This design comes from an exercise in tuning for small area, a short achievable clock period and few clock cycles on the open sky130 flow, not from production work.
At most, simulation tests tie the RTL to the original design; equivalence was not proved.
Not every run is shown, and edits may drop behaviour that the tests do not exercise.
Function not checked in run 2: the RTL went through the layout flow alone.

==> flow/design.v <==
module Two_D_Conv_with_S_and_P #(parameter Width = 16 )(
 input[Width-1:0] A_in,
 input[Width-1:0] B_in,
 input RST,CLK,
 input[5:0] N1, M1, S1, P1, O1,
   output reg [Width-1:0] FINAL_OUT,
   output  reg Done
    );
 reg signed [Width-1:0] A[63:0];
 reg signed [Width-1:0] B[63:0];
 reg signed [Width-1:0] OUT[63:0];
 reg [3:0] State , nxt_State ;
 reg [Width-1:0] ACC;
 reg [5:0] Out_size ;
 reg [5:0] Count_1, Count_2, Count_3,Count_4,Count_5; 
 reg [5:0] N, M ,S,P,N_padded;
 localparam s0 = 4'b0000,
            s1 = 4'b0001,
            s2 = 4'b0010,
            s3 = 4'b0011,
            s4 = 4'b0100,
            s5 = 4'b0101;
 integer i;
 always@(posedge CLK or posedge RST) begin
 if (RST == 1)
 begin
 State <= s0;
  for (i = 0; i < 64 ; i = i+1)
   begin
    A[i] <= 0;
    B[i] <= 0;
    OUT[i] <= 0;
   end
 end
 else
 begin
 State <= nxt_State;
 case (State)
  s0    : begin              
            Count_1  <= 0;
            Count_2 <= 0;
            Count_3 <=0;
            Count_4 <= 0;
            Count_5 <= 0;
            Done <= 0;
            FINAL_OUT <= 0;
            ACC <= 0;
            Out_size <= (O1)   *  (O1) ;
             N <= N1;
              M <= M1;
              S <= S1;
              P <= P1;
              N_padded <= 2*P1 + N1; 
          end
   s1    : begin       
              Count_1 <= Count_1 + 1'b1;
              if(Count_1 < N*N )
              A[Count_1 + P*(N + 2*P + 1) + Count_3] <= A_in;
              if(Count_1 < M*M )
              B[Count_1] <= B_in;
              if(Count_1 == N*N)
               begin
                Count_1 <= 0;
                Count_2 <= 0;
                Count_3 <= 0;
               end
             else if(Count_2 == N-1 )
               begin
               Count_3 <= Count_3 + 2*P;
               Count_2 <= 0;
               end
             else
                Count_2 <= Count_2 + 1'b1;
          end
   s2   : begin  
             ACC <= (ACC + A[Count_1 + N_padded *Count_2 + Count_3 + N_padded *Count_4 ]*B[Count_1 + M*Count_2 ]);
                   if (Count_1 == M-1)
                         begin 
                         Count_1 <=0;
                         Count_2 <= Count_2 + 1;
                        end
                      else
                        Count_1 <= Count_1 + 1'b1; 
             end 
   s3 :   OUT[ Count_5 ]  <= ACC;
   s4 :  begin
                ACC <= 0;
                Count_1 <= 0; 
                Count_2 <= 0;
                Count_5 <= Count_5 + 1;
                Count_3 <= Count_3 + S;
                             if ( Count_3 == N_padded -M)
                             begin
                             Count_4 <= Count_4 + S;
                             Count_3 <= 0;
                             end
           end
   s5 :    begin
                if (Count_5 > 0) 
                 begin
                FINAL_OUT <= OUT[Out_size- (Count_5 )];
                Count_5 <= Count_5 - 1;
                Done <= 1;
                 end
                else 
                  begin
                   Done <= 0;
                   FINAL_OUT <= 0;
                  end
                end
  endcase 
  end 
 end
 always@(*) begin
 case(State)
 4'b0000 :  begin 
         nxt_State =  4'b0001;
         end
4'b0001 : begin
         if(Count_1 == N*N)
                 nxt_State =  4'b0010;
                 else
                 begin
                 nxt_State =  4'b0001;
                 end
         end
  4'b0010 : begin  
            if (Count_2 == M-1 && Count_1 == M-1)
             nxt_State =  4'b0011;
            else
            nxt_State =  4'b0010; 
          end        
  4'b0011 : nxt_State =   4'b0100;        
  4'b0100: begin
           if (Count_4 == N_padded-M && Count_3 == N_padded-M)
           nxt_State = 4'b0101; 
           else
           nxt_State = 4'b0010;
           end   
  4'b0101 : nxt_State =   4'b0101;
  default : nxt_State =   State;
 endcase
 end
endmodule
==> flow/run.sh <==
#!/bin/bash
# synth_recipe.tcl (not shown) runs the flow's synth.tcl, then flattens the netlist and writes it again
# the make line also repeats each setting of config.mk as NAME=value (left out here)
make -C /OpenROAD-flow-scripts/flow DESIGN_CONFIG=/design/flow/config.mk WORK_HOME=/design/flow/orfs CLKGATE_MAP_FILE= SYNTH_SCRIPT=/design/flow/synth_recipe.tcl finish
==> flow/config.mk <==
export PLATFORM = sky130hd
export DESIGN_NAME = Two_D_Conv_with_S_and_P
export DESIGN_NICKNAME = Two_D_Conv_with_S_and_P
export VERILOG_FILES = /design/flow/design.v
export SDC_FILE = /design/flow/constraint.sdc
export NUM_CORES = 8
export LEC_CHECK = 0
export CAP_MARGIN = 20
export CORE_MARGIN = 2
export CORE_UTILIZATION = 40
export SLEW_MARGIN = 20
==> flow/constraint.sdc <==
create_clock -name core_clock -period 15.0 [get_ports {CLK}]
set_input_delay 3.0000 -clock core_clock [delete_from_list [all_inputs] [get_ports {CLK}]]
set_output_delay 3.0000 -clock core_clock [all_outputs]
set_load 0.01 [all_outputs]
==> run_1/class_map.png <==
Drawn at 1 px/um. Fill, decap, tap and diode cells in grey.
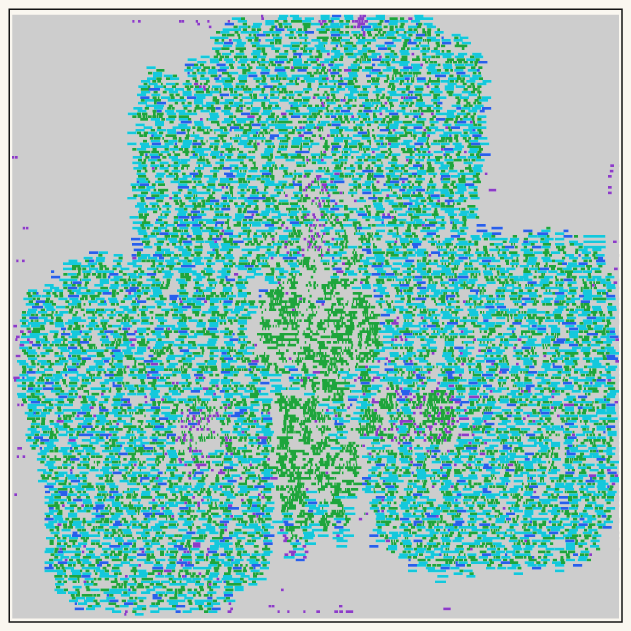
- cyan: registers (cells 3172)
- green: remaining logic cells (cells 7743)
- blue: clock drivers and dummy loads (cells 639)
- purple: remaining buffers and delay cells (cells 577)

==> run_1/route_heat.png <==
Drawn at 0.5 px/um. The die is cut into 31 by 31 equal tiles; dark purple is low, yellow is high, scaled to the fullest tile. Values are wire area over tile area, all layers added.
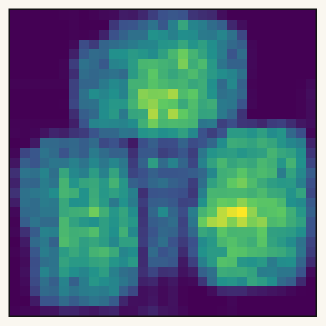
- fullest tile: 0.83
- nearly empty tiles: 22%
- mean over tiles: 0.27

==> run_1/m3.png <==
Drawn at 1 px/um.
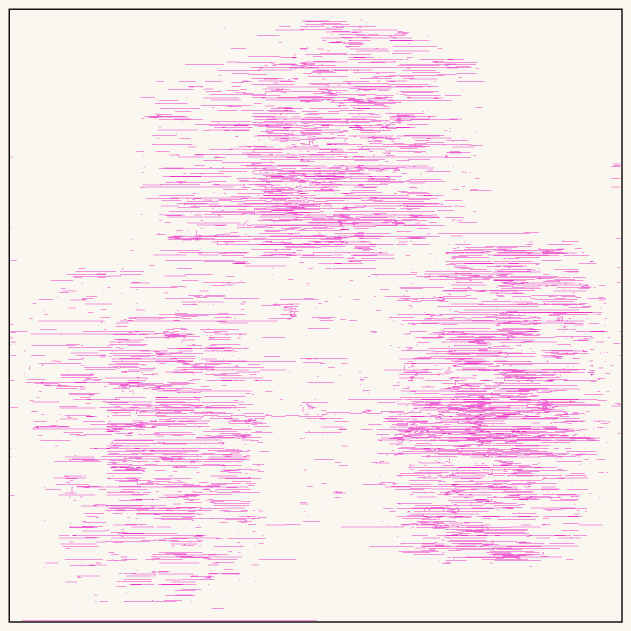
- wire length on this layer: 62.5 mm
- nets with wire on the layer: 1198

==> run_1/top_view.png <==
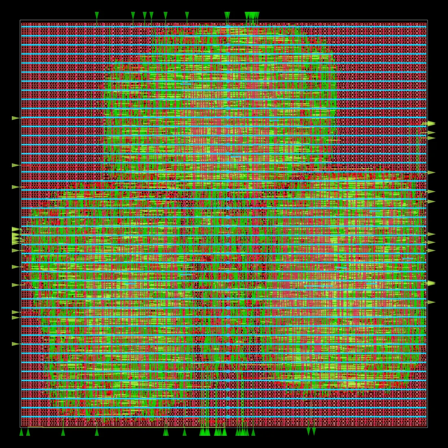
Final Cell Area: 0.168 mm^2
DRT Wirelength: 574 mm

==> impl_metrics.csv, run 1 <==
group,metric,value,unit
status,status,"timing/DRC/antenna clean",
setup_path,start_kind,"flip-flop",
clock_network,clock_latency,1.01,ns
synthesis,synth.cell_area,0.147,mm^2
timing,slew-limit-headroom,12.8,%
setup_path,critical_path.slowest_cell,"or4_1",
timing,finalSetupViolations,0,
cells_and_area,layout_common_cells,"dfrtp_1 (3075), mux2_2 (2703), nand2_1 (943), a22oi_1 (620), o21ai_0 (470)",
setup_path,reg2reg_depth,40,
setup_path,r2r_start,"Count_4[0]$_SDFFCE_PP0P_",
timing,rsz0062_at_grt,"false",
placement,place.gp.congestion,0.936,
setup_path,cp_max_fo,37,
clock_network,cts_buffer_depth,4,
setup_path,cp_top_family,"adder cells",
routing,drt_first_pass_iters,6,
timing,slew_violations,0,
cells_and_area,drive_gt1_share,32.8,%
synthesis,synth-seq-area-share,54.2,%
clock_network,cts_buffers,352,
setup_path,critical_path_class,"flip-flop to flip-flop",
timing,period_minus_slack,13.21,ns
clock_network,cts-root-buf,"clkbuf_16",
synthesis,synth_edf_count,97,
global_route,grt_pass1_vias,109000,
routing,vias,108000,
timing,worst_pin_slew,1.30,ns
routing,wl_per_cell,33.9,um
setup_path,path_common_cell,"fa_1",
synthesis,ys_warn_count,4,
clock_network,cts_resized,0,
routing,initialDrtViolationCount,13600,
global_route,grt_pass1_wl,818,mm
cells_and_area,multi_input_area,0.0638,mm^2
global_route,grt.total_usage,30.3,%
worst_hold_path,min_to,"OUT[53][5]$_DFFE_PP0P_",
clock_network,cts.clk_slew.worst_paths,0.06,ns
clock_network,post_cts_buffers,0,
timing,tns,0,ns
synthesis,synth_cell_types,81,
clock_network,cts_tree,"built",
worst_hold_path,hp-class,"flip-flop to flip-flop",
cells_and_area,syn2layout_area_growth,13.6,%
synthesis,async_flop_share,96.9,%
placement,place_hpwl,350,mm
setup_path,r2r_end,"ACC[15]$_SDFFCE_PP0P_",
synthesis,synthFlopType,"dfrtp_1",
global_route,grt_max_degree,195,
routing,drtAntennaViolNets,0,
cells_and_area,final_nets,12200,
setup_path,max_stage_delay,0.64,ns
floorplan,initial_utilization,40.3,%
floorplan,fp.dieH,611,um
synthesis,synth_cells,11900,
routing,vias_per_cell,6.39,
timing,finalHoldViolCount,0,
setup_path,crit_buf_inv,6,
clock_network,h-tree-depth,5,
worst_hold_path,whs_path_depth,2,
floorplan,ios,81,
cells_and_area,seq_area,0.0799,mm^2
setup_path,arrival,14.06,ns
worst_hold_path,min_from,"OUT[53][5]$_DFFE_PP0P_",
floorplan,die_area,0.374,mm^2
clock_network,clkSinkCount,3172,
floorplan,rows,222,
synthesis,syn_area_per_cell,12.4,um^2
synthesis,synth_nets,12300,
setup_path,cp.required,15.85,ns
cells_and_area,fill_cells,32800,
setup_path,rrSetupSlack,1.79,ns
job,cap_violations,0,
floorplan,core-area,0.366,mm^2
global_route,antenna_found_initial,26,
global_route,grt_overflow_total,0,
timing,finalCritPeriodShare,88.1,%
cells_and_area,final_common_cell,"dfrtp_1",
setup_path,cp-end-kind,"flip-flop",
timing,fmax,75.7,MHz
timing,skew,0.107,ns
clock_network,holdBufCountCts,0,
floorplan,die_w,611,um
placement,place.port_buffers,79,
routing,drc_errors,0,
synthesis,ys_seq_elements,3172,
Testbench counts for the RTL of run 1, summed over its fixed seeds: cycles 193,814.
==> run 1: area by class of cell <==
type | instances | share of cell area (%)
Sequential cell | 3172 | 47.7
Timing Repair Buffer | 577 | 2.84
Clock buffer | 524 | 6.21
Clock inverter | 115 | 0.948
Inverter | 283 | 0.636
Tap cell | 4816 | 3.60
Multi-Input combinational cell | 7460 | 38.1
Antenna cell | 14 | 0.0209
==> run 1: sequential cells by signal (all words and copies together) (netlist names), 16 cells and up <==
name / cells
A: 1024
ACC: 16
B: 1024
FINAL_OUT: 16
OUT: 1024
==> run 1: cells by family (layout without fill, tap and decap cells) <==
group	after synthesis	after routing	share of synthesized area, %
muxes	2756	2756	21.0
xor gates and xnor gates	181	181	1.19
other	0	14	0
AOI/OAI and AO/OA	2132	2132	10.5
adders and majority gates	320	320	3.45
and+or+nand+nor	2071	2071	6.41
DFF	3172	3172	54.2
buffers and inverters	1269	1499	3.27
==> run 1: metrics by stage <==
| stage | setup WS (ns) | cell area, um^2 | instances | utilization, % | hold WS (ns) |
|---|---|---|---|---|---|
| after CTS | 1.94 | 167000 | 16900 | 45.7 | 0.483 |
| after detailed placement | 2.04 | 155000 | 16300 | 42.4 | 0.470 |
| after floorplan | -36.84 | 147000 | 11900 | - | 0.450 |
| after global placement | 1.57 | 155000 | 16300 | 42.4 | 0.461 |
| after global routing | 1.25 | 167000 | 16900 | 45.7 | 0.495 |
| final | 1.79 | 168000 | 17000 | 45.7 | 0.480 |
==> run 1: worst max path at each step <==
stage,startpoint,to,slack [ns],cells past startpoint
2_1_floorplan,RST,Done$_DFFE_PP_,-36.84,3
3_3_place_gp,Count_4[0]$_SDFFCE_PP0P_,ACC[15]$_SDFFCE_PP0P_,1.57,40
3_5_place_dp,Count_4[0]$_SDFFCE_PP0P_,ACC[15]$_SDFFCE_PP0P_,2.04,39
4_1_cts,Count_4[0]$_SDFFCE_PP0P_,ACC[15]$_SDFFCE_PP0P_,1.94,39
5_1_grt,N_padded[1]$_DFFE_PP_,ACC[15]$_SDFFCE_PP0P_,1.25,46
6_report,Count_4[0]$_SDFFCE_PP0P_,ACC[15]$_SDFFCE_PP0P_,1.79,40
==> run 1: cell usage after synthesis (all sizes together) (9+ instances only) <==
library cell / number / share of area [%]
dfrtp: 3075 / 52
mux2: 2704 / 21
nand2: 950 / 2.4
clkbuf: 847 / 2.2
a22oi: 620 / 3.2
o21ai: 472 / 1.6
nor2: 299 / 0.76
inv: 281 / 0.72
nand3: 258 / 0.88
a221oi: 210 / 1.2
a22o: 190 / 1.1
ha: 175 / 1.5
a222oi: 166 / 1.1
nand4: 165 / 0.70
a21oi: 153 / 0.52
fa: 145 / 2.0
buf: 139 / 0.40
xnor2: 117 / 0.69
and2: 113 / 0.48
nor3: 100 / 0.34
edfxtp: 97 / 2.0
a31oi: 63 / 0.27
and3: 55 / 0.23
xor2: 52 / 0.31
mux2i: 51 / 0.35
nor2b: 36 / 0.15
a211oi: 31 / 0.16
a32oi: 30 / 0.18
a221o: 29 / 0.20
nor4: 24 / 0.10
a311oi: 20 / 0.12
o211ai: 20 / 0.11
a21o: 19 / 0.097
o22ai: 18 / 0.076
nand2b: 16 / 0.068
a2111oi: 13 / 0.077
nor3b: 12 / 0.061
or3: 12 / 0.051
o31ai: 10 / 0.051
xnor3: 9 / 0.14
==> run 1: worst reg2reg max path, delay by kind of cell, from the launching register on <==
family          cells  cell delay [ns]
compound gates      8             2.73
xor+xnor            3             0.61
fa+ha+maj          14             6.19
buf+inv             6             0.68
flops               1             0.58
simple gates        9             2.30
==> run 1: per-layer routing <==
layer / track usage (%) / share of wire [%] / up-vias
met5: 0 / 0.028 / -
met4: 16.9 / 6.9 / 20
met3: 7.57 / 11 / 1831
met2: 46.1 / 44 / 6478
met1: 39.6 / 38 / 56700
li1: - / - / 43400
==> run_1/ff_map.png <==
Drawn at 1 px/um. Other sequential cells in the stronger grey, the rest of the logic in the fainter grey.
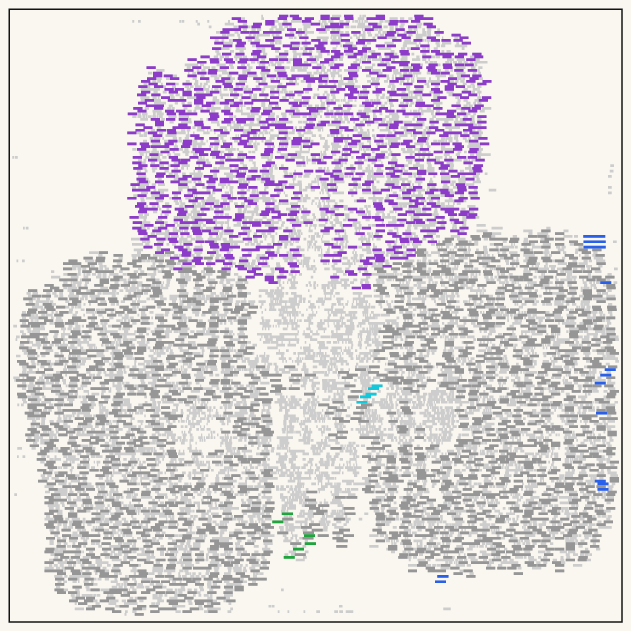

## Run 2: files that changed since run 1, shown whole
removed: flow/run.sh
==> flow/design.v <==
module Two_D_Conv_with_S_and_P #(parameter Width = 16 )(
  input  [Width-1:0] A_in,
  input  [Width-1:0] B_in,
  input  RST, CLK,
  input  [5:0] N1, M1, S1, P1, O1,
  output reg [Width-1:0] FINAL_OUT,
  output reg Done
);
  localparam L = 5;
  function [2:0] add7;
    input [2:0] a, b;
    reg [3:0] s;
    begin
      s = a + b;
      add7 = (s >= 4'd7) ? s - 4'd7 : s[2:0];
    end
  endfunction
  function [2:0] sub7;
    input [2:0] a, b;
    begin
      sub7 = (a >= b) ? a - b : a + 3'd7 - b;
    end
  endfunction
  function [2:0] mul7;
    input [2:0] a, b;
    begin
      case ({a, b})
        6'd0: mul7 = 3'd0;
        6'd1: mul7 = 3'd0;
        6'd2: mul7 = 3'd0;
        6'd3: mul7 = 3'd0;
        6'd4: mul7 = 3'd0;
        6'd5: mul7 = 3'd0;
        6'd6: mul7 = 3'd0;
        6'd7: mul7 = 3'd0;
        6'd8: mul7 = 3'd0;
        6'd9: mul7 = 3'd1;
        6'd10: mul7 = 3'd2;
        6'd11: mul7 = 3'd3;
        6'd12: mul7 = 3'd4;
        6'd13: mul7 = 3'd5;
        6'd14: mul7 = 3'd6;
        6'd15: mul7 = 3'd0;
        6'd16: mul7 = 3'd0;
        6'd17: mul7 = 3'd2;
        6'd18: mul7 = 3'd4;
        6'd19: mul7 = 3'd6;
        6'd20: mul7 = 3'd1;
        6'd21: mul7 = 3'd3;
        6'd22: mul7 = 3'd5;
        6'd23: mul7 = 3'd0;
        6'd24: mul7 = 3'd0;
        6'd25: mul7 = 3'd3;
        6'd26: mul7 = 3'd6;
        6'd27: mul7 = 3'd2;
        6'd28: mul7 = 3'd5;
        6'd29: mul7 = 3'd1;
        6'd30: mul7 = 3'd4;
        6'd31: mul7 = 3'd0;
        6'd32: mul7 = 3'd0;
        6'd33: mul7 = 3'd4;
        6'd34: mul7 = 3'd1;
        6'd35: mul7 = 3'd5;
        6'd36: mul7 = 3'd2;
        6'd37: mul7 = 3'd6;
        6'd38: mul7 = 3'd3;
        6'd39: mul7 = 3'd0;
        6'd40: mul7 = 3'd0;
        6'd41: mul7 = 3'd5;
        6'd42: mul7 = 3'd3;
        6'd43: mul7 = 3'd1;
        6'd44: mul7 = 3'd6;
        6'd45: mul7 = 3'd4;
        6'd46: mul7 = 3'd2;
        6'd47: mul7 = 3'd0;
        6'd48: mul7 = 3'd0;
        6'd49: mul7 = 3'd6;
        6'd50: mul7 = 3'd5;
        6'd51: mul7 = 3'd4;
        6'd52: mul7 = 3'd3;
        6'd53: mul7 = 3'd2;
        6'd54: mul7 = 3'd1;
        6'd55: mul7 = 3'd0;
        6'd56: mul7 = 3'd0;
        6'd57: mul7 = 3'd0;
        6'd58: mul7 = 3'd0;
        6'd59: mul7 = 3'd0;
        6'd60: mul7 = 3'd0;
        6'd61: mul7 = 3'd0;
        6'd62: mul7 = 3'd0;
        6'd63: mul7 = 3'd0;
      endcase
    end
  endfunction
  function [6:0] onehot7;
    input [2:0] a;
    begin
      onehot7 = 7'd1 << a;
    end
  endfunction
  reg [2:0] cN, cM, cS, cO;
  reg [1:0] cP;
  always @(posedge CLK) begin
    cN <= N1[2:0];
    cM <= M1[2:0];
    cS <= S1[2:0];
    cP <= P1[1:0];
    cO <= O1[2:0];
  end
  wire m6 = (cM == 3'd6);
  wire m7 = (cM == 3'd7);
  wire [2:0] N7 = (cN == 3'd7) ? 3'd0 : cN;    
  wire [2:0] S7 = (cS == 3'd7) ? 3'd0 : cS;    
  wire [2:0] M7 = m7 ? 3'd0 : cM;              
  reg [2:0] tm7;
  wire [2:0] tm7_n = (tm7 == 3'd6) ? 3'd0 : tm7 + 3'd1;
  always @(posedge CLK or posedge RST)
    if (RST) tm7 <= 3'd6; else tm7 <= tm7_n;
  reg        go;                
  reg [2:0]  ar, ac;            
  reg        adone;             
  reg [2:0]  kr, kc;            
  reg        kdone;
  wire       awr = go & ~adone;
  wire       kwr = go & ~kdone;
  always @(posedge CLK or posedge RST) begin
    if (RST) begin
      go <= 1'b0;
      ar <= 3'd0; ac <= 3'd0; adone <= 1'b0;
      kr <= 3'd0; kc <= 3'd0; kdone <= 1'b0;
    end else begin
      go <= 1'b1;
      if (awr) begin
        if (ac == cN - 3'd1) begin
          ac <= 3'd0;
          ar <= ar + 3'd1;
          if (ar == cN - 3'd1) adone <= 1'b1;
        end else
          ac <= ac + 3'd1;
      end
      if (kwr) begin
        if (kc == cM - 3'd1) begin
          kc <= 3'd0;
          kr <= kr + 3'd1;
          if (kr == cM - 3'd1) kdone <= 1'b1;
        end else
          kc <= kc + 3'd1;
      end
    end
  end
  reg [Width-1:0] aring [0:6][0:6];
  reg [Width-1:0] kring [0:5][0:6];
  integer ri, si;
  always @(posedge CLK) begin
    for (ri = 0; ri < 7; ri = ri + 1) begin
      for (si = 1; si < 7; si = si + 1)
        aring[ri][si] <= aring[ri][si-1];
      aring[ri][0] <= (awr && ar == ri) ? A_in : aring[ri][6];
    end
    for (ri = 0; ri < 6; ri = ri + 1) begin
      for (si = 1; si < 7; si = si + 1)
        kring[ri][si] <= kring[ri][si-1];
      kring[ri][0] <= (kwr && kc == ri) ? B_in : kring[ri][6];
    end
  end
  wire signed [4:0] sN = $signed({2'b00, cN});
  wire signed [4:0] sM = $signed({2'b00, cM});
  wire signed [4:0] sS = $signed({2'b00, cS});
  function [4:0] lanemask;
    input signed [4:0] x;
    input [2:0] m, n;
    integer q;
    reg signed [5:0] c;
    begin
      for (q = 0; q < 5; q = q + 1) begin
        c = x + q;
        lanemask[q] = (q < m) && (c >= 0) && (c < $signed({3'b000, n}));
      end
    end
  endfunction
  function [2:0] lastcol;
    input signed [4:0] x;
    input [2:0] m, n;
    reg signed [5:0] c;
    begin
      c = x + $signed({3'b000, m}) - 6'sd1;
      if (c >= $signed({3'b000, n})) lastcol = n - 3'd1;
      else if (c < 0) lastcol = 3'd0;
      else lastcol = c[2:0];
    end
  endfunction
  reg [2:0] kN7, kS7, kM7, kP7, kP1;
  reg signed [4:0] k_top0;        
  reg [2:0] kOm1, kNm1;           
  reg k_m6, k_m7;
  reg signed [4:0] k_bot0;        
  reg signed [4:0] k_c1, k_cl1;   
  reg signed [4:0] k_n5;          
  always @(posedge CLK) begin
    k_bot0 <= $signed({2'b00, cM}) - 5'sd1 - $signed({3'b000, cP});
    k_c1  <= $signed({2'b00, cS}) - $signed({3'b000, cP});
    k_cl1 <= $signed({2'b00, cS}) - $signed({3'b000, cP}) + $signed({2'b00, cM}) - 5'sd1;
    k_n5  <= $signed({2'b00, cN}) - 5'sd5;
    kN7   <= (cN == 3'd7) ? 3'd0 : cN;
    kS7   <= (cS == 3'd7) ? 3'd0 : cS;
    kM7   <= (cM == 3'd7) ? 3'd0 : cM;
    kP7   <= {1'b0, cP};
    kP1   <= (cP == 2'd0) ? 3'd6 : {1'b0, cP} - 3'd1;
    k_top0 <= -$signed({3'b000, cP});
    kOm1  <= cO - 3'd1;
    kNm1  <= cN - 3'd1;
    k_m6  <= (cM == 3'd6);
    k_m7  <= (cM == 3'd7);
  end
  reg [2:0] kSN7, kSM7;
  reg [2:0] k_bN0, k_kM0;         
  reg [2:0] k_last0;              
  reg [4:0] k_lm0;                
  reg       k_lms0, k_lms1;       
  always @(posedge CLK) begin
    kSN7  <= mul7(kS7, kN7);
    kSM7  <= mul7(kS7, kM7);
    k_bN0 <= add7(kP1, mul7(kP7, kN7));
    k_kM0 <= sub7(3'd6, mul7(kP7, kM7));
    k_last0 <= clipcol(k_bot0, cN);
    k_lm0 <= lanemask(k_top0, cM, cN);
    k_lms0 <= (k_top0 + 5'sd5 < $signed({2'b00, cN}));
    k_lms1 <= (k_top0 + $signed({2'b00, cS}) + 5'sd5 < $signed({2'b00, cN}));
  end
  function [2:0] clipcol;
    input signed [4:0] xl;
    input [2:0] n;
    begin
      if (xl >= $signed({2'b00, n})) clipcol = n - 3'd1;
      else if (xl < 0) clipcol = 3'd0;
      else clipcol = xl[2:0];
    end
  endfunction
  function [31:0] rowdesc;
    input signed [4:0] t, b;
    input [2:0] bN, kM;
    input [2:0] n, p1;
    reg [2:0] ra_, rb_, ua_, ba_, ka_;
    reg e;
    begin
      ra_ = t[4] ? 3'd0 : t[2:0];
      ua_ = t[4] ? -t[2:0] : 3'd0;
      rb_ = (b >= $signed({2'b00, n})) ? n - 3'd1 : b[2:0];
      e   = (t >= $signed({2'b00, n})) || b[4];
      ba_ = t[4] ? p1 : bN;                     
      ka_ = t[4] ? kM : 3'd6;                   
      rowdesc = {e, ka_, ba_, ua_, rb_, ra_, kM, bN, b, t};
    end
  endfunction
  function [17:0] coldesc;
    input signed [4:0] x, xl;
    input [2:0] m, n;
    begin
      coldesc = {lanemask(x, m, n), clipcol(xl, n), x, xl};
    end
  endfunction
  reg        go0, go1;          
  reg        run;               
  reg [2:0]  oi, oj;            
  reg [2:0]  ra, rb, ua;        
  reg        empty;             
  reg [15:0] nrow;              
  reg [2:0]  n_ra, n_rb, n_ua;
  reg        n_empty;
  reg signed [4:0] c0;          
  reg [2:0]  cend;              
  reg [4:0]  lmo;               
  reg signed [4:0] n_c0, n_cl;  
  reg [2:0]  n_cend;
  reg [4:0]  n_lmo;
  reg [2:0]  r, u;              
  reg        sub;               
  reg [6:0]  rsel;              
  reg [6:0]  bsel, ksel;        
  reg [4:0]  lmask;             
  wire a_ok  = adone || (r < ar) || (r == ar && cend < ac);
  wire k_ok  = kdone || (u < kr);
  wire avail = empty || (a_ok && k_ok);
  wire last_row  = empty || (r == rb);
  wire more_sub  = k_m6 && !sub && !empty;
  wire step_last = last_row && !more_sub;
  wire issue     = run && !k_m7 && avail;
  wire col_adv   = issue && !more_sub && last_row && (oj != kOm1);
  wire row_adv   = issue && !more_sub && last_row && (oj == kOm1) && (oi != kOm1);
  wire [15:0] rbase = go1 ? nrow : {k_kM0, k_bN0, k_bot0, k_top0};
  reg  [31:0] rd_0;             
  always @(posedge CLK) rd_0 <= rowdesc(k_top0, k_bot0, kP1, sub7(3'd6, mul7(kP7, kM7)), cN, kP1);
  wire [31:0] rd_2  = rowdesc($signed(rbase[4:0]) + sS, $signed(rbase[9:5]) + sS,
                              sub7(rbase[12:10], kSN7), add7(rbase[15:13], kSM7), cN, kP1);
  wire [17:0] cd_n2 = coldesc(n_c0 + sS, n_cl + sS, cM, cN);    
  reg  [17:0] cd_1;              
  always @(posedge CLK) cd_1 <= coldesc(k_c1, k_cl1, cM, cN);
  reg         lm_sub;                                      
  reg         n_lm_sub;
  wire c_init = !go1;
  wire c_sub  = go1 && issue && more_sub;
  wire c_radv = go1 && issue && !more_sub && !last_row;
  wire c_cadv = go1 && col_adv;
  wire c_oadv = go1 && row_adv;
  wire c_stay = !(c_init || c_sub || c_radv || c_cadv || c_oadv);
  function [6:0] rotl;              
    input [6:0] x;
    input integer a;
    integer i;
    begin
      for (i = 0; i < 7; i = i + 1) rotl[i] = x[(i + 7 - a) % 7];
    end
  endfunction
  function [6:0] rotk;              
    input [6:0] x, c;
    integer i, k;
    begin
      for (i = 0; i < 7; i = i + 1) begin
        rotk[i] = 1'b0;
        for (k = 0; k < 7; k = k + 1)
          rotk[i] = rotk[i] | (c[k] & x[(i + 7 - k) % 7]);
      end
    end
  endfunction
  reg [6:0] rN1, rM1, rS1;          
  always @(posedge CLK) begin
    rN1 <= onehot7(sub7(3'd1, kN7));
    rM1 <= onehot7(sub7(3'd1, kM7));
    rS1 <= onehot7(sub7(3'd1, kS7));
  end
  reg [6:0] Bh, Ah, NAh, Kh, KAh, NKAh;
  wire [2:0] tn = tm7_n;
  wire [6:0] b_init  = onehot7(add7(tn, rd_0[27:25]));
  wire [6:0] k_init  = onehot7(add7(tn, rd_0[30:28]));
  reg [2:0] n_ba, n_ka;
  reg       n_ld;
  wire [6:0] nb_new  = onehot7(add7(tn, n_ba));
  wire [6:0] nk_new  = onehot7(add7(tn, n_ka));
  wire [6:0] b_radv  = rotk(Bh, rN1);
  wire [6:0] k_radv  = rotk(Kh, rM1);
  wire [6:0] a_cadv  = rotk(Ah, rS1);
  wire [6:0] Bh_x = ({7{c_init}} & b_init) | ({7{c_radv}} & b_radv) | ({7{c_cadv}} & a_cadv)
                  | ({7{c_oadv}} & rotl(NAh, 1)) | ({7{c_stay | c_sub}} & rotl(Bh, 1));
  wire [6:0] Kh_x = ({7{c_init}} & k_init) | ({7{c_radv}} & k_radv) | ({7{c_cadv}} & rotl(KAh, 1))
                  | ({7{c_oadv}} & rotl(NKAh, 1)) | ({7{c_stay | c_sub}} & rotl(Kh, 1));
  always @(posedge CLK or posedge RST) begin
    if (RST) begin
      go0 <= 1'b0; go1 <= 1'b0;
      run <= 1'b0; sub <= 1'b0; empty <= 1'b0;
      oi <= 3'd0; oj <= 3'd0; r <= 3'd0; u <= 3'd0;
      ra <= 3'd0; rb <= 3'd0; ua <= 3'd0;
      nrow <= 16'd0; n_ra <= 3'd0; n_rb <= 3'd0; n_ua <= 3'd0;
      n_empty <= 1'b0;
      c0 <= 5'sd0; cend <= 3'd0; lmo <= 5'd0; lm_sub <= 1'b0;
      n_c0 <= 5'sd0; n_cl <= 5'sd0; n_cend <= 3'd0; n_lmo <= 5'd0; n_lm_sub <= 1'b0;
      lmask <= 5'd0;
      rsel <= 7'd0; bsel <= 7'd0; ksel <= 7'd0;
      Bh <= 7'd0; Ah <= 7'd0; NAh <= 7'd0; Kh <= 7'd0; KAh <= 7'd0; NKAh <= 7'd0;
      n_ba <= 3'd0; n_ka <= 3'd0; n_ld <= 1'b0;
    end else begin
      go0 <= go; go1 <= go0;
      Bh <= Bh_x; Kh <= Kh_x;
      Ah <= c_init ? b_init : c_cadv ? a_cadv : c_oadv ? rotl(NAh, 1) : rotl(Ah, 1);
      KAh <= c_init ? k_init : c_oadv ? rotl(NKAh, 1) : rotl(KAh, 1);
      n_ld <= c_init || c_oadv;
      if (c_init || c_oadv) begin
        n_ba <= rd_2[27:25];
        n_ka <= rd_2[30:28];
      end
      NAh <= n_ld ? nb_new : rotl(NAh, 1);
      NKAh <= n_ld ? nk_new : rotl(NKAh, 1);
      bsel <= c_sub ? rotl(Bh, 3) : (c_stay ? rotl(bsel, 1) : Bh_x);
      ksel <= c_sub ? rotl(Kh, 3) : (c_stay ? rotl(ksel, 1) : Kh_x);
      if (c_init) begin
        run <= go0; sub <= 1'b0;
        empty <= rd_0[31];
        r <= rd_0[18:16]; u <= rd_0[24:22]; rsel <= onehot7(rd_0[18:16]);
        lmask <= rd_0[31] ? 5'd0 : k_lm0;
        oi <= 3'd0; oj <= 3'd0;
        {ua, rb, ra} <= rd_0[24:16];
        c0 <= k_top0; cend <= k_last0; lmo <= k_lm0;
        lm_sub <= k_lms0;
        {n_empty, n_ua, n_rb, n_ra, nrow} <= {rd_2[31], rd_2[24:0]};
        {n_lmo, n_cend, n_c0, n_cl} <= cd_1;
        n_lm_sub <= k_lms1;
      end
      if (c_sub) begin
        sub <= 1'b1;
        lmask <= {4'd0, lm_sub};
      end
      if (c_radv) begin
        sub <= 1'b0;
        r <= r + 3'd1; u <= u + 3'd1; rsel <= {rsel[5:0], rsel[6]};
        lmask <= lmo;
      end
      if (c_cadv) begin
        sub <= 1'b0;
        r <= ra; u <= ua; rsel <= onehot7(ra);
        lmask <= empty ? 5'd0 : n_lmo;
        oj <= oj + 3'd1;
        c0 <= n_c0; cend <= n_cend; lmo <= n_lmo; lm_sub <= n_lm_sub;
        {n_lmo, n_cend, n_c0, n_cl} <= cd_n2;
        n_lm_sub <= (n_c0 + sS < k_n5);
      end
      if (c_oadv) begin
        sub <= 1'b0;
        empty <= n_empty;
        r <= n_ra; u <= n_ua; rsel <= onehot7(n_ra);
        lmask <= n_empty ? 5'd0 : k_lm0;
        oi <= oi + 3'd1; oj <= 3'd0;
        {ua, rb, ra} <= {n_ua, n_rb, n_ra};
        c0 <= k_top0; cend <= k_last0; lmo <= k_lm0;
        lm_sub <= k_lms0;
        {n_empty, n_ua, n_rb, n_ra, nrow} <= {rd_2[31], rd_2[24:0]};
        {n_lmo, n_cend, n_c0, n_cl} <= cd_1;
        n_lm_sub <= k_lms1;
      end
      if (go1 && issue && !more_sub && last_row && oj == kOm1 && oi == kOm1)
        run <= 1'b0;
      if (k_m7) begin
        rsel <= onehot7(ar);
        bsel <= 7'd1;
        lmask <= 5'd1;
      end
    end
  end
  reg [Width-1:0] rowv [0:6];
  integer rs, rr;
  always @(*) begin
    for (rs = 0; rs < 7; rs = rs + 1) begin
      rowv[rs] = {Width{1'b0}};
      for (rr = 0; rr < 7; rr = rr + 1)
        rowv[rs] = rowv[rs] | ({Width{rsel[rr]}} & aring[rr][rs]);
    end
  end
  function [23:0] booth_enc;
    input [Width-1:0] y;
    integer k;
    reg ym1;
    begin
      for (k = 0; k < 8; k = k + 1) begin
        ym1 = (k == 0) ? 1'b0 : y[2*k-1];
        booth_enc[3*k]   = y[2*k+1];
        booth_enc[3*k+1] = y[2*k] ^ ym1;
        booth_enc[3*k+2] = (y[2*k+1] & ~y[2*k] & ~ym1) | (~y[2*k+1] & y[2*k] & ym1);
      end
    end
  endfunction
  reg [Width-1:0] bin_r;        
  always @(posedge CLK) bin_r <= B_in;
  reg m7v, m7f, m7l;            
  reg [Width-1:0] la [0:L-1];
  reg [23:0]      lk [0:L-1];
  reg v_valid, v_first, v_last;
  reg first_pend;               
  integer l, ss;
  reg [Width-1:0] av, kv;
  always @(posedge CLK) begin
    for (l = 0; l < L; l = l + 1) begin
      av = {Width{1'b0}};
      kv = {Width{1'b0}};
      for (ss = 0; ss < 7; ss = ss + 1) begin
        av = av | ({Width{bsel[(ss + l) % 7]}} & rowv[ss]);
        if (l == 0)
          kv = kv | ({Width{ksel[ss]}} & (sub ? kring[5][ss] : kring[0][ss]));
        else
          kv = kv | ({Width{ksel[(ss + l) % 7]}} & kring[l][ss]);
      end
      la[l] <= lmask[l] ? av : {Width{1'b0}};
      lk[l] <= booth_enc((l == 0 && k_m7) ? bin_r : kv);
    end
  end
  always @(posedge CLK or posedge RST) begin
    if (RST) begin
      v_valid <= 1'b0; v_first <= 1'b0; v_last <= 1'b0; first_pend <= 1'b1;
      m7v <= 1'b0; m7f <= 1'b0; m7l <= 1'b0;
    end else begin
      m7v <= k_m7 && awr;
      m7f <= ar == 3'd0 && ac == 3'd0;
      m7l <= ar == 3'd6 && ac == 3'd6;
      v_valid <= issue || m7v;
      v_first <= (issue && first_pend) || (m7v && m7f);
      v_last  <= (issue && step_last) || (m7v && m7l);
      if (issue) first_pend <= step_last;
    end
  end
  function [2*Width-1:0] csa;         
    input [Width-1:0] a, b, c;
    reg [Width-1:0] cy;
    begin
      cy = (a & b) | (a & c) | (b & c);
      csa = {cy[Width-2:0], 1'b0, a ^ b ^ c};
    end
  endfunction
  function [2*Width-1:0] lane_mul;
    input [Width-1:0] x;
    input [23:0] yd;
    reg [Width-1:0] pp [0:8];
    reg [Width-1:0] mag, x2;
    reg neg, one, two;
    reg [2*Width-1:0] t1, t2, t3, t4, t5, t6, t7;
    integer k;
    begin
      x2 = {x[Width-2:0], 1'b0};
      pp[8] = {Width{1'b0}};
      for (k = 0; k < 8; k = k + 1) begin
        neg = yd[3*k];
        one = yd[3*k+1];
        two = yd[3*k+2];
        mag = ({Width{one}} & x) | ({Width{two}} & x2);
        pp[k] = ({Width{neg}} ^ mag) << (2*k);
        pp[8][2*k] = neg;
      end
      t1 = csa(pp[0], pp[1], pp[2]);
      t2 = csa(pp[3], pp[4], pp[5]);
      t3 = csa(pp[6], pp[7], pp[8]);
      t4 = csa(t1[Width-1:0], t1[2*Width-1:Width], t2[Width-1:0]);
      t5 = csa(t2[2*Width-1:Width], t3[Width-1:0], t3[2*Width-1:Width]);
      t6 = csa(t4[Width-1:0], t4[2*Width-1:Width], t5[Width-1:0]);
      t7 = csa(t6[Width-1:0], t6[2*Width-1:Width], t5[2*Width-1:Width]);
      lane_mul = t7;
    end
  endfunction
  reg [2*Width-1:0] pm [0:L-1];
  reg p_valid, p_first, p_last;
  integer lp;
  always @(posedge CLK) begin
    for (lp = 0; lp < L; lp = lp + 1)
      pm[lp] <= lane_mul(la[lp], lk[lp]);
  end
  reg [Width-1:0] acs, acc_c;
  wire [Width-1:0] qs = p_first ? {Width{1'b0}} : acs;
  wire [Width-1:0] qc = p_first ? {Width{1'b0}} : acc_c;
  wire [2*Width-1:0] q1 = csa(pm[0][Width-1:0], pm[0][2*Width-1:Width], pm[1][Width-1:0]);
  wire [2*Width-1:0] q2 = csa(pm[1][2*Width-1:Width], pm[2][Width-1:0], pm[2][2*Width-1:Width]);
  wire [2*Width-1:0] q3 = csa(pm[3][Width-1:0], pm[3][2*Width-1:Width], pm[4][Width-1:0]);
  wire [2*Width-1:0] q4 = csa(pm[4][2*Width-1:Width], qs, qc);
  wire [2*Width-1:0] q5 = csa(q1[Width-1:0], q1[2*Width-1:Width], q2[Width-1:0]);
  wire [2*Width-1:0] q6 = csa(q2[2*Width-1:Width], q3[Width-1:0], q3[2*Width-1:Width]);
  wire [2*Width-1:0] q7 = csa(q4[Width-1:0], q4[2*Width-1:Width], q5[Width-1:0]);
  wire [2*Width-1:0] q8 = csa(q5[2*Width-1:Width], q6[Width-1:0], q6[2*Width-1:Width]);
  wire [2*Width-1:0] q9 = csa(q7[Width-1:0], q7[2*Width-1:Width], q8[Width-1:0]);
  wire [2*Width-1:0] q10 = csa(q9[Width-1:0], q9[2*Width-1:Width], q8[2*Width-1:Width]);
  reg q_last;
  always @(posedge CLK) begin
    if (p_valid) begin
      acs   <= q10[Width-1:0];
      acc_c <= q10[2*Width-1:Width];
    end
  end
  always @(posedge CLK) begin
    FINAL_OUT <= acs + acc_c;
    Done <= q_last;
  end
  always @(posedge CLK or posedge RST) begin
    if (RST) begin
      p_valid <= 1'b0; p_first <= 1'b0; p_last <= 1'b0; q_last <= 1'b0;
    end else begin
      p_valid <= v_valid;
      p_first <= v_first;
      p_last  <= v_valid && v_last;
      q_last  <= p_valid && p_last;
    end
  end
endmodule
==> flow/flow/run.sh <==
#!/bin/bash
# Layout flow: the standard ORFS flow, with timing repair asked to leave
# setup slack beyond what the 15 ns clock needs (the clock, constraints and
# every other step stay as the standard flow has them).
set -euo pipefail
bash standard.sh SETUP_SLACK_MARGIN=11 finish > flow_make.log 2>&1
==> flow/standard.sh <==
#!/bin/bash
# synth_recipe.tcl (not shown) runs the flow's synth.tcl, then flattens the netlist and writes it again
# the make line also repeats each setting of config.mk as NAME=value (left out here)
make -C /OpenROAD-flow-scripts/flow DESIGN_CONFIG=/design/flow/config.mk WORK_HOME=/design/flow/orfs CLKGATE_MAP_FILE= SYNTH_SCRIPT=/design/flow/synth_recipe.tcl "${@:-finish}"
==> run_2/ff_map.png <==
Drawn at 1 px/um. Other sequential cells in the stronger grey, the rest of the logic in the fainter grey.
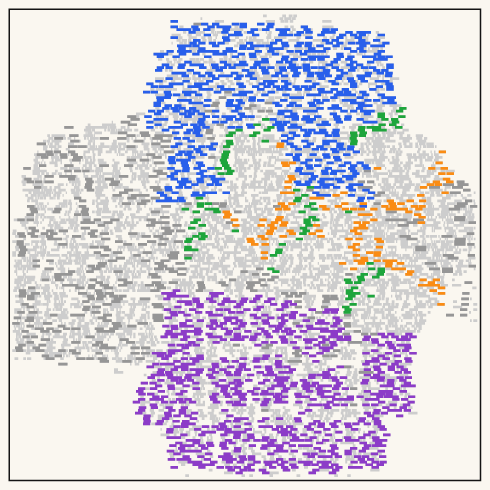
- orange: pm (placed flops 140)
- blue: kring (placed flops 672)
- purple: aring (placed flops 784)
- green: lk (placed flops 120)

==> run_2/top_view.png <==
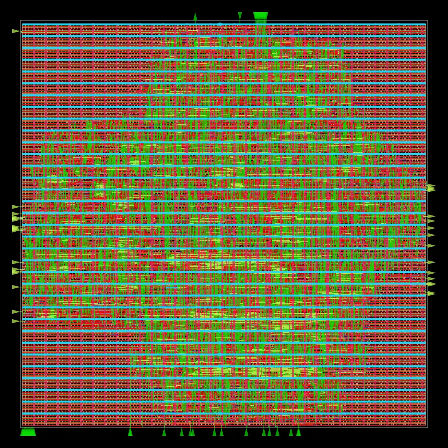
Finished Layout Cells: 10.4k
Final Cell Area: 0.0975 mm^2
Die Width: 470 um

==> run_2/route_heat.png <==
The die is cut into 23 by 23 equal tiles; dark purple is low, yellow is high, scaled to the fullest tile. Values are wire area over tile area, all layers added.
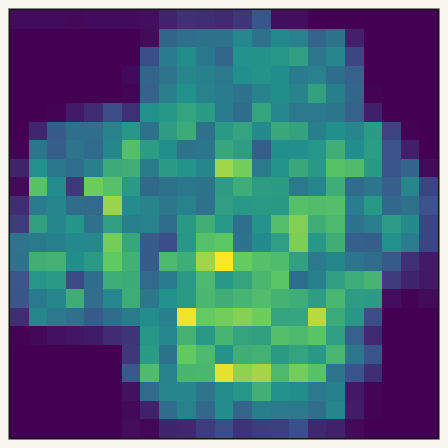
- emptiest ninth of the die: top left
- mean over tiles: 0.17
- tiles over half the peak: 30%
- nearly empty tiles: 23%
- fullest tile: 0.51

==> impl_metrics.csv, run 2 <==
group,metric,value,unit
status,status,"timing/DRC/antenna clean",
global_route,grt_pass1_vias,59700,
setup_path,critical_path.slowest_cell,"dfxtp_1",
cells_and_area,final_nets,8125,
clock_network,cts_buffers,215,
clock_network,holdBufCountCts,0,
clock_network,cts.clk_slew.worst_paths,0.06,ns
timing,hold_slack,0.266,ns
placement,place_hpwl,160,mm
clock_network,cts-root-buf,"clkbuf_16",
setup_path,reg2reg_depth,11,
timing,fmax,232,MHz
routing,wl_per_cell,22.6,um
clock_network,h-tree-depth,4,
placement,place.gp.congestion,0.879,
setup_path,cp.required,12.00,ns
cells_and_area,drive_gt1_share,11.4,%
clock_network,clock_latency,0.89,ns
setup_path,arrival,1.30,ns
setup_path,cp.depth,1,
timing,finalCritPeriodShare,28.7,%
setup_path,worstPathCellList,"buf_2",
global_route,grt_pass1_wl,360,mm
placement,place.port_buffers,64,
placement,dp_worst_setup_slack,9.57,ns
floorplan,die_area,0.221,mm^2
routing,wl,236,mm
synthesis,synth_area_leader_cell,"dfxtp_1",
synthesis,synthFlopType,"dfxtp_1",
global_route,grt.total_usage,20.8,%
worst_hold_path,hp-class,"flip-flop to flip-flop",
synthesis,yosysMostFrequentCell,"dfxtp_1",
timing,worst_pin_slew,1.16,ns
cells_and_area,regMostFlops,"aring",
synthesis,async_flop_share,8.47,%
cells_and_area,reg_top3,"aring (784), kring (672), pm (140)",
synthesis,yosys.area.top_type_share,45.2,%
global_route,antenna_found_initial,20,
floorplan,rows,170,
timing,rsz0062_at_grt,"true",
setup_path,cp_top_family,"flip-flops",
setup_path,critical_path_class,"flip-flop to primary output",
setup_path,max_stage_delay,0.30,ns
timing,tns,0,ns
synthesis,ys_seq_elements,2172,
cells_and_area,layout_common_cells,"dfxtp_1 (1952), a22oi_1 (899), inv_1 (463), xnor2_1 (362), ha_1 (333)",
floorplan,initial_utilization,40.3,%
timing,finalSetupViolations,0,
timing,slew-limit-headroom,22.1,%
synthesis,synth-seq-area-share,51.5,%
synthesis,synth_cell_types,89,
cells_and_area,largest_reg_flops,784,
routing,initialDrtViolationCount,6904,
routing,vias,59100,
setup_path,cp_max_fo,1,
synthesis,ys_warn_count,12,
routing,vias_per_cell,5.66,
clock_network,cts_buffer_depth,3,
synthesis,synth_nets,8275,
timing,finalHoldViolCount,0,
synthesis,synth_cells,7555,
cells_and_area,fill_cells,19600,
timing,skew,0.0977,ns
floorplan,core-area,0.215,mm^2
routing,drc_errors,0,
setup_path,crit_buf_inv,1,
synthesis,synth_edf_count,30,
synthesis,synthTopCellsByCount,"dfxtp_1 (1958), a22oi_1 (899), inv_1 (464)",
routing,drtAntennaViolNets,0,
clock_network,cts_tree,"built",
global_route,grt_overflow_total,0,
cells_and_area,final_common_cell,"dfxtp_1",
setup_path,cp-end-kind,"primary output",
synthesis,synthTopCellsByArea,"dfxtp_1 (45%), a22oi_1 (7.8%), fa_1 (7.5%)",
cells_and_area,syn2layout_area_growth,12.3,%
synthesis,synth.cell_area,0.0868,mm^2
timing,slew_violations,0,
timing,period_minus_slack,4.30,ns
timing,setup_ws,10.70,ns
global_route,grt_max_degree,88,
worst_hold_path,whs_path_depth,0,
synthesis,syn_area_per_cell,11.5,um^2
setup_path,start_kind,"flip-flop",
## run 2: changes by cell type in the layout (fill, tap and decap cells not counted), moves of 279 or more
cell and delta:
o21ai_0 -339, nand2_1 -654, a22oi_1 +279, dfxtp_1 +1952, mux2_2 -2381, buf_4 -392, dfrtp_1 -2917
## run 2: cell type report
cell class              instances  area (um^2)  share of cell area, %
well taps                    2838         3550                   3.64
inverters                     478         1800                   1.85
repair buffers                136         1150                   1.18
clock buffers                 292         6250                   6.41
diodes                         11         27.5                 0.0282
clock inverters               113         1480                   1.51
flip-flops and latches       2172        44800                   45.9
multi-input cells            4402        38400                   39.4
## run 2: path summary, 6_finish.rpt
| kind | from | end | slack [ns] |
|---|---|---|---|
| setup / recovery | Done$_DFF_P_ | Done | 10.70 |
| hold / removal | kring[39][4]$_DFF_P_ | kring[40][4]$_DFF_P_ | 0.27 |
| setup reg to reg | la[4][8]$_SDFF_PN0_ | pm[4][15]$_DFF_P_ | 11.14 |
| hold reg to reg | kring[39][4]$_DFF_P_ | kring[40][4]$_DFF_P_ | 0.27 |
| max in group asynchronous | RST | ksel[0]$_DFF_PP0_ | 11.21 |
| min in group asynchronous | RST | ac[0]$_DFFE_PP0P_ | 2.68 |
## run 2: repair_timing
action | 4_1_cts | 5_1_grt
buffers inserted | 1 | 0
resized for setup | 75 | 15
setup endpoints to repair | 149 | 112
pin swaps | 1 | 0
endpoints found under the hold margin | 0 | 0
## run 2: cell families after synthesis
family / count (synthesis) / synth area share, %
AOI/OAI and AO/OA: 1853 / 16.1
xor gates and xnor gates: 566 / 5.72
adders and majority gates: 659 / 12.3
buffers and inverters: 981 / 4.27
DFF: 2172 / 51.5
muxes: 377 / 4.84
other: 2 / 0.00866
and+or+nand+nor: 945 / 5.18
## run 2: metal layers
metal / wire length [um] / GRT usage (%)
met1: 101000 / 27.4
met2: 111000 / 34.2
met3: 16000 / 3.51
met4: 8190 / 7.80
met5: 11 / 0
## run 2: metrics by stage
| step | instance area [um^2] |
|---|---|
| detailed placement | 89700 |
| CTS | 97400 |
| floorplan | 86800 |
| finish | 97500 |
| global placement | 89700 |
| global route | 97400 |
==> run_2/m3.png <==
Drawn at 1 px/um.
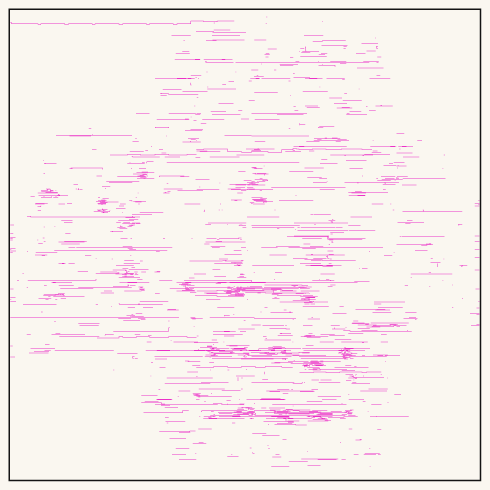

==> run 3, diff against run 2 <==
--- a/flow/design.v
+++ b/flow/design.v
@@ -151,3 +151,3 @@
   reg [Width-1:0] aring [0:6][0:6];
-  reg [Width-1:0] kring [0:5][0:6];
+  reg [Width-1:0] kring [0:4][0:6];
   integer ri, si;
@@ -159,11 +159,12 @@
     end
-    for (ri = 0; ri < 6; ri = ri + 1) begin
+    for (ri = 0; ri < 5; ri = ri + 1) begin
       for (si = 1; si < 7; si = si + 1)
         kring[ri][si] <= kring[ri][si-1];
-      kring[ri][0] <= (kwr && kc == ri) ? B_in : kring[ri][6];
+      kring[ri][0] <= (kwr && (kc == ri || (kc == 3'd5 && kr == 4 - ri))) ? B_in : kring[ri][6];
     end
   end
-  wire signed [4:0] sN = $signed({2'b00, cN});
-  wire signed [4:0] sM = $signed({2'b00, cM});
-  wire signed [4:0] sS = $signed({2'b00, cS});
+  wire signed [4:0] sN = {2'b00, cN};
+  wire signed [4:0] sM = {2'b00, cM};
+  wire signed [4:0] sS = {2'b00, cS};
+  wire signed [4:0] sP = {3'b000, cP};
   function [4:0] lanemask;
@@ -172,7 +173,8 @@
     integer q;
-    reg signed [5:0] c;
+    reg signed [5:0] c, nn;
     begin
+      nn = {3'b000, n};
       for (q = 0; q < 5; q = q + 1) begin
         c = x + q;
-        lanemask[q] = (q < m) && (c >= 0) && (c < $signed({3'b000, n}));
+        lanemask[q] = (q < m) && (c >= 0) && (c < nn);
       end
@@ -180,13 +182,2 @@
   endfunction
-  function [2:0] lastcol;
-    input signed [4:0] x;
-    input [2:0] m, n;
-    reg signed [5:0] c;
-    begin
-      c = x + $signed({3'b000, m}) - 6'sd1;
-      if (c >= $signed({3'b000, n})) lastcol = n - 3'd1;
-      else if (c < 0) lastcol = 3'd0;
-      else lastcol = c[2:0];
-    end
-  endfunction
   reg [2:0] kN7, kS7, kM7, kP7, kP1;
@@ -199,6 +190,6 @@
   always @(posedge CLK) begin
-    k_bot0 <= $signed({2'b00, cM}) - 5'sd1 - $signed({3'b000, cP});
-    k_c1  <= $signed({2'b00, cS}) - $signed({3'b000, cP});
-    k_cl1 <= $signed({2'b00, cS}) - $signed({3'b000, cP}) + $signed({2'b00, cM}) - 5'sd1;
-    k_n5  <= $signed({2'b00, cN}) - 5'sd5;
+    k_bot0 <= sM - 5'sd1 - sP;
+    k_c1  <= sS - sP;
+    k_cl1 <= sS - sP + sM - 5'sd1;
+    k_n5  <= sN - 5'sd5;
     kN7   <= (cN == 3'd7) ? 3'd0 : cN;
@@ -208,3 +199,3 @@
     kP1   <= (cP == 2'd0) ? 3'd6 : {1'b0, cP} - 3'd1;
-    k_top0 <= -$signed({3'b000, cP});
+    k_top0 <= -sP;
     kOm1  <= cO - 3'd1;
@@ -226,4 +217,4 @@
     k_lm0 <= lanemask(k_top0, cM, cN);
-    k_lms0 <= (k_top0 + 5'sd5 < $signed({2'b00, cN}));
-    k_lms1 <= (k_top0 + $signed({2'b00, cS}) + 5'sd5 < $signed({2'b00, cN}));
+    k_lms0 <= (k_top0 + 5'sd5 < sN);
+    k_lms1 <= (k_top0 + sS + 5'sd5 < sN);
   end
@@ -232,4 +223,6 @@
     input [2:0] n;
+    reg signed [4:0] nn;
     begin
-      if (xl >= $signed({2'b00, n})) clipcol = n - 3'd1;
+      nn = {2'b00, n};
+      if (xl >= nn) clipcol = n - 3'd1;
       else if (xl < 0) clipcol = 3'd0;
@@ -244,7 +237,9 @@
     reg e;
+    reg signed [4:0] nn;
     begin
+      nn = {2'b00, n};
       ra_ = t[4] ? 3'd0 : t[2:0];
       ua_ = t[4] ? -t[2:0] : 3'd0;
-      rb_ = (b >= $signed({2'b00, n})) ? n - 3'd1 : b[2:0];
-      e   = (t >= $signed({2'b00, n})) || b[4];
+      rb_ = (b >= nn) ? n - 3'd1 : b[2:0];
+      e   = (t >= nn) || b[4];
       ba_ = t[4] ? p1 : bN;                     
@@ -280,3 +275,5 @@
   reg [4:0]  lmask;             
-  wire a_ok  = adone || (r < ar) || (r == ar && cend < ac);
+  wire a_now = adone || (r < ar) || (r == ar && cend < ac);
+  wire a_byp = awr && (r == ar) && (cend == ac) && !k_m6;
+  wire a_ok  = a_now || a_byp;
   wire k_ok  = kdone || (u < kr);
@@ -292,3 +289,5 @@
   always @(posedge CLK) rd_0 <= rowdesc(k_top0, k_bot0, kP1, sub7(3'd6, mul7(kP7, kM7)), cN, kP1);
-  wire [31:0] rd_2  = rowdesc($signed(rbase[4:0]) + sS, $signed(rbase[9:5]) + sS,
+  wire signed [4:0] rbase_t = rbase[4:0];
+  wire signed [4:0] rbase_b = rbase[9:5];
+  wire [31:0] rd_2  = rowdesc(rbase_t + sS, rbase_b + sS,
                               sub7(rbase[12:10], kSN7), add7(rbase[15:13], kSM7), cN, kP1);
@@ -341,2 +340,7 @@
   wire [6:0] a_cadv  = rotk(Ah, rS1);
+  wire [6:0] sub_bsel = rotk(Bh, (u == 3'd5) ? 7'b0001000 : onehot7(sub7(3'd0, u)));
+  wire [6:0] sub_ksel = onehot7(add7(tn, 3'd5));
+  wire [4:0] sub_lane = (u == 3'd5) ? 5'b00001 : (5'b10000 >> u);
+  reg        kbin;                  
+  reg        first_pend;            
   wire [6:0] Bh_x = ({7{c_init}} & b_init) | ({7{c_radv}} & b_radv) | ({7{c_cadv}} & a_cadv)
@@ -348,15 +352,12 @@
       go0 <= 1'b0; go1 <= 1'b0;
-      run <= 1'b0; sub <= 1'b0; empty <= 1'b0;
-      oi <= 3'd0; oj <= 3'd0; r <= 3'd0; u <= 3'd0;
-      ra <= 3'd0; rb <= 3'd0; ua <= 3'd0;
-      nrow <= 16'd0; n_ra <= 3'd0; n_rb <= 3'd0; n_ua <= 3'd0;
-      n_empty <= 1'b0;
-      c0 <= 5'sd0; cend <= 3'd0; lmo <= 5'd0; lm_sub <= 1'b0;
-      n_c0 <= 5'sd0; n_cl <= 5'sd0; n_cend <= 3'd0; n_lmo <= 5'd0; n_lm_sub <= 1'b0;
-      lmask <= 5'd0;
-      rsel <= 7'd0; bsel <= 7'd0; ksel <= 7'd0;
-      Bh <= 7'd0; Ah <= 7'd0; NAh <= 7'd0; Kh <= 7'd0; KAh <= 7'd0; NKAh <= 7'd0;
-      n_ba <= 3'd0; n_ka <= 3'd0; n_ld <= 1'b0;
+      run <= 1'b0;
     end else begin
       go0 <= go; go1 <= go0;
+      if (c_init) run <= go0;
+      if (go1 && issue && !more_sub && last_row && oj == kOm1 && oi == kOm1)
+        run <= 1'b0;
+    end
+  end
+  always @(posedge CLK) begin
+    begin
       Bh <= Bh_x; Kh <= Kh_x;
@@ -371,6 +372,7 @@
       NKAh <= n_ld ? nk_new : rotl(NKAh, 1);
-      bsel <= c_sub ? rotl(Bh, 3) : (c_stay ? rotl(bsel, 1) : Bh_x);
-      ksel <= c_sub ? rotl(Kh, 3) : (c_stay ? rotl(ksel, 1) : Kh_x);
+      bsel <= c_sub ? sub_bsel : (c_stay ? rotl(bsel, 1) : Bh_x);
+      ksel <= c_sub ? sub_ksel : (c_stay ? rotl(ksel, 1) : Kh_x);
+      kbin <= k_m7 || (c_sub && u == 3'd5) || (c_stay && kbin);
       if (c_init) begin
-        run <= go0; sub <= 1'b0;
+        sub <= 1'b0; first_pend <= 1'b1;
         empty <= rd_0[31];
@@ -388,3 +390,3 @@
         sub <= 1'b1;
-        lmask <= {4'd0, lm_sub};
+        lmask <= lm_sub ? sub_lane : 5'd0;
       end
@@ -417,4 +419,3 @@
       end
-      if (go1 && issue && !more_sub && last_row && oj == kOm1 && oi == kOm1)
-        run <= 1'b0;
+      if (issue) first_pend <= step_last;
       if (k_m7) begin
@@ -449,3 +450,4 @@
   reg [Width-1:0] bin_r;        
-  always @(posedge CLK) bin_r <= B_in;
+  always @(posedge CLK)
+    if (!k_m6 || (kwr && kr == 3'd5 && kc == 3'd5)) bin_r <= B_in;
   reg m7v, m7f, m7l;            
@@ -454,3 +456,3 @@
   reg v_valid, v_first, v_last;
-  reg first_pend;               
+  wire [4:0] ltop = lmask & ~{1'b0, lmask[4:1]};    
   integer l, ss;
@@ -463,23 +465,20 @@
         av = av | ({Width{bsel[(ss + l) % 7]}} & rowv[ss]);
-        if (l == 0)
-          kv = kv | ({Width{ksel[ss]}} & (sub ? kring[5][ss] : kring[0][ss]));
-        else
-          kv = kv | ({Width{ksel[(ss + l) % 7]}} & kring[l][ss]);
+        kv = kv | ({Width{ksel[(ss + l) % 7]}} & kring[l][ss]);
       end
-      la[l] <= lmask[l] ? av : {Width{1'b0}};
-      lk[l] <= booth_enc((l == 0 && k_m7) ? bin_r : kv);
+      la[l] <= (!a_now && !k_m7 && ltop[l]) ? A_in : lmask[l] ? av : {Width{1'b0}};
+      lk[l] <= booth_enc((l == 0 && kbin) ? bin_r : kv);
     end
   end
+  always @(posedge CLK) begin
+    m7v <= k_m7 && awr;
+    m7f <= ar == 3'd0 && ac == 3'd0;
+    m7l <= ar == 3'd6 && ac == 3'd6;
+    v_first <= (issue && first_pend) || (m7v && m7f);
+  end
   always @(posedge CLK or posedge RST) begin
     if (RST) begin
-      v_valid <= 1'b0; v_first <= 1'b0; v_last <= 1'b0; first_pend <= 1'b1;
-      m7v <= 1'b0; m7f <= 1'b0; m7l <= 1'b0;
+      v_valid <= 1'b0; v_last <= 1'b0;
     end else begin
-      m7v <= k_m7 && awr;
-      m7f <= ar == 3'd0 && ac == 3'd0;
-      m7l <= ar == 3'd6 && ac == 3'd6;
       v_valid <= issue || m7v;
-      v_first <= (issue && first_pend) || (m7v && m7f);
       v_last  <= (issue && step_last) || (m7v && m7l);
-      if (issue) first_pend <= step_last;
     end
@@ -554,8 +553,8 @@
   end
+  always @(posedge CLK) p_first <= v_first;
   always @(posedge CLK or posedge RST) begin
     if (RST) begin
-      p_valid <= 1'b0; p_first <= 1'b0; p_last <= 1'b0; q_last <= 1'b0;
+      p_valid <= 1'b0; p_last <= 1'b0; q_last <= 1'b0;
     end else begin
       p_valid <= v_valid;
-      p_first <= v_first;
       p_last  <= v_valid && v_last;
--- a/flow/config.mk
+++ b/flow/config.mk
@@ -9,3 +9,3 @@
 export CORE_MARGIN = 2
-export CORE_UTILIZATION = 40
+export CORE_UTILIZATION = 60
 export SLEW_MARGIN = 20
==> run_3/m3.png <==
Drawn at 1 px/um.
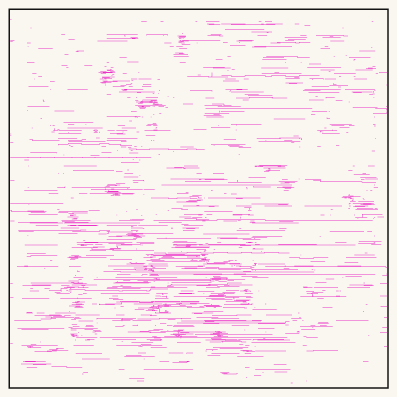
- nets with wire on the layer: 590
- longest straight run: 194 um
- share of all routed wire: 7.4%
- wire length on this layer: 16600 um

==> run_3/top_view.png <==
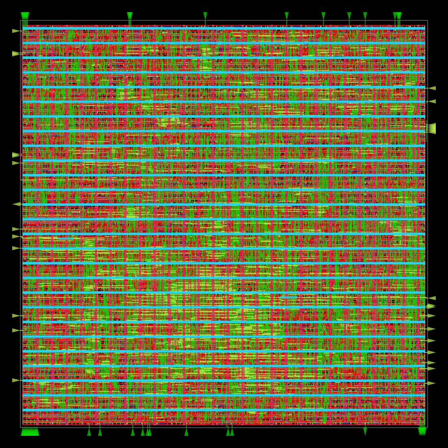
full die area: 0.142 mm^2
DRT Wirelength: 224 mm
Final Cell Area: 0.0922 mm^2
Finished Layout Cells: 9129

==> run_3/class_map.png <==
Drawn at 2 px/um. Fill, decap, tap and diode cells in grey.
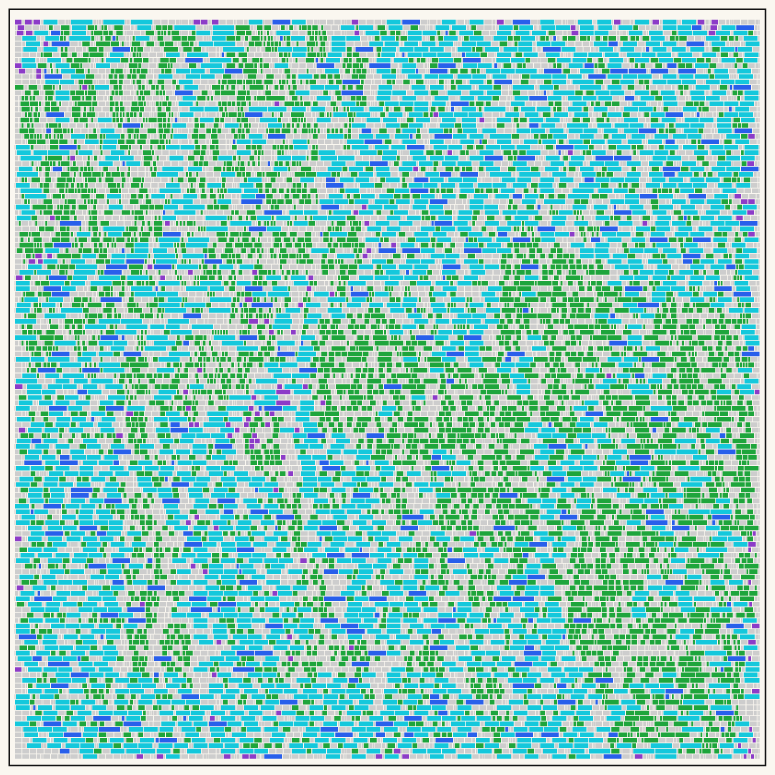
- purple: remaining buffers and delay cells (cells 147)
- green: remaining logic cells (cells 4762)
- blue: clock drivers and dummy loads (cells 365)
- cyan: registers (cells 2061)

==> impl_metrics.csv, run 3 <==
group,metric,value,unit
status,status,"timing/DRC/antenna clean",
cells_and_area,final_common_cell,"dfxtp_1",
floorplan,core-area,0.138,mm^2
clock_network,clkSinkCount,2061,
setup_path,critical_path.slowest_cell,"dfxtp_2",
timing,tns,0,ns
synthesis,synthTopCellsByCount,"dfxtp_1 (1902), a22oi_1 (909), inv_1 (483)",
setup_path,reg2reg_depth,11,
setup_path,cp-end-kind,"primary output",
synthesis,async_flop_share,1.26,%
timing,finalSetupViolations,0,
global_route,grt_pass1_wl,343,mm
synthesis,synth-xor-area-share,5.95,%
timing,worst_pin_slew,1.12,ns
floorplan,initial_utilization,60.7,%
synthesis,synth_area_leader_cell,"dfxtp_1",
synthesis,synth-simple-area-share,5.70,%
placement,dp_cells,8761,
synthesis,synth.cell_area,0.0836,mm^2
cells_and_area,regMostFlops,"aring",
synthesis,synth_cells,7315,
clock_network,cts-root-buf,"clkbuf_16",
routing,vias_per_cell,6.23,
routing,drt_first_pass_iters,11,
timing,finalHoldViolCount,0,
cells_and_area,reg_top3,"aring (784), kring (560), pm (140)",
job,cap_violations,0,
timing,skew,0.0656,ns
cells_and_area,syn2layout_area_growth,10.3,%
worst_hold_path,whs_path_depth,0,
setup_path,cp_top_family,"flip-flops",
synthesis,ys_seq_elements,2061,
global_route,grt.total_usage,31.3,%
global_route,antenna_found_initial,6,
synthesis,yosys.area.top_type_share,45.5,%
setup_path,arrival,1.25,ns
synthesis,syn_area_per_cell,11.4,um^2
cells_and_area,drive_gt1_share,9.90,%
setup_path,cp.depth,1,
clock_network,holdBufCountCts,0,
cells_and_area,final_nets,7913,
routing,drc_errors,0,
synthesis,synthMuxAreaShare,3.48,%
synthesis,synth_nets,8057,
clock_network,clock_latency,0.84,ns
synthesis,yosysMostFrequentCell,"dfxtp_1",
clock_network,h-tree-depth,4,
timing,slew_violations,0,
clock_network,cts.clk_slew.worst_paths,0.06,ns
cells_and_area,largest_reg_flops,784,
cells_and_area,fin_util,66.9,%
timing,rsz0062_at_grt,"true",
setup_path,cp.required,12.00,ns
timing,period_minus_slack,4.25,ns
synthesis,ys_warn_count,12,
cells_and_area,layout_common_cells,"dfxtp_1 (1879), a22oi_1 (909), inv_1 (482), xnor2_1 (355), ha_1 (351)",
synthesis,synthTopCellsByArea,"dfxtp_1 (46%), a22oi_1 (8.2%), fa_1 (7.8%)",
global_route,grt_overflow_total,0,
clock_network,cts_tree,"built",
floorplan,ios,81,
timing,fmax,236,MHz
setup_path,worstPathCellList,"buf_6",
setup_path,critical_path_class,"flip-flop to primary output",
worst_hold_path,hp-class,"flip-flop to flip-flop",
synthesis,synth_edf_count,133,
placement,place_hpwl,153,mm
setup_path,cp_max_fo,1,
cells_and_area,antennaDiodeCount,0,
setup_path,max_stage_delay,0.32,ns
clock_network,cts_buffer_depth,3,
routing,vias,56900,
synthesis,synth_fa_ha_area_share,13.1,%
Testbench counts for the RTL of run 3, summed over its fixed seeds: cycles 52,651.
==> run 3: cell types whose count changed after synthesis, moves of 19 or more <==
cell,previous run,this run
dfrtp_1,181,24
edfxtp_1,30,133
a31oi_1,123,24
mux2_2,322,225
nand3_1,236,321
a22o_1,16,87
dfxtp_1,1958,1902
a21oi_1,130,94
a221oi_1,50,14
buf_1,81,50
nor2_1,175,153
inv_1,464,483
==> run 3: path summary, 6_finish.rpt <==
check | from | endpoint | slack (ns)
setup / recovery | Done$_DFF_P_ | Done | 10.75
hold / removal | aring[19][2]$_DFF_P_ | aring[20][2]$_DFF_P_ | 0.30
setup reg to reg | la[4][8]$_DFF_P_ | pm[4][15]$_DFF_P_ | 11.12
hold reg to reg | aring[19][2]$_DFF_P_ | aring[20][2]$_DFF_P_ | 0.30
max in group asynchronous | RST | q_last$_DFF_PP0_ | 12.07
min in group asynchronous | RST | kr[2]$_DFFE_PP0P_ | 2.56
==> run 3: final cells by class <==
| class | count | area [um^2] |
|---|---|---|
| Clock buffer | 279 | 5770 |
| Clock inverter | 86 | 1050 |
| Fill cell | 10500 | 45600 |
| Inverter | 494 | 1860 |
| Multi-Input combinational cell | 4268 | 37300 |
| Sequential cell | 2061 | 42800 |
| Tap cell | 1794 | 2240 |
| Timing Repair Buffer | 147 | 1250 |
==> run 3: kinds of logic after synthesis <==
| kind of cell | after synthesis |
|---|---|
| AO/OA/AOI/OAI | 1759 |
| XOR/XNOR | 568 |
| adder cells (fa/ha/maj) | 678 |
| buffers and inverters | 986 |
| flip-flops | 2061 |
| multiplexers | 263 |
| other | 2 |
| AND/OR/NAND/NOR | 998 |
==> run 3: stage by stage <==
stage	hold WS [ns]	worst slack, ns	area (um^2)
2_1_floorplan	0.310	11.04	83600
3_3_place_gp	0.330	10.62	85300
3_5_place_dp	0.336	10.63	85300
4_1_cts	0.302	10.69	92100
5_1_grt	0.306	10.71	92200
6_report	0.302	10.75	92200
==> run 3: what timing repair did <==
| action | 4_1_cts | 5_1_grt |
|---|---|---|
| pin swaps | 0 | 1 |
| buffers inserted | 0 | 3 |
| gates cloned | 0 | 0 |
| endpoints found under the setup margin | 120 | 124 |
| resized for setup | 76 | 28 |
| hold endpoints to repair | 0 | 0 |
==> run 3: per-layer routing <==
layer	vias up	GRT usage, %	share of wire (%)
met5	-	0	0.011
met2	2350	50.6	47
li1	26000	-	-
met3	452	5.55	7.4
met1	28100	42.1	42
met4	4	11.7	3.6
==> run_3/ff_map.png <==
Drawn at 1 px/um. Other sequential cells in the stronger grey, the rest of the logic in the fainter grey.
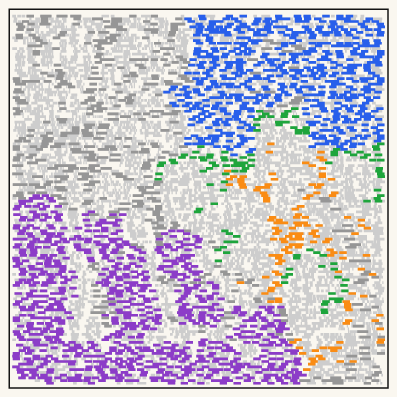

==> run 4, diff against run 3 <==
--- a/flow/config.mk
+++ b/flow/config.mk
@@ -10,2 +10,4 @@
 export CORE_UTILIZATION = 60
+export CTS_CLUSTER_DIAMETER = 120
+export CTS_CLUSTER_SIZE = 20
 export SLEW_MARGIN = 20
==> run_4/ff_map.png <==
Drawn at 1 px/um. Other sequential cells in the stronger grey, the rest of the logic in the fainter grey.
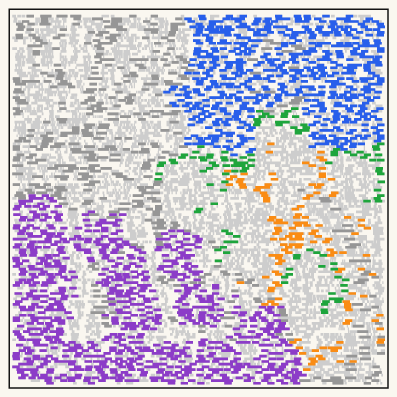
- purple: aring (placed flops 784)
- green: lk (placed flops 120)
- blue: kring (placed flops 560)
- orange: pm (placed flops 140)
- not coloured: 457

==> run_4/route_heat.png <==
Drawn at 1 px/um. The die is cut into 38 by 38 equal tiles; dark purple is low, yellow is high, scaled to the fullest tile. Values are wire area over tile area, all layers added.
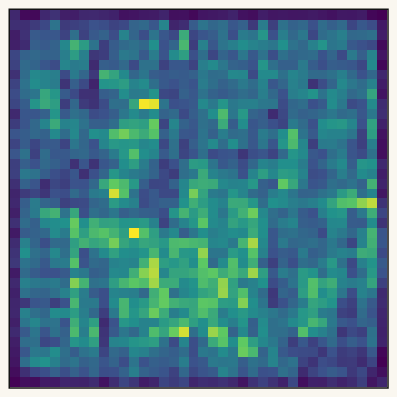
- tiles over half the peak: 19%
- mean over tiles: 0.25
- densest ninth of the die: bottom middle
- nearly empty tiles: 0.30%
- fullest tile: 0.69

==> impl_metrics.csv, run 4 <==
group,metric,value,unit
cells_and_area,final_nets,7825,
timing,fmax,236,MHz
clock_network,cts.clk_slew.worst_paths,0.08,ns
setup_path,crit_buf_inv,1,
global_route,grt.total_usage,30.9,%
timing,tns,0,ns
setup_path,worstPathCellList,"buf_6",
timing,rsz0062_at_grt,"true",
synthesis,syn_area_per_cell,11.4,um^2
timing,finalSetupViolations,0,
setup_path,cp-end-kind,"primary output",
routing,wl_met1,94.8,mm
setup_path,critical_path.slowest_cell,"dfxtp_2",
routing,drc_errors,0,
timing,hold_slack,0.304,ns
setup_path,max_stage_delay,0.33,ns
status,status,"timing/DRC/antenna clean",
global_route,grt_pass1_vias,55900,
global_route,grt_pass1_wl,338,mm
routing,wl_per_cell,24.8,um
routing,vias_per_cell,6.29,
synthesis,synthFlopType,"dfxtp_1",
floorplan,die_area,0.142,mm^2
job,cap_violations,0,
cells_and_area,syn2layout_area_growth,5.93,%
clock_network,cts-root-buf,"clkbuf_16",
synthesis,synth-seq-area-share,51.1,%
worst_hold_path,whs_path_depth,0,
global_route,grt_max_degree,114,
setup_path,cp.required,12.00,ns
clock_network,cts_tree,"built",
cells_and_area,seq_area,0.0428,mm^2
floorplan,rows,136,
synthesis,synth_edf_count,133,
setup_path,reg2reg_depth,11,
timing,period_minus_slack,4.23,ns
cells_and_area,regMostFlops,"aring",
timing,finalCritPeriodShare,28.2,%
setup_path,critical_path_class,"flip-flop to primary output",
synthesis,synth_cells,7315,
clock_network,cts_buffers,113,
routing,vias,56100,
global_route,grt_overflow_total,0,
floorplan,ios,81,
synthesis,synthTopCellsByArea,"dfxtp_1 (46%), a22oi_1 (8.2%), fa_1 (7.8%)",
placement,place_hpwl,153,mm
timing,skew,0.0754,ns
synthesis,yosys.area.top_type_share,45.5,%
timing,finalHoldViolCount,0,
timing,worst_pin_slew,1.10,ns
worst_hold_path,hp-class,"flip-flop to flip-flop",
cells_and_area,layout_common_cells,"dfxtp_1 (1880), a22oi_1 (909), inv_1 (482), xnor2_1 (354), ha_1 (351)",
placement,place.port_buffers,64,
cells_and_area,reg_top3,"aring (784), kring (560), pm (140)",
setup_path,cp_max_fo,1,
synthesis,synth_nets,8057,
timing,slew_violations,0,
setup_path,rrSetupSlack,11.15,ns
synthesis,synthTopCellsByCount,"dfxtp_1 (1902), a22oi_1 (909), inv_1 (483)",
clock_network,h-tree-depth,3,
setup_path,cp_top_family,"flip-flops",
synthesis,synth_area_leader_cell,"dfxtp_1",
synthesis,async_flop_share,1.26,%
clock_network,clock_latency,0.80,ns
floorplan,fp.dieH,377,um
clock_network,clkSinkCount,2061,
placement,place.gp.congestion,0.910,
global_route,antenna_found_initial,6,
synthesis,ys_warn_count,12,
routing,wl_met3,15.7,mm
synthesis,synth.cell_area,0.0836,mm^2
timing,slew-limit-headroom,26.9,%
cells_and_area,largest_reg_flops,784,
setup_path,arrival,1.23,ns
synthesis,synth_cell_types,85,
setup_path,cp.depth,1,
clock_network,cts_buffer_depth,3,
synthesis,yosysMostFrequentCell,"dfxtp_1",
routing,wl,222,mm
routing,drt_first_pass_iters,12,
floorplan,core-area,0.138,mm^2
routing,wl_met2,103,mm
synthesis,ys_seq_elements,2061,
routing,routed.top_layer,"met5",
cells_and_area,antennaDiodeCount,0,
cells_and_area,drive_gt1_share,7.31,%
cells_and_area,multi_input_area,0.0373,mm^2
floorplan,initial_utilization,60.7,%
cells_and_area,fill_cells,10900,
routing,initialDrtViolationCount,7258,
routing,drtAntennaViolNets,0,
==> run_4/class_map.png <==
Drawn at 2 px/um. Fill, decap, tap and diode cells in grey.
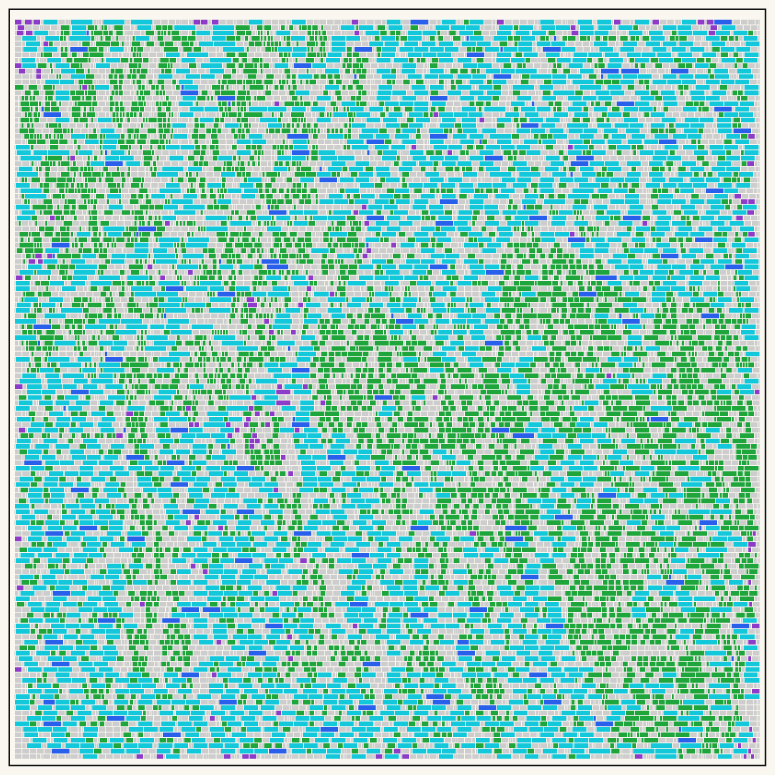
- purple: remaining buffers and delay cells (cells 144)
- cyan: registers (cells 2061)
- blue: clock drivers and dummy loads (cells 159)
- green: remaining logic cells (cells 4763)

[run 4: path summary, 6_finish.rpt]
path / start / endpoint
max in group asynchronous: RST / adone$_DFFE_PP0P_
worst max register to register: la[2][3]$_DFF_P_ / pm[2][15]$_DFF_P_
worst min-delay path: kring[12][10]$_DFF_P_ / kring[13][10]$_DFF_P_
min in group asynchronous: RST / tm7[0]$_DFF_PP0_
worst max-delay path: Done$_DFF_P_ / Done
worst min register to register: kring[12][10]$_DFF_P_ / kring[13][10]$_DFF_P_
[run 4: final cells by class]
cell class              instances  share of cell area (%)
clock inverters                 7                   0.206
inverters                     494                    2.10
repair buffers                144                    1.39
well taps                    1794                    2.53
clock buffers                 152                    3.41
flip-flops and latches       2061                    48.3
multi-input cells            4269                    42.1
[run 4: what timing repair did]
action / CTS / global route
setup buffers: 0 / 0
hold buffers: 0 / 0
cloned: 0 / 1
setup endpoints to repair: 122 / 125
hold endpoints to repair: 0 / 0
resized for setup: 77 / 27
pin swaps: 0 / 2
[run 4: logic make-up after synthesis]
logic type	Yosys count	share of synthesized area (%)
buf+inv	986	4.48
fa+ha+maj	678	13.1
xor+xnor	568	5.95
flops	2061	51.1
simple gates	998	5.70
other cells	2	0.00898
mux	263	3.48
compound gates	1759	16.2
[run 4: through the flow]
| stage | setup WS, ns | instance area, um^2 | util (%) | std cells |
|---|---|---|---|---|
| 6_report | 10.77 | 88600 | 64.3 | 8921 |
| 5_1_grt | 10.74 | 88600 | 64.3 | 8921 |
| 4_1_cts | 10.71 | 88500 | 64.2 | 8920 |
| 3_5_place_dp | 10.63 | 85300 | 61.9 | 8761 |
| 3_3_place_gp | 10.62 | 85300 | 61.9 | 8761 |
| 2_1_floorplan | 11.04 | 83600 | - | 7315 |
[run 4: routing by layer]
layer | vias to the layer above | track usage (%)
met3 | 385 | 4.39
li1 | 25700 | -
met1 | 27700 | 42.2
met5 | - | 0
met2 | 2234 | 50.2
met4 | 4 | 10.8
==> run_4/top_view.png <==
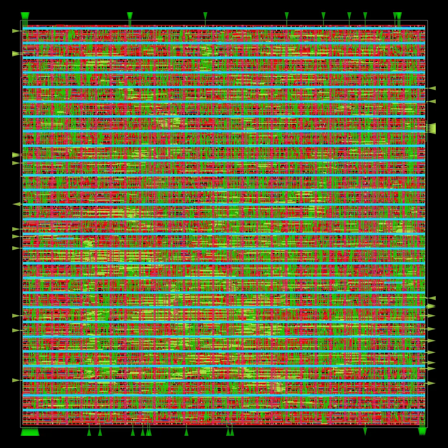

==> run 5, diff against run 4 <==
--- a/flow/design.v
+++ b/flow/design.v
@@ -187,3 +187,2 @@
   reg signed [4:0] k_bot0;        
-  reg signed [4:0] k_c1, k_cl1;   
   reg signed [4:0] k_n5;          
@@ -191,4 +190,2 @@
     k_bot0 <= sM - 5'sd1 - sP;
-    k_c1  <= sS - sP;
-    k_cl1 <= sS - sP + sM - 5'sd1;
     k_n5  <= sN - 5'sd5;
@@ -209,3 +206,3 @@
   reg [4:0] k_lm0;                
-  reg       k_lms0, k_lms1;       
+  reg       k_lms0;               
   always @(posedge CLK) begin
@@ -218,3 +215,2 @@
     k_lms0 <= (k_top0 + 5'sd5 < sN);
-    k_lms1 <= (k_top0 + sS + 5'sd5 < sN);
   end
@@ -249,9 +245,2 @@
   endfunction
-  function [17:0] coldesc;
-    input signed [4:0] x, xl;
-    input [2:0] m, n;
-    begin
-      coldesc = {lanemask(x, m, n), clipcol(xl, n), x, xl};
-    end
-  endfunction
   reg        go0, go1;          
@@ -267,5 +256,3 @@
   reg [4:0]  lmo;               
-  reg signed [4:0] n_c0, n_cl;  
-  reg [2:0]  n_cend;
-  reg [4:0]  n_lmo;
+  reg signed [4:0] cl;          
   reg [2:0]  r, u;              
@@ -293,7 +280,6 @@
                               sub7(rbase[12:10], kSN7), add7(rbase[15:13], kSM7), cN, kP1);
-  wire [17:0] cd_n2 = coldesc(n_c0 + sS, n_cl + sS, cM, cN);    
-  reg  [17:0] cd_1;              
-  always @(posedge CLK) cd_1 <= coldesc(k_c1, k_cl1, cM, cN);
+  wire signed [4:0] c0_n = c0 + sS;
+  wire signed [4:0] cl_n = cl + sS;
+  wire [4:0] lm_n = lanemask(c0_n, cM, cN);
   reg         lm_sub;                                      
-  reg         n_lm_sub;
   wire c_init = !go1;
@@ -382,7 +368,5 @@
         {ua, rb, ra} <= rd_0[24:16];
-        c0 <= k_top0; cend <= k_last0; lmo <= k_lm0;
+        c0 <= k_top0; cl <= k_bot0; cend <= k_last0; lmo <= k_lm0;
         lm_sub <= k_lms0;
         {n_empty, n_ua, n_rb, n_ra, nrow} <= {rd_2[31], rd_2[24:0]};
-        {n_lmo, n_cend, n_c0, n_cl} <= cd_1;
-        n_lm_sub <= k_lms1;
       end
@@ -400,7 +384,6 @@
         r <= ra; u <= ua; rsel <= onehot7(ra);
-        lmask <= empty ? 5'd0 : n_lmo;
+        lmask <= empty ? 5'd0 : lm_n;
         oj <= oj + 3'd1;
-        c0 <= n_c0; cend <= n_cend; lmo <= n_lmo; lm_sub <= n_lm_sub;
-        {n_lmo, n_cend, n_c0, n_cl} <= cd_n2;
-        n_lm_sub <= (n_c0 + sS < k_n5);
+        c0 <= c0_n; cl <= cl_n; cend <= clipcol(cl_n, cN); lmo <= lm_n;
+        lm_sub <= (c0_n < k_n5);
       end
@@ -413,7 +396,5 @@
         {ua, rb, ra} <= {n_ua, n_rb, n_ra};
-        c0 <= k_top0; cend <= k_last0; lmo <= k_lm0;
+        c0 <= k_top0; cl <= k_bot0; cend <= k_last0; lmo <= k_lm0;
         lm_sub <= k_lms0;
         {n_empty, n_ua, n_rb, n_ra, nrow} <= {rd_2[31], rd_2[24:0]};
-        {n_lmo, n_cend, n_c0, n_cl} <= cd_1;
-        n_lm_sub <= k_lms1;
       end
@@ -465,3 +446,3 @@
         av = av | ({Width{bsel[(ss + l) % 7]}} & rowv[ss]);
-        kv = kv | ({Width{ksel[(ss + l) % 7]}} & kring[l][ss]);
+        kv = kv | ({Width{ksel[(ss + l) % 7] & lmask[l]}} & kring[l][ss]);
       end
--- a/flow/config.mk
+++ b/flow/config.mk
@@ -9,3 +9,3 @@
 export CORE_MARGIN = 2
-export CORE_UTILIZATION = 60
+export CORE_UTILIZATION = 70
 export CTS_CLUSTER_DIAMETER = 120
==> run_5/top_view.png <==
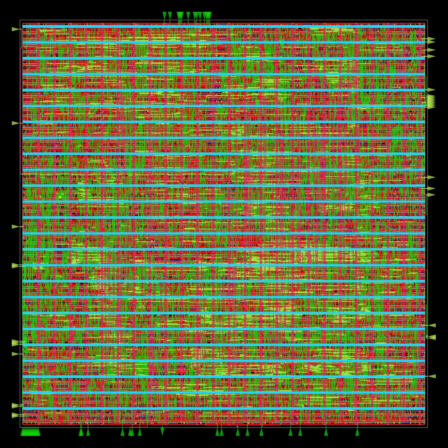
Final Cell Area: 0.0873 mm^2
Die Width: 348 um
DIE HEIGHT: 348 um
DRT Wirelength: 215 mm

==> run_5/route_heat.png <==
Drawn at 1 px/um. The die is cut into 35 by 35 equal tiles; dark purple is low, yellow is high, scaled to the fullest tile. Values are wire area over tile area, all layers added.
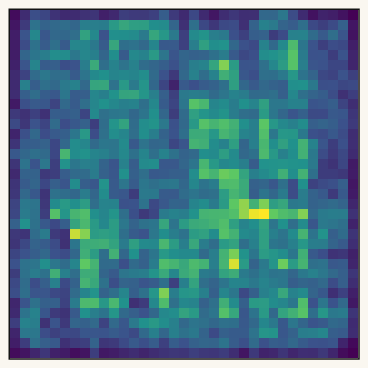
- nearly empty tiles: 0.20%
- tiles over half the peak: 18%
- fullest tile: 0.81

==> run_5/m3.png <==
Drawn at 1 px/um.
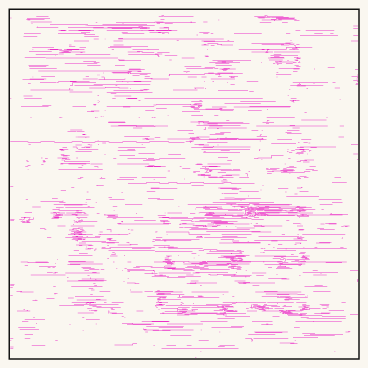
- longest straight run: 118 um
- wire length on this layer: 16700 um
- share of all routed wire: 7.8%
- nets with wire on the layer: 748

==> impl_metrics.csv, run 5 <==
group,metric,value,unit
status,status,"timing/DRC/antenna clean",
synthesis,synth.cell_area,0.0830,mm^2
floorplan,core-area,0.118,mm^2
placement,place_hpwl,152,mm
setup_path,crit_end,"FINAL_OUT[3]",
worst_hold_path,whs_path_depth,0,
setup_path,cp_max_fo,1,
cells_and_area,drive_gt1_share,6.92,%
cells_and_area,layout_common_cells,"dfxtp_1 (1863), a22oi_1 (968), inv_1 (479), xnor2_1 (387), nand2_1 (354)",
timing,period_minus_slack,4.20,ns
global_route,antenna_found_initial,1,
synthesis,ys_seq_elements,2025,
cells_and_area,syn2layout_area_growth,5.19,%
synthesis,ys_warn_count,12,
setup_path,cp.required,12.00,ns
setup_path,critical_path_class,"flip-flop to primary output",
timing,worst_pin_slew,1.24,ns
synthesis,async_flop_share,1.28,%
timing,slew_violations,0,
clock_network,h-tree-depth,3,
cells_and_area,regMostFlops,"aring",
placement,place.gp.congestion,0.950,
synthesis,synth_edf_count,124,
timing,finalSetupViolations,0,
setup_path,startpoint,"FINAL_OUT[3]$_DFF_P_",
synthesis,synth_cell_types,95,
synthesis,synthFlopType,"dfxtp_1",
cells_and_area,final_nets,7796,
cells_and_area,fill_cells,8197,
synthesis,synth-simple-area-share,6.57,%
synthesis,yosys.area.top_type_share,45.2,%
global_route,grt.total_usage,35.1,%
setup_path,worstPathCellList,"buf_2",
job,cap_violations,0,
routing,wl_per_cell,24.8,um
cells_and_area,reg_top3,"aring (784), kring (560), pm (140)",
clock_network,cts.clk_slew.worst_paths,0.09,ns
clock_network,clock_latency,0.75,ns
routing,drt_first_pass_iters,11,
placement,dp_worst_setup_slack,10.57,ns
setup_path,crit_buf_inv,1,
routing,initialDrtViolationCount,7846,
cells_and_area,multi_input_area,0.0373,mm^2
synthesis,synthTopCellsByCount,"dfxtp_1 (1875), a22oi_1 (968), inv_1 (479)",
timing,skew,0.0615,ns
timing,setup_ws,10.80,ns
synthesis,synthMuxAreaShare,3.37,%
setup_path,critical_path.slowest_cell,"dfxtp_1",
clock_network,cts_tree,"built",
timing,finalHoldViolCount,0,
worst_hold_path,hp-class,"flip-flop to flip-flop",
timing,rsz0062_at_grt,"true",
routing,vias_per_cell,6.59,
cells_and_area,final_common_cell,"dfxtp_1",
timing,finalCritPeriodShare,28.0,%
synthesis,syn_area_per_cell,11.3,um^2
synthesis,synthTopCellsByArea,"dfxtp_1 (45%), a22oi_1 (8.8%), fa_1 (7.8%)",
setup_path,cp-end-kind,"primary output",
setup_path,r2r_start,"la[3][4]$_DFF_P_",
global_route,grt_pass1_wl,329,mm
setup_path,start_kind,"flip-flop",
routing,drtAntennaViolNets,0,
routing,drc_errors,0,
setup_path,cp_top_family,"flip-flops",
cells_and_area,seq_area,0.0419,mm^2
placement,place_area,0.0842,mm^2
setup_path,cp.depth,1,
global_route,grt_max_degree,82,
setup_path,rrSetupSlack,11.07,ns
synthesis,synth-xor-area-share,5.95,%
clock_network,cts-root-buf,"clkbuf_16",
placement,place.port_buffers,64,
clock_network,cts_buffers,111,
synthesis,synth_area_leader_cell,"dfxtp_1",
clock_network,cts_buffer_depth,3,
synthesis,synth_fa_ha_area_share,12.6,%
setup_path,arrival,1.20,ns
setup_path,max_stage_delay,0.32,ns
synthesis,synth-compound-area-share,16.4,%
routing,vias,57100,
synthesis,synth_top_family_by_area,"compound AO/OA/AOI/OAI gates",
floorplan,rows,126,
setup_path,reg2reg_depth,11,
synthesis,synth-seq-area-share,50.5,%
setup_path,r2r_end,"pm[3][15]$_DFF_P_",
synthesis,yosysMostFrequentCell,"dfxtp_1",
cells_and_area,fin_util,74.1,%
floorplan,ios,81,
timing,fmax,238,MHz
synthesis,synth_cells,7344,
Testbench counts for the RTL of run 5, summed over its fixed seeds: cycles 52,651.
[run 5: worst register-to-register path, delay by kind of cell (launching register included)]
kind            cells  cell delay [ns]
compound gates      1             0.25
xor+xnor            6             1.18
fa+ha+maj           3             1.47
buf+inv             1             0.06
flops               1             0.79
[run 5: cells by family (layout without fill, tap and decap cells)]
group	Yosys count	after routing
xor gates and xnor gates	564	564
other	2	3
DFF	2025	2025
adders and majority gates	638	638
buffers and inverters	998	781
muxes	253	253
and+or+nand+nor	1096	1096
AOI/OAI and AO/OA	1768	1768
[run 5: per-stage QoR]
step / instances / hold WS, ns
floorplan: 7344 / 0.310
global placement: 8513 / 0.315
detailed placement: 8513 / 0.315
CTS: 8659 / 0.303
global route: 8664 / 0.310
finish: 8664 / 0.302
[run 5: area by class of cell]
cell class	instances	share of cell area, %
timing repair buffer	143	1.35
sequential	2025	48.0
clock inverter	6	0.155
clock buffer	140	3.33
tap	1536	2.20
inverter	492	2.12
multi-input combinational	4321	42.8
antenna	1	0.00287
[run 5: timing repair]
item	in CTS	in global routing
pin swaps	0	1
gates resized for setup	72	19
setup endpoints to repair	30	81
buffers inserted	0	4
hold buffers	0	0
[run 5: worst min-delay path by stage]
| stage | startpoint | slack, ns | end |
|---|---|---|---|
| floorplan | v_first$_DFF_P_ | 0.31 | p_first$_DFF_P_ |
| global placement | v_first$_DFF_P_ | 0.31 | p_first$_DFF_P_ |
| detailed placement | v_first$_DFF_P_ | 0.32 | p_first$_DFF_P_ |
| CTS | aring[16][11]$_DFF_P_ | 0.30 | aring[17][11]$_DFF_P_ |
| global route | aring[29][11]$_DFF_P_ | 0.31 | aring[30][11]$_DFF_P_ |
| finish | aring[10][11]$_DFF_P_ | 0.30 | aring[11][11]$_DFF_P_ |
[run 5: routing by layer]
layer / global-route usage, % / routed length, um / up-vias
li1: - / - / 25800
met4: 17.2 / 11800 / 0
met2: 56.0 / 98700 / 2729
met5: 0 / 0 / -
met3: 4.47 / 16700 / 508
met1: 47.4 / 87700 / 28000
==> run_5/ff_map.png <==
Drawn at 1 px/um. Other sequential cells in the stronger grey, the rest of the logic in the fainter grey.
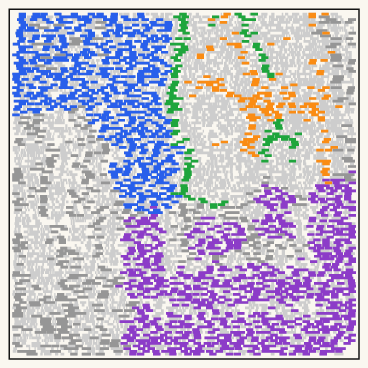

==> run 6, diff against run 5 <==
--- a/flow/design.v
+++ b/flow/design.v
@@ -202,3 +202,2 @@
   end
-  reg [2:0] kSN7, kSM7;
   reg [2:0] k_bN0, k_kM0;         
@@ -208,9 +207,13 @@
   always @(posedge CLK) begin
+    k_bN0 <= add7((cP == 2'd0) ? 3'd6 : {1'b0, cP} - 3'd1,
+                  mul7({1'b0, cP}, (cN == 3'd7) ? 3'd0 : cN));
+    k_kM0 <= sub7(3'd6, mul7({1'b0, cP}, (cM == 3'd7) ? 3'd0 : cM));
+    k_last0 <= clipcol(sM - 5'sd1 - sP, cN);
+    k_lm0 <= lanemask(-sP, cM, cN);
+    k_lms0 <= (5'sd5 - sP < sN);
+  end
+  reg [2:0] kSN7, kSM7;
+  always @(posedge CLK) begin
     kSN7  <= mul7(kS7, kN7);
     kSM7  <= mul7(kS7, kM7);
-    k_bN0 <= add7(kP1, mul7(kP7, kN7));
-    k_kM0 <= sub7(3'd6, mul7(kP7, kM7));
-    k_last0 <= clipcol(k_bot0, cN);
-    k_lm0 <= lanemask(k_top0, cM, cN);
-    k_lms0 <= (k_top0 + 5'sd5 < sN);
   end
@@ -245,3 +248,3 @@
   endfunction
-  reg        go0, go1;          
+  reg        go0;               
   reg        run;               
@@ -250,5 +253,3 @@
   reg        empty;             
-  reg [15:0] nrow;              
-  reg [2:0]  n_ra, n_rb, n_ua;
-  reg        n_empty;
+  reg [15:0] crow;              
   reg signed [4:0] c0;          
@@ -273,9 +274,6 @@
   wire row_adv   = issue && !more_sub && last_row && (oj == kOm1) && (oi != kOm1);
-  wire [15:0] rbase = go1 ? nrow : {k_kM0, k_bN0, k_bot0, k_top0};
-  reg  [31:0] rd_0;             
-  always @(posedge CLK) rd_0 <= rowdesc(k_top0, k_bot0, kP1, sub7(3'd6, mul7(kP7, kM7)), cN, kP1);
-  wire signed [4:0] rbase_t = rbase[4:0];
-  wire signed [4:0] rbase_b = rbase[9:5];
-  wire [31:0] rd_2  = rowdesc(rbase_t + sS, rbase_b + sS,
-                              sub7(rbase[12:10], kSN7), add7(rbase[15:13], kSM7), cN, kP1);
+  wire signed [4:0] crow_t = crow[4:0];
+  wire signed [4:0] crow_b = crow[9:5];
+  wire [31:0] rd_n  = rowdesc(crow_t + sS, crow_b + sS,
+                              sub7(crow[12:10], kSN7), add7(crow[15:13], kSM7), cN, kP1);
   wire signed [4:0] c0_n = c0 + sS;
@@ -284,7 +282,7 @@
   reg         lm_sub;                                      
-  wire c_init = !go1;
-  wire c_sub  = go1 && issue && more_sub;
-  wire c_radv = go1 && issue && !more_sub && !last_row;
-  wire c_cadv = go1 && col_adv;
-  wire c_oadv = go1 && row_adv;
+  wire c_init = !go0;
+  wire c_sub  = go0 && issue && more_sub;
+  wire c_radv = go0 && issue && !more_sub && !last_row;
+  wire c_cadv = go0 && col_adv;
+  wire c_oadv = go0 && row_adv;
   wire c_stay = !(c_init || c_sub || c_radv || c_cadv || c_oadv);
@@ -317,8 +315,4 @@
   wire [2:0] tn = tm7_n;
-  wire [6:0] b_init  = onehot7(add7(tn, rd_0[27:25]));
-  wire [6:0] k_init  = onehot7(add7(tn, rd_0[30:28]));
-  reg [2:0] n_ba, n_ka;
-  reg       n_ld;
-  wire [6:0] nb_new  = onehot7(add7(tn, n_ba));
-  wire [6:0] nk_new  = onehot7(add7(tn, n_ka));
+  wire [6:0] b_init  = onehot7(add7(tn, kP1));
+  wire [6:0] k_init  = onehot7(add7(tn, k_kM0));
   wire [6:0] b_radv  = rotk(Bh, rN1);
@@ -337,8 +331,8 @@
     if (RST) begin
-      go0 <= 1'b0; go1 <= 1'b0;
+      go0 <= 1'b0;
       run <= 1'b0;
     end else begin
-      go0 <= go; go1 <= go0;
-      if (c_init) run <= go0;
-      if (go1 && issue && !more_sub && last_row && oj == kOm1 && oi == kOm1)
+      go0 <= go;
+      if (c_init) run <= go;
+      if (go0 && issue && !more_sub && last_row && oj == kOm1 && oi == kOm1)
         run <= 1'b0;
@@ -351,9 +345,4 @@
       KAh <= c_init ? k_init : c_oadv ? rotl(NKAh, 1) : rotl(KAh, 1);
-      n_ld <= c_init || c_oadv;
-      if (c_init || c_oadv) begin
-        n_ba <= rd_2[27:25];
-        n_ka <= rd_2[30:28];
-      end
-      NAh <= n_ld ? nb_new : rotl(NAh, 1);
-      NKAh <= n_ld ? nk_new : rotl(NKAh, 1);
+      NAh <= onehot7(add7(tn, rd_n[27:25]));
+      NKAh <= onehot7(add7(tn, rd_n[30:28]));
       bsel <= c_sub ? sub_bsel : (c_stay ? rotl(bsel, 1) : Bh_x);
@@ -363,10 +352,10 @@
         sub <= 1'b0; first_pend <= 1'b1;
-        empty <= rd_0[31];
-        r <= rd_0[18:16]; u <= rd_0[24:22]; rsel <= onehot7(rd_0[18:16]);
-        lmask <= rd_0[31] ? 5'd0 : k_lm0;
+        empty <= k_bot0[4];
+        r <= 3'd0; u <= kP7; rsel <= 7'd1;
+        lmask <= k_bot0[4] ? 5'd0 : k_lm0;
         oi <= 3'd0; oj <= 3'd0;
-        {ua, rb, ra} <= rd_0[24:16];
+        ra <= 3'd0; rb <= k_last0; ua <= kP7;
+        crow <= {k_kM0, k_bN0, k_bot0, k_top0};
         c0 <= k_top0; cl <= k_bot0; cend <= k_last0; lmo <= k_lm0;
         lm_sub <= k_lms0;
-        {n_empty, n_ua, n_rb, n_ra, nrow} <= {rd_2[31], rd_2[24:0]};
       end
@@ -391,10 +380,10 @@
         sub <= 1'b0;
-        empty <= n_empty;
-        r <= n_ra; u <= n_ua; rsel <= onehot7(n_ra);
-        lmask <= n_empty ? 5'd0 : k_lm0;
+        empty <= rd_n[31];
+        r <= rd_n[18:16]; u <= rd_n[24:22]; rsel <= onehot7(rd_n[18:16]);
+        lmask <= rd_n[31] ? 5'd0 : k_lm0;
         oi <= oi + 3'd1; oj <= 3'd0;
-        {ua, rb, ra} <= {n_ua, n_rb, n_ra};
+        {ua, rb, ra} <= rd_n[24:16];
+        crow <= rd_n[15:0];
         c0 <= k_top0; cl <= k_bot0; cend <= k_last0; lmo <= k_lm0;
         lm_sub <= k_lms0;
-        {n_empty, n_ua, n_rb, n_ra, nrow} <= {rd_2[31], rd_2[24:0]};
       end
==> run_6/ff_map.png <==
Drawn at 1 px/um. Other sequential cells in the stronger grey, the rest of the logic in the fainter grey.
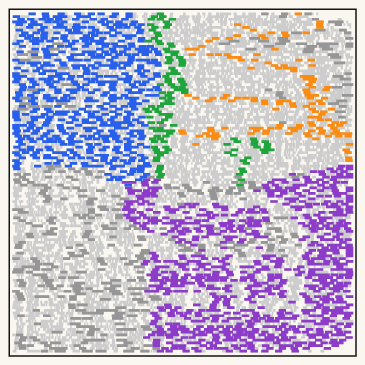
- orange: pm (placed flops 140)
- green: lk (placed flops 120)
- purple: aring (placed flops 784)
- blue: kring (placed flops 560)
- not coloured: 387

==> run_6/top_view.png <==
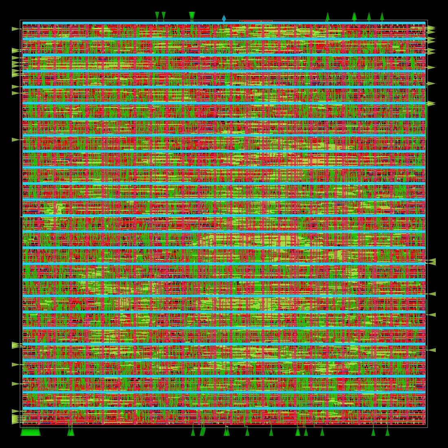
Die Width: 345 um
Final Cell Area: 0.0857 mm^2
Finished Layout Cells: 8533

==> run_6/m3.png <==
Drawn at 1 px/um.
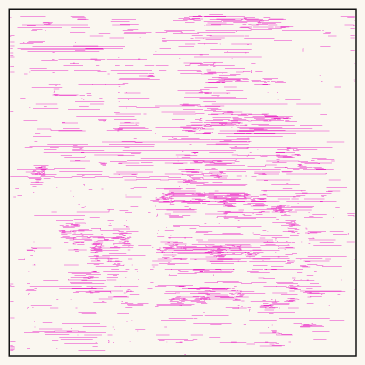
- share of all routed wire: 9.3%
- longest straight run: 148 um
- nets with wire on the layer: 764
- wire length on this layer: 19500 um
- main direction: horizontal

==> impl_metrics.csv, run 6 <==
group,metric,value,unit
routing,initialDrtViolationCount,7629,
placement,place.port_buffers,64,
setup_path,r2r_start,"la[4][4]$_DFF_P_",
routing,vias,56400,
setup_path,critical_path_class,"flip-flop to primary output",
synthesis,ys_warn_count,12,
setup_path,cp.depth,1,
setup_path,crit_end,"Done",
setup_path,cp_top_family,"flip-flops",
clock_network,cts_buffer_depth,3,
timing,rsz0062_at_grt,"true",
clock_network,holdBufCountCts,0,
setup_path,max_stage_delay,0.31,ns
synthesis,yosys.area.top_type_share,45.7,%
cells_and_area,regMostFlops,"aring",
cells_and_area,syn2layout_area_growth,5.19,%
setup_path,arrival,1.18,ns
cells_and_area,largest_reg_flops,784,
status,status,"timing/DRC/antenna clean",
routing,wl,210,mm
cells_and_area,multi_input_area,0.0368,mm^2
timing,worst_pin_slew,1.13,ns
floorplan,rows,125,
setup_path,r2r_end,"pm[4][15]$_DFF_P_",
global_route,grt_pass1_wl,326,mm
setup_path,worstPathCellList,"buf_2",
timing,finalSetupViolations,0,
synthesis,synthTopCellsByCount,"dfxtp_1 (1858), a22oi_1 (980), inv_1 (455)",
clock_network,cts-root-buf,"clkbuf_16",
floorplan,initial_utilization,70.3,%
global_route,antenna_found_initial,1,
cells_and_area,drive_gt1_share,6.72,%
synthesis,synth_cell_types,86,
worst_hold_path,hp-class,"flip-flop to flip-flop",
timing,finalCritPeriodShare,27.8,%
clock_network,clkSinkCount,1991,
routing,drt_first_pass_iters,15,
timing,slew_violations,0,
placement,place_hpwl,147,mm
routing,drtAntennaViolNets,0,
synthesis,synth_area_leader_cell,"dfxtp_1",
clock_network,cts_buffers,109,
synthesis,synth.cell_area,0.0815,mm^2
cells_and_area,seq_area,0.0411,mm^2
timing,setup_ws,10.82,ns
synthesis,synthTopCellsByArea,"dfxtp_1 (46%), a22oi_1 (9.0%), fa_1 (8.0%)",
setup_path,start_kind,"flip-flop",
synthesis,synth-seq-area-share,50.4,%
synthesis,synth_cells,7240,
setup_path,reg2reg_depth,11,
setup_path,cp.required,12.00,ns
cells_and_area,final_nets,7672,
floorplan,ios,81,
setup_path,cp-end-kind,"primary output",
timing,fmax,239,MHz
job,cap_violations,0,
cells_and_area,fill_cells,8103,
synthesis,synthFlopType,"dfxtp_1",
cells_and_area,reg_top3,"aring (784), kring (560), pm (140)",
synthesis,async_flop_share,1.26,%
placement,place.gp.congestion,0.972,
floorplan,core-area,0.116,mm^2
setup_path,critical_path.slowest_cell,"dfxtp_1",
clock_network,cts_tree,"built",
synthesis,synth_nets,7939,
synthesis,ys_seq_elements,1991,
placement,dp_worst_setup_slack,10.55,ns
setup_path,crit_buf_inv,1,
setup_path,rrSetupSlack,11.12,ns
global_route,grt_overflow_total,0,
cells_and_area,final_common_cell,"dfxtp_1",
routing,vias_per_cell,6.61,
timing,skew,0.0656,ns
timing,tns,0,ns
setup_path,startpoint,"Done$_DFF_P_",
routing,drc_errors,0,
global_route,grt.total_usage,34.9,%
clock_network,h-tree-depth,3,
timing,finalHoldViolCount,0,
timing,period_minus_slack,4.18,ns
cells_and_area,layout_common_cells,"dfxtp_1 (1842), a22oi_1 (980), inv_1 (454), xnor2_1 (379), nand2_1 (369)",
synthesis,syn_area_per_cell,11.3,um^2
synthesis,yosysMostFrequentCell,"dfxtp_1",
global_route,grt_max_degree,82,
setup_path,cp_max_fo,1,
clock_network,clock_latency,0.76,ns
synthesis,synth_edf_count,108,
clock_network,cts.clk_slew.worst_paths,0.08,ns
global_route,grt_pass1_vias,55800,
floorplan,die_area,0.119,mm^2
routing,wl_per_cell,24.6,um
timing,slew-limit-headroom,24.6,%
Testbench counts for the RTL of run 6, summed over its fixed seeds: cycles 52,448.
==> run 6: layout make-up <==
type,count,area share [%]
sequential,1991,47.9
multi-input combinational,4273,43.0
clock buffer,139,3.34
tap,1524,2.22
inverter,466,2.04
timing repair buffer,132,1.31
clock inverter,7,0.164
antenna,1,0.00292
==> run 6: metrics by stage <==
step	cells	hold slack, ns	cell area [um^2]	util, %
global route	8533	0.324	85700	74.0
detailed placement	8381	0.331	82600	71.3
CTS	8529	0.306	85600	73.8
floorplan	7240	0.310	81500	-
global placement	8381	0.327	82600	71.3
finish	8533	0.299	85700	74.0
==> run 6: how the worst min path moves through the flow <==
stage | depth (start not counted) | to | start
floorplan | 0 | p_first$_DFF_P_ | v_first$_DFF_P_
global placement | 0 | Done$_DFF_P_ | q_last$_DFF_PP0_
detailed placement | 0 | Done$_DFF_P_ | q_last$_DFF_PP0_
CTS | 0 | aring[41][15]$_DFF_P_ | aring[40][15]$_DFF_P_
global route | 0 | aring[41][15]$_DFF_P_ | aring[40][15]$_DFF_P_
finish | 0 | aring[41][15]$_DFF_P_ | aring[40][15]$_DFF_P_
==> run 6: cell families after synthesis <==
kind of cell               Yosys count  synth area share (%)
AOI/OAI and AO/OA                 1741                  16.4
xor gates and xnor gates           557                  5.99
adders and majority gates          635                  12.7
buffers and inverters              977                  4.55
DFF                               1991                  50.4
muxes                              240                  3.26
other                                1               0.00460
and+or+nand+nor                   1098                  6.65
==> run 6: layer usage <==
layer	track usage, %	wire, um	vias up	share of wire (%)
met4	16.5	10800	0	5.1
met3	6.11	19500	452	9.3
li1	-	-	25400	-
met1	48.7	87000	27600	41
met2	53.1	92400	2984	44
met5	0	0	-	0
==> run 6: timing repair <==
action	4_1_cts	5_1_grt
gates resized for setup	74	25
setup endpoints to repair	48	49
cloned	0	1
pin swaps	1	2
buffers inserted	2	2
==> run_6/class_map.png <==
Drawn at 2 px/um. Fill, decap, tap and diode cells in grey.
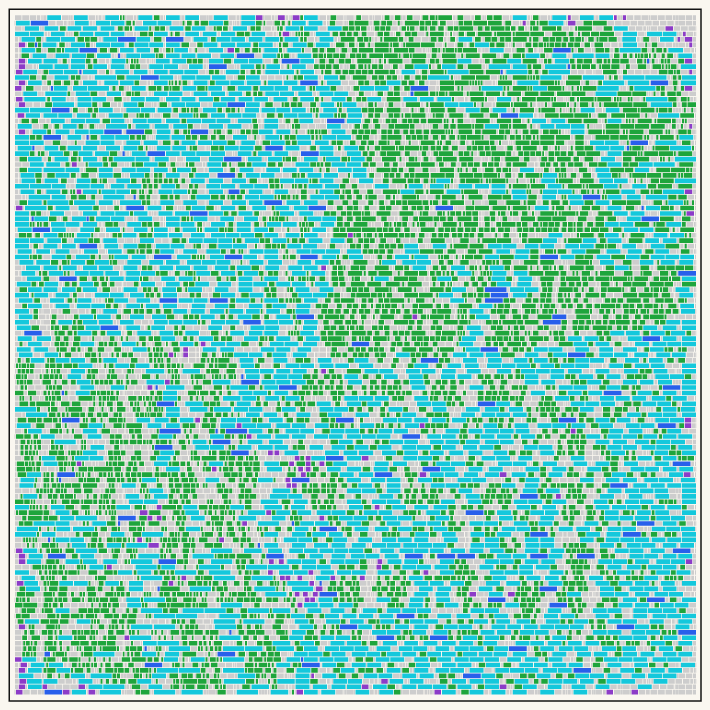

==> run 7, diff against run 6 <==
--- a/flow/design.v
+++ b/flow/design.v
@@ -125,2 +125,27 @@
   wire       kwr = go & ~kdone;
+  reg [2:0]  ar_x, ac_x, kr_x, kc_x;
+  reg        adone_x, kdone_x;
+  always @(*) begin
+    ar_x = ar; ac_x = ac; adone_x = adone;
+    kr_x = kr; kc_x = kc; kdone_x = kdone;
+    if (awr) begin
+      if (ac == cN - 3'd1) begin
+        ac_x = 3'd0;
+        ar_x = ar + 3'd1;
+        if (ar == cN - 3'd1) adone_x = 1'b1;
+      end else
+        ac_x = ac + 3'd1;
+    end
+    if (kwr) begin
+      if (kc == cM - 3'd1) begin
+        kc_x = 3'd0;
+        kr_x = kr + 3'd1;
+        if (kr == cM - 3'd1) kdone_x = 1'b1;
+      end else
+        kc_x = kc + 3'd1;
+    end
+  end
+  reg [6:0]  wea;
+  reg [4:0]  wek;
+  integer wi;
   always @(posedge CLK or posedge RST) begin
@@ -130,20 +155,11 @@
       kr <= 3'd0; kc <= 3'd0; kdone <= 1'b0;
+      wea <= 7'd0; wek <= 5'd0;
     end else begin
       go <= 1'b1;
-      if (awr) begin
-        if (ac == cN - 3'd1) begin
-          ac <= 3'd0;
-          ar <= ar + 3'd1;
-          if (ar == cN - 3'd1) adone <= 1'b1;
-        end else
-          ac <= ac + 3'd1;
-      end
-      if (kwr) begin
-        if (kc == cM - 3'd1) begin
-          kc <= 3'd0;
-          kr <= kr + 3'd1;
-          if (kr == cM - 3'd1) kdone <= 1'b1;
-        end else
-          kc <= kc + 3'd1;
-      end
+      ar <= ar_x; ac <= ac_x; adone <= adone_x;
+      kr <= kr_x; kc <= kc_x; kdone <= kdone_x;
+      for (wi = 0; wi < 7; wi = wi + 1)
+        wea[wi] <= !adone_x && ar_x == wi;
+      for (wi = 0; wi < 5; wi = wi + 1)
+        wek[wi] <= !kdone_x && (kc_x == wi || (kc_x == 3'd5 && kr_x == 4 - wi));
     end
@@ -157,3 +173,3 @@
         aring[ri][si] <= aring[ri][si-1];
-      aring[ri][0] <= (awr && ar == ri) ? A_in : aring[ri][6];
+      aring[ri][0] <= (A_in & {Width{wea[ri]}}) | (aring[ri][6] & {Width{~wea[ri]}});
     end
@@ -162,3 +178,3 @@
         kring[ri][si] <= kring[ri][si-1];
-      kring[ri][0] <= (kwr && (kc == ri || (kc == 3'd5 && kr == 4 - ri))) ? B_in : kring[ri][6];
+      kring[ri][0] <= (B_in & {Width{wek[ri]}}) | (kring[ri][6] & {Width{~wek[ri]}});
     end
@@ -435,5 +451,6 @@
         av = av | ({Width{bsel[(ss + l) % 7]}} & rowv[ss]);
-        kv = kv | ({Width{ksel[(ss + l) % 7] & lmask[l]}} & kring[l][ss]);
+        kv = kv | ({Width{ksel[(ss + l) % 7] & lmask[l] & (issue | m7v)}} & kring[l][ss]);
       end
-      la[l] <= (!a_now && !k_m7 && ltop[l]) ? A_in : lmask[l] ? av : {Width{1'b0}};
+      la[l] <= (issue && !a_now && ltop[l]) ? A_in
+             : ((issue || m7v) && lmask[l]) ? av : {Width{1'b0}};
       lk[l] <= booth_enc((l == 0 && kbin) ? bin_r : kv);
@@ -492,8 +509,19 @@
   endfunction
-  reg [2*Width-1:0] pm [0:L-1];
+  reg [Width-1:0] pm [0:6];
   reg p_valid, p_first, p_last;
+  reg [2*Width-1:0] lm [0:L-1];
+  reg [2*Width-1:0] m1, m2, m3;
   integer lp;
-  always @(posedge CLK) begin
+  always @(*) begin
     for (lp = 0; lp < L; lp = lp + 1)
-      pm[lp] <= lane_mul(la[lp], lk[lp]);
+      lm[lp] = lane_mul(la[lp], lk[lp]);
+    m1 = csa(lm[0][Width-1:0], lm[0][2*Width-1:Width], lm[1][Width-1:0]);
+    m2 = csa(lm[1][2*Width-1:Width], lm[2][Width-1:0], lm[2][2*Width-1:Width]);
+    m3 = csa(lm[3][Width-1:0], lm[3][2*Width-1:Width], lm[4][Width-1:0]);
+  end
+  always @(posedge CLK) begin
+    pm[0] <= m1[Width-1:0]; pm[1] <= m1[2*Width-1:Width];
+    pm[2] <= m2[Width-1:0]; pm[3] <= m2[2*Width-1:Width];
+    pm[4] <= m3[Width-1:0]; pm[5] <= m3[2*Width-1:Width];
+    pm[6] <= lm[4][2*Width-1:Width];
   end
@@ -502,18 +530,13 @@
   wire [Width-1:0] qc = p_first ? {Width{1'b0}} : acc_c;
-  wire [2*Width-1:0] q1 = csa(pm[0][Width-1:0], pm[0][2*Width-1:Width], pm[1][Width-1:0]);
-  wire [2*Width-1:0] q2 = csa(pm[1][2*Width-1:Width], pm[2][Width-1:0], pm[2][2*Width-1:Width]);
-  wire [2*Width-1:0] q3 = csa(pm[3][Width-1:0], pm[3][2*Width-1:Width], pm[4][Width-1:0]);
-  wire [2*Width-1:0] q4 = csa(pm[4][2*Width-1:Width], qs, qc);
-  wire [2*Width-1:0] q5 = csa(q1[Width-1:0], q1[2*Width-1:Width], q2[Width-1:0]);
-  wire [2*Width-1:0] q6 = csa(q2[2*Width-1:Width], q3[Width-1:0], q3[2*Width-1:Width]);
-  wire [2*Width-1:0] q7 = csa(q4[Width-1:0], q4[2*Width-1:Width], q5[Width-1:0]);
-  wire [2*Width-1:0] q8 = csa(q5[2*Width-1:Width], q6[Width-1:0], q6[2*Width-1:Width]);
-  wire [2*Width-1:0] q9 = csa(q7[Width-1:0], q7[2*Width-1:Width], q8[Width-1:0]);
-  wire [2*Width-1:0] q10 = csa(q9[Width-1:0], q9[2*Width-1:Width], q8[2*Width-1:Width]);
+  wire [2*Width-1:0] q1 = csa(pm[0], pm[1], pm[2]);
+  wire [2*Width-1:0] q2 = csa(pm[3], pm[4], pm[5]);
+  wire [2*Width-1:0] q3 = csa(pm[6], qs, qc);
+  wire [2*Width-1:0] q4 = csa(q1[Width-1:0], q1[2*Width-1:Width], q2[Width-1:0]);
+  wire [2*Width-1:0] q5 = csa(q2[2*Width-1:Width], q3[Width-1:0], q3[2*Width-1:Width]);
+  wire [2*Width-1:0] q6 = csa(q4[Width-1:0], q4[2*Width-1:Width], q5[Width-1:0]);
+  wire [2*Width-1:0] q10 = csa(q6[Width-1:0], q6[2*Width-1:Width], q5[2*Width-1:Width]);
   reg q_last;
   always @(posedge CLK) begin
-    if (p_valid) begin
-      acs   <= q10[Width-1:0];
-      acc_c <= q10[2*Width-1:Width];
-    end
+    acs   <= q10[Width-1:0];
+    acc_c <= q10[2*Width-1:Width];
   end
==> run_7/class_map.png <==
Drawn at 2 px/um. Fill, decap, tap and diode cells in grey.
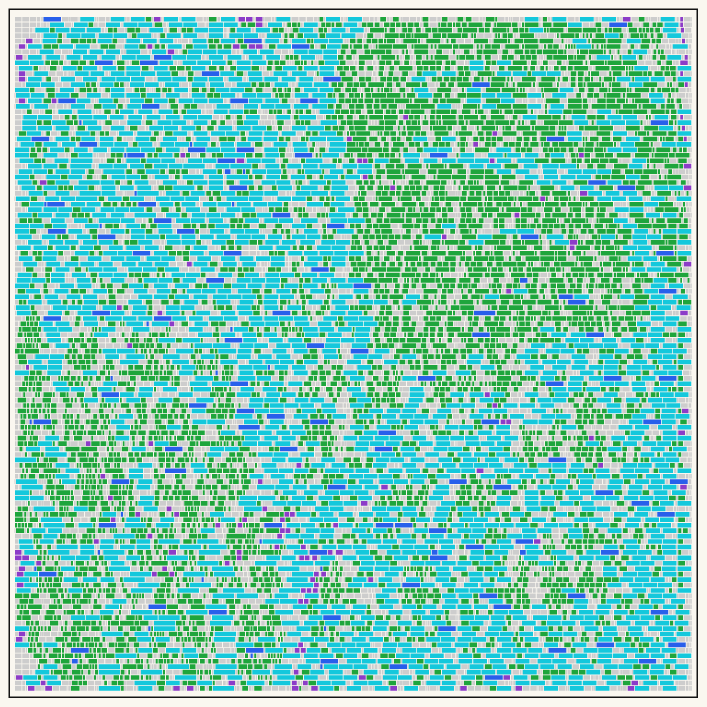
- blue: clock drivers and dummy loads (cells 141)
- green: remaining logic cells (cells 4666)
- cyan: registers (cells 1964)
- purple: remaining buffers and delay cells (cells 150)

==> run_7/route_heat.png <==
Drawn at 1 px/um. The die is cut into 34 by 34 equal tiles; dark purple is low, yellow is high, scaled to the fullest tile. Values are wire area over tile area, all layers added.
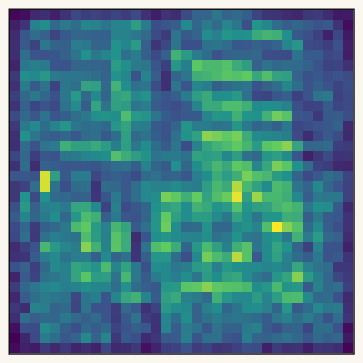
- nearly empty tiles: 0.30%
- mean over tiles: 0.30
- fullest tile: 0.78
- densest ninth of the die: middle

==> impl_metrics.csv, run 7 <==
group,metric,value,unit
status,status,"timing/DRC/antenna clean",
synthesis,synth-seq-area-share,50.0,%
timing,setup_ws,10.80,ns
timing,worst_pin_slew,1.23,ns
cells_and_area,final_common_cell,"dfxtp_1",
routing,wl_met1,86.1,mm
floorplan,initial_utilization,70.6,%
timing,finalCritPeriodShare,28.0,%
global_route,grt.total_usage,35.2,%
cells_and_area,reg_top3,"aring (784), kring (560), lk (120)",
setup_path,startpoint,"FINAL_OUT[15]$_DFF_P_",
global_route,grt_max_degree,78,
global_route,global_route.usage.met2,53.8,%
synthesis,ys_seq_elements,1964,
synthesis,synthTopCellsByArea,"dfxtp_1 (46%), a22oi_1 (8.4%), fa_1 (8.0%)",
floorplan,die_w,343,um
placement,place_hpwl,143,mm
setup_path,cp_max_fo,1,
routing,wl,208,mm
floorplan,core-area,0.114,mm^2
clock_network,cts-root-buf,"clkbuf_16",
global_route,grt_overflow_total,0,
timing,slew_violations,0,
global_route,antenna_found_initial,4,
timing,period_minus_slack,4.20,ns
timing,slew-limit-headroom,18.2,%
clock_network,cts_buffers,108,
routing,wl_met2,92.2,mm
synthesis,synth_cell_types,89,
clock_network,h-tree-depth,3,
timing,finalSetupViolations,0,
floorplan,rows,124,
synthesis,synth_cells,7144,
routing,initialDrtViolationCount,8628,
routing,vias_per_cell,6.62,
synthesis,synth_area_leader_cell,"dfxtp_1",
synthesis,synth_edf_count,78,
floorplan,die_area,0.118,mm^2
clock_network,cts.clk_slew.worst_paths,0.09,ns
setup_path,max_stage_delay,0.34,ns
setup_path,cp-end-kind,"primary output",
synthesis,syn_area_per_cell,11.3,um^2
cells_and_area,final_area,0.0852,mm^2
synthesis,synth.cell_area,0.0806,mm^2
global_route,grt_pass1_vias,54800,
setup_path,cp.required,12.00,ns
timing,fmax,238,MHz
clock_network,holdBufCountCts,0,
job,cap_violations,0,
global_route,met3_usage,5.17,%
routing,drc_errors,0,
timing,finalHoldViolCount,0,
timing,tns,0,ns
placement,place_area,0.0817,mm^2
placement,dp_cells,8272,
routing,vias,55900,
clock_network,cts_buffer_depth,3,
placement,place.gp.congestion,0.945,
cells_and_area,syn2layout_area_growth,5.78,%
cells_and_area,drive_gt1_share,9.84,%
cells_and_area,largest_reg_flops,784,
Testbench counts for the RTL of run 7, summed over its fixed seeds: cycles 52,448.
==> run_7/top_view.png <==
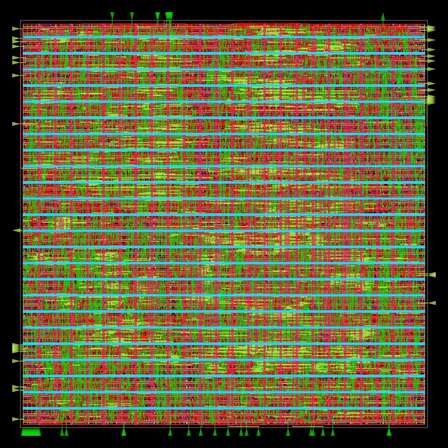
DIE HEIGHT: 343 um
I/O pin cnt: 81

## run 7: cell count changes after synthesis, moves of 33 or more
cell / change
nand3_1: -71
and2_1: -33
a222oi_1: +74
nand2_1: -40
a31oi_1: +51
a22o_1: -61
and4_1: -39
a31o_2: +41
a22oi_1: -79
## run 7: area by class of cell
| class | instances | area (um^2) | area share, % |
|---|---|---|---|
| clock inverter | 9 | 156 | 0.183 |
| inverter | 450 | 1700 | 1.99 |
| clock buffer | 132 | 2790 | 3.28 |
| sequential | 1964 | 40500 | 47.6 |
| timing repair buffer | 150 | 1250 | 1.47 |
| antenna | 5 | 12.5 | 0.0147 |
| multi-input combinational | 4216 | 36900 | 43.3 |
| tap | 1512 | 1890 | 2.22 |
## run 7: cells by family (layout without fill, tap and decap cells)
group                    Yosys count  in the layout  synth area share (%)
buffers and inverters            964            741                  4.57
multiplexers                     236            236                  3.24
AND/OR/NAND/NOR                  908            908                  5.36
AO/OA/AOI/OAI                   1881           1881                  18.0
adder cells (fa/ha/maj)          627            627                  12.8
flip-flops                      1964           1964                  50.0
XOR/XNOR                         563            563                  6.12
other                              1              6               0.00465
## run 7: timing repair
action	CTS	global route
endpoints found under the hold margin	0	0
gates cloned	0	0
setup buffers	9	10
endpoints found under the setup margin	79	82
gates resized for setup	210	72
pin swaps	17	17
## run 7: stage by stage
step	hold WS, ns	util [%]
2_1_floorplan	0.310	-
3_3_place_gp	0.329	71.5
3_5_place_dp	0.329	71.5
4_1_cts	0.307	74.4
5_1_grt	0.316	74.6
6_report	0.318	74.6
## run 7: worst paths after layout
path,depth (start not counted),slack [ns],end
max in group asynchronous,3,11.92,wek[4]$_DFF_PP0_
setup reg to reg,14,11.05,pm[0][15]$_DFF_P_
min in group asynchronous,3,2.67,ac[2]$_DFFE_PP0N_
hold / removal,0,0.32,aring[10][15]$_DFF_P_
hold reg to reg,0,0.32,aring[10][15]$_DFF_P_
setup / recovery,1,10.80,FINAL_OUT[15]
## run 7: worst register-to-register path: stages (launching register included)
cell	delay, ns
dfxtp_4	0.42
a22oi_2	0.27
xnor2_2	0.13
fa_1	0.56
fa_1	0.43
fa_1	0.51
inv_1	0.05
fa_2	0.37
xnor2_2	0.21
xnor2_2	0.14
xnor2_1	0.16
xnor2_1	0.16
xnor2_1	0.16
xnor2_1	0.15
xnor2_1	0.16

-- port drivers added, routing unchanged --
The flow's constraints put no driver on any port. The routed layouts listed below were extracted and timed again, unchanged, in two steps.
Step 1 (the two cells are an assumption about what drives the block):
set clk [get_ports {CLK}]
set_driving_cell -lib_cell sky130_fd_sc_hd__clkbuf_16 $clk
set_driving_cell -lib_cell sky130_fd_sc_hd__buf_2 [delete_from_list [all_inputs] $clk]
Step 2, shift: input delay + t, output delay - t, t = (earliest + latest rising clock arrival at the registers) / 2. This alone moves slack from input paths to output paths.
a / b / c = ideal ports / drivers / drivers and shift; a / b = the first two.
run	t, ns	slack for setup (ns)	worst hold slack (ns)	clock arrival spread, ns	worst slew at a driven data input, ns
run 1	1.073	1.791 / 1.791 / 1.791	0.480 / 0.480 / 0.480	0.123 / 0.122	0.10
run 2	0.931	10.698 / 10.605 / 10.349	0.266 / 0.266 / 0.266	0.106 / 0.106	0.17
run 3	0.887	10.755 / 10.678 / 10.593	0.302 / 0.302 / 0.302	0.065 / 0.065	0.15
run 4	0.837	10.771 / 10.691 / 10.604	0.304 / 0.304 / 0.304	0.079 / 0.079	0.15
run 5	0.792	10.804 / 10.732 / 10.577	0.302 / 0.302 / 0.302	0.064 / 0.064	0.10
run 6	0.793	10.823 / 10.751 / 10.549	0.299 / 0.299 / 0.299	0.068 / 0.069	0.13
run 7	0.799	10.803 / 10.730 / 10.526	0.318 / 0.318 / 0.318	0.052 / 0.052	0.13
After both steps every run listed still meets setup and hold. The setup slack of run 2, which loses most, moves by -0.093 ns with the drivers and by -0.349 ns with both steps. Setup slack includes reset recovery checks.
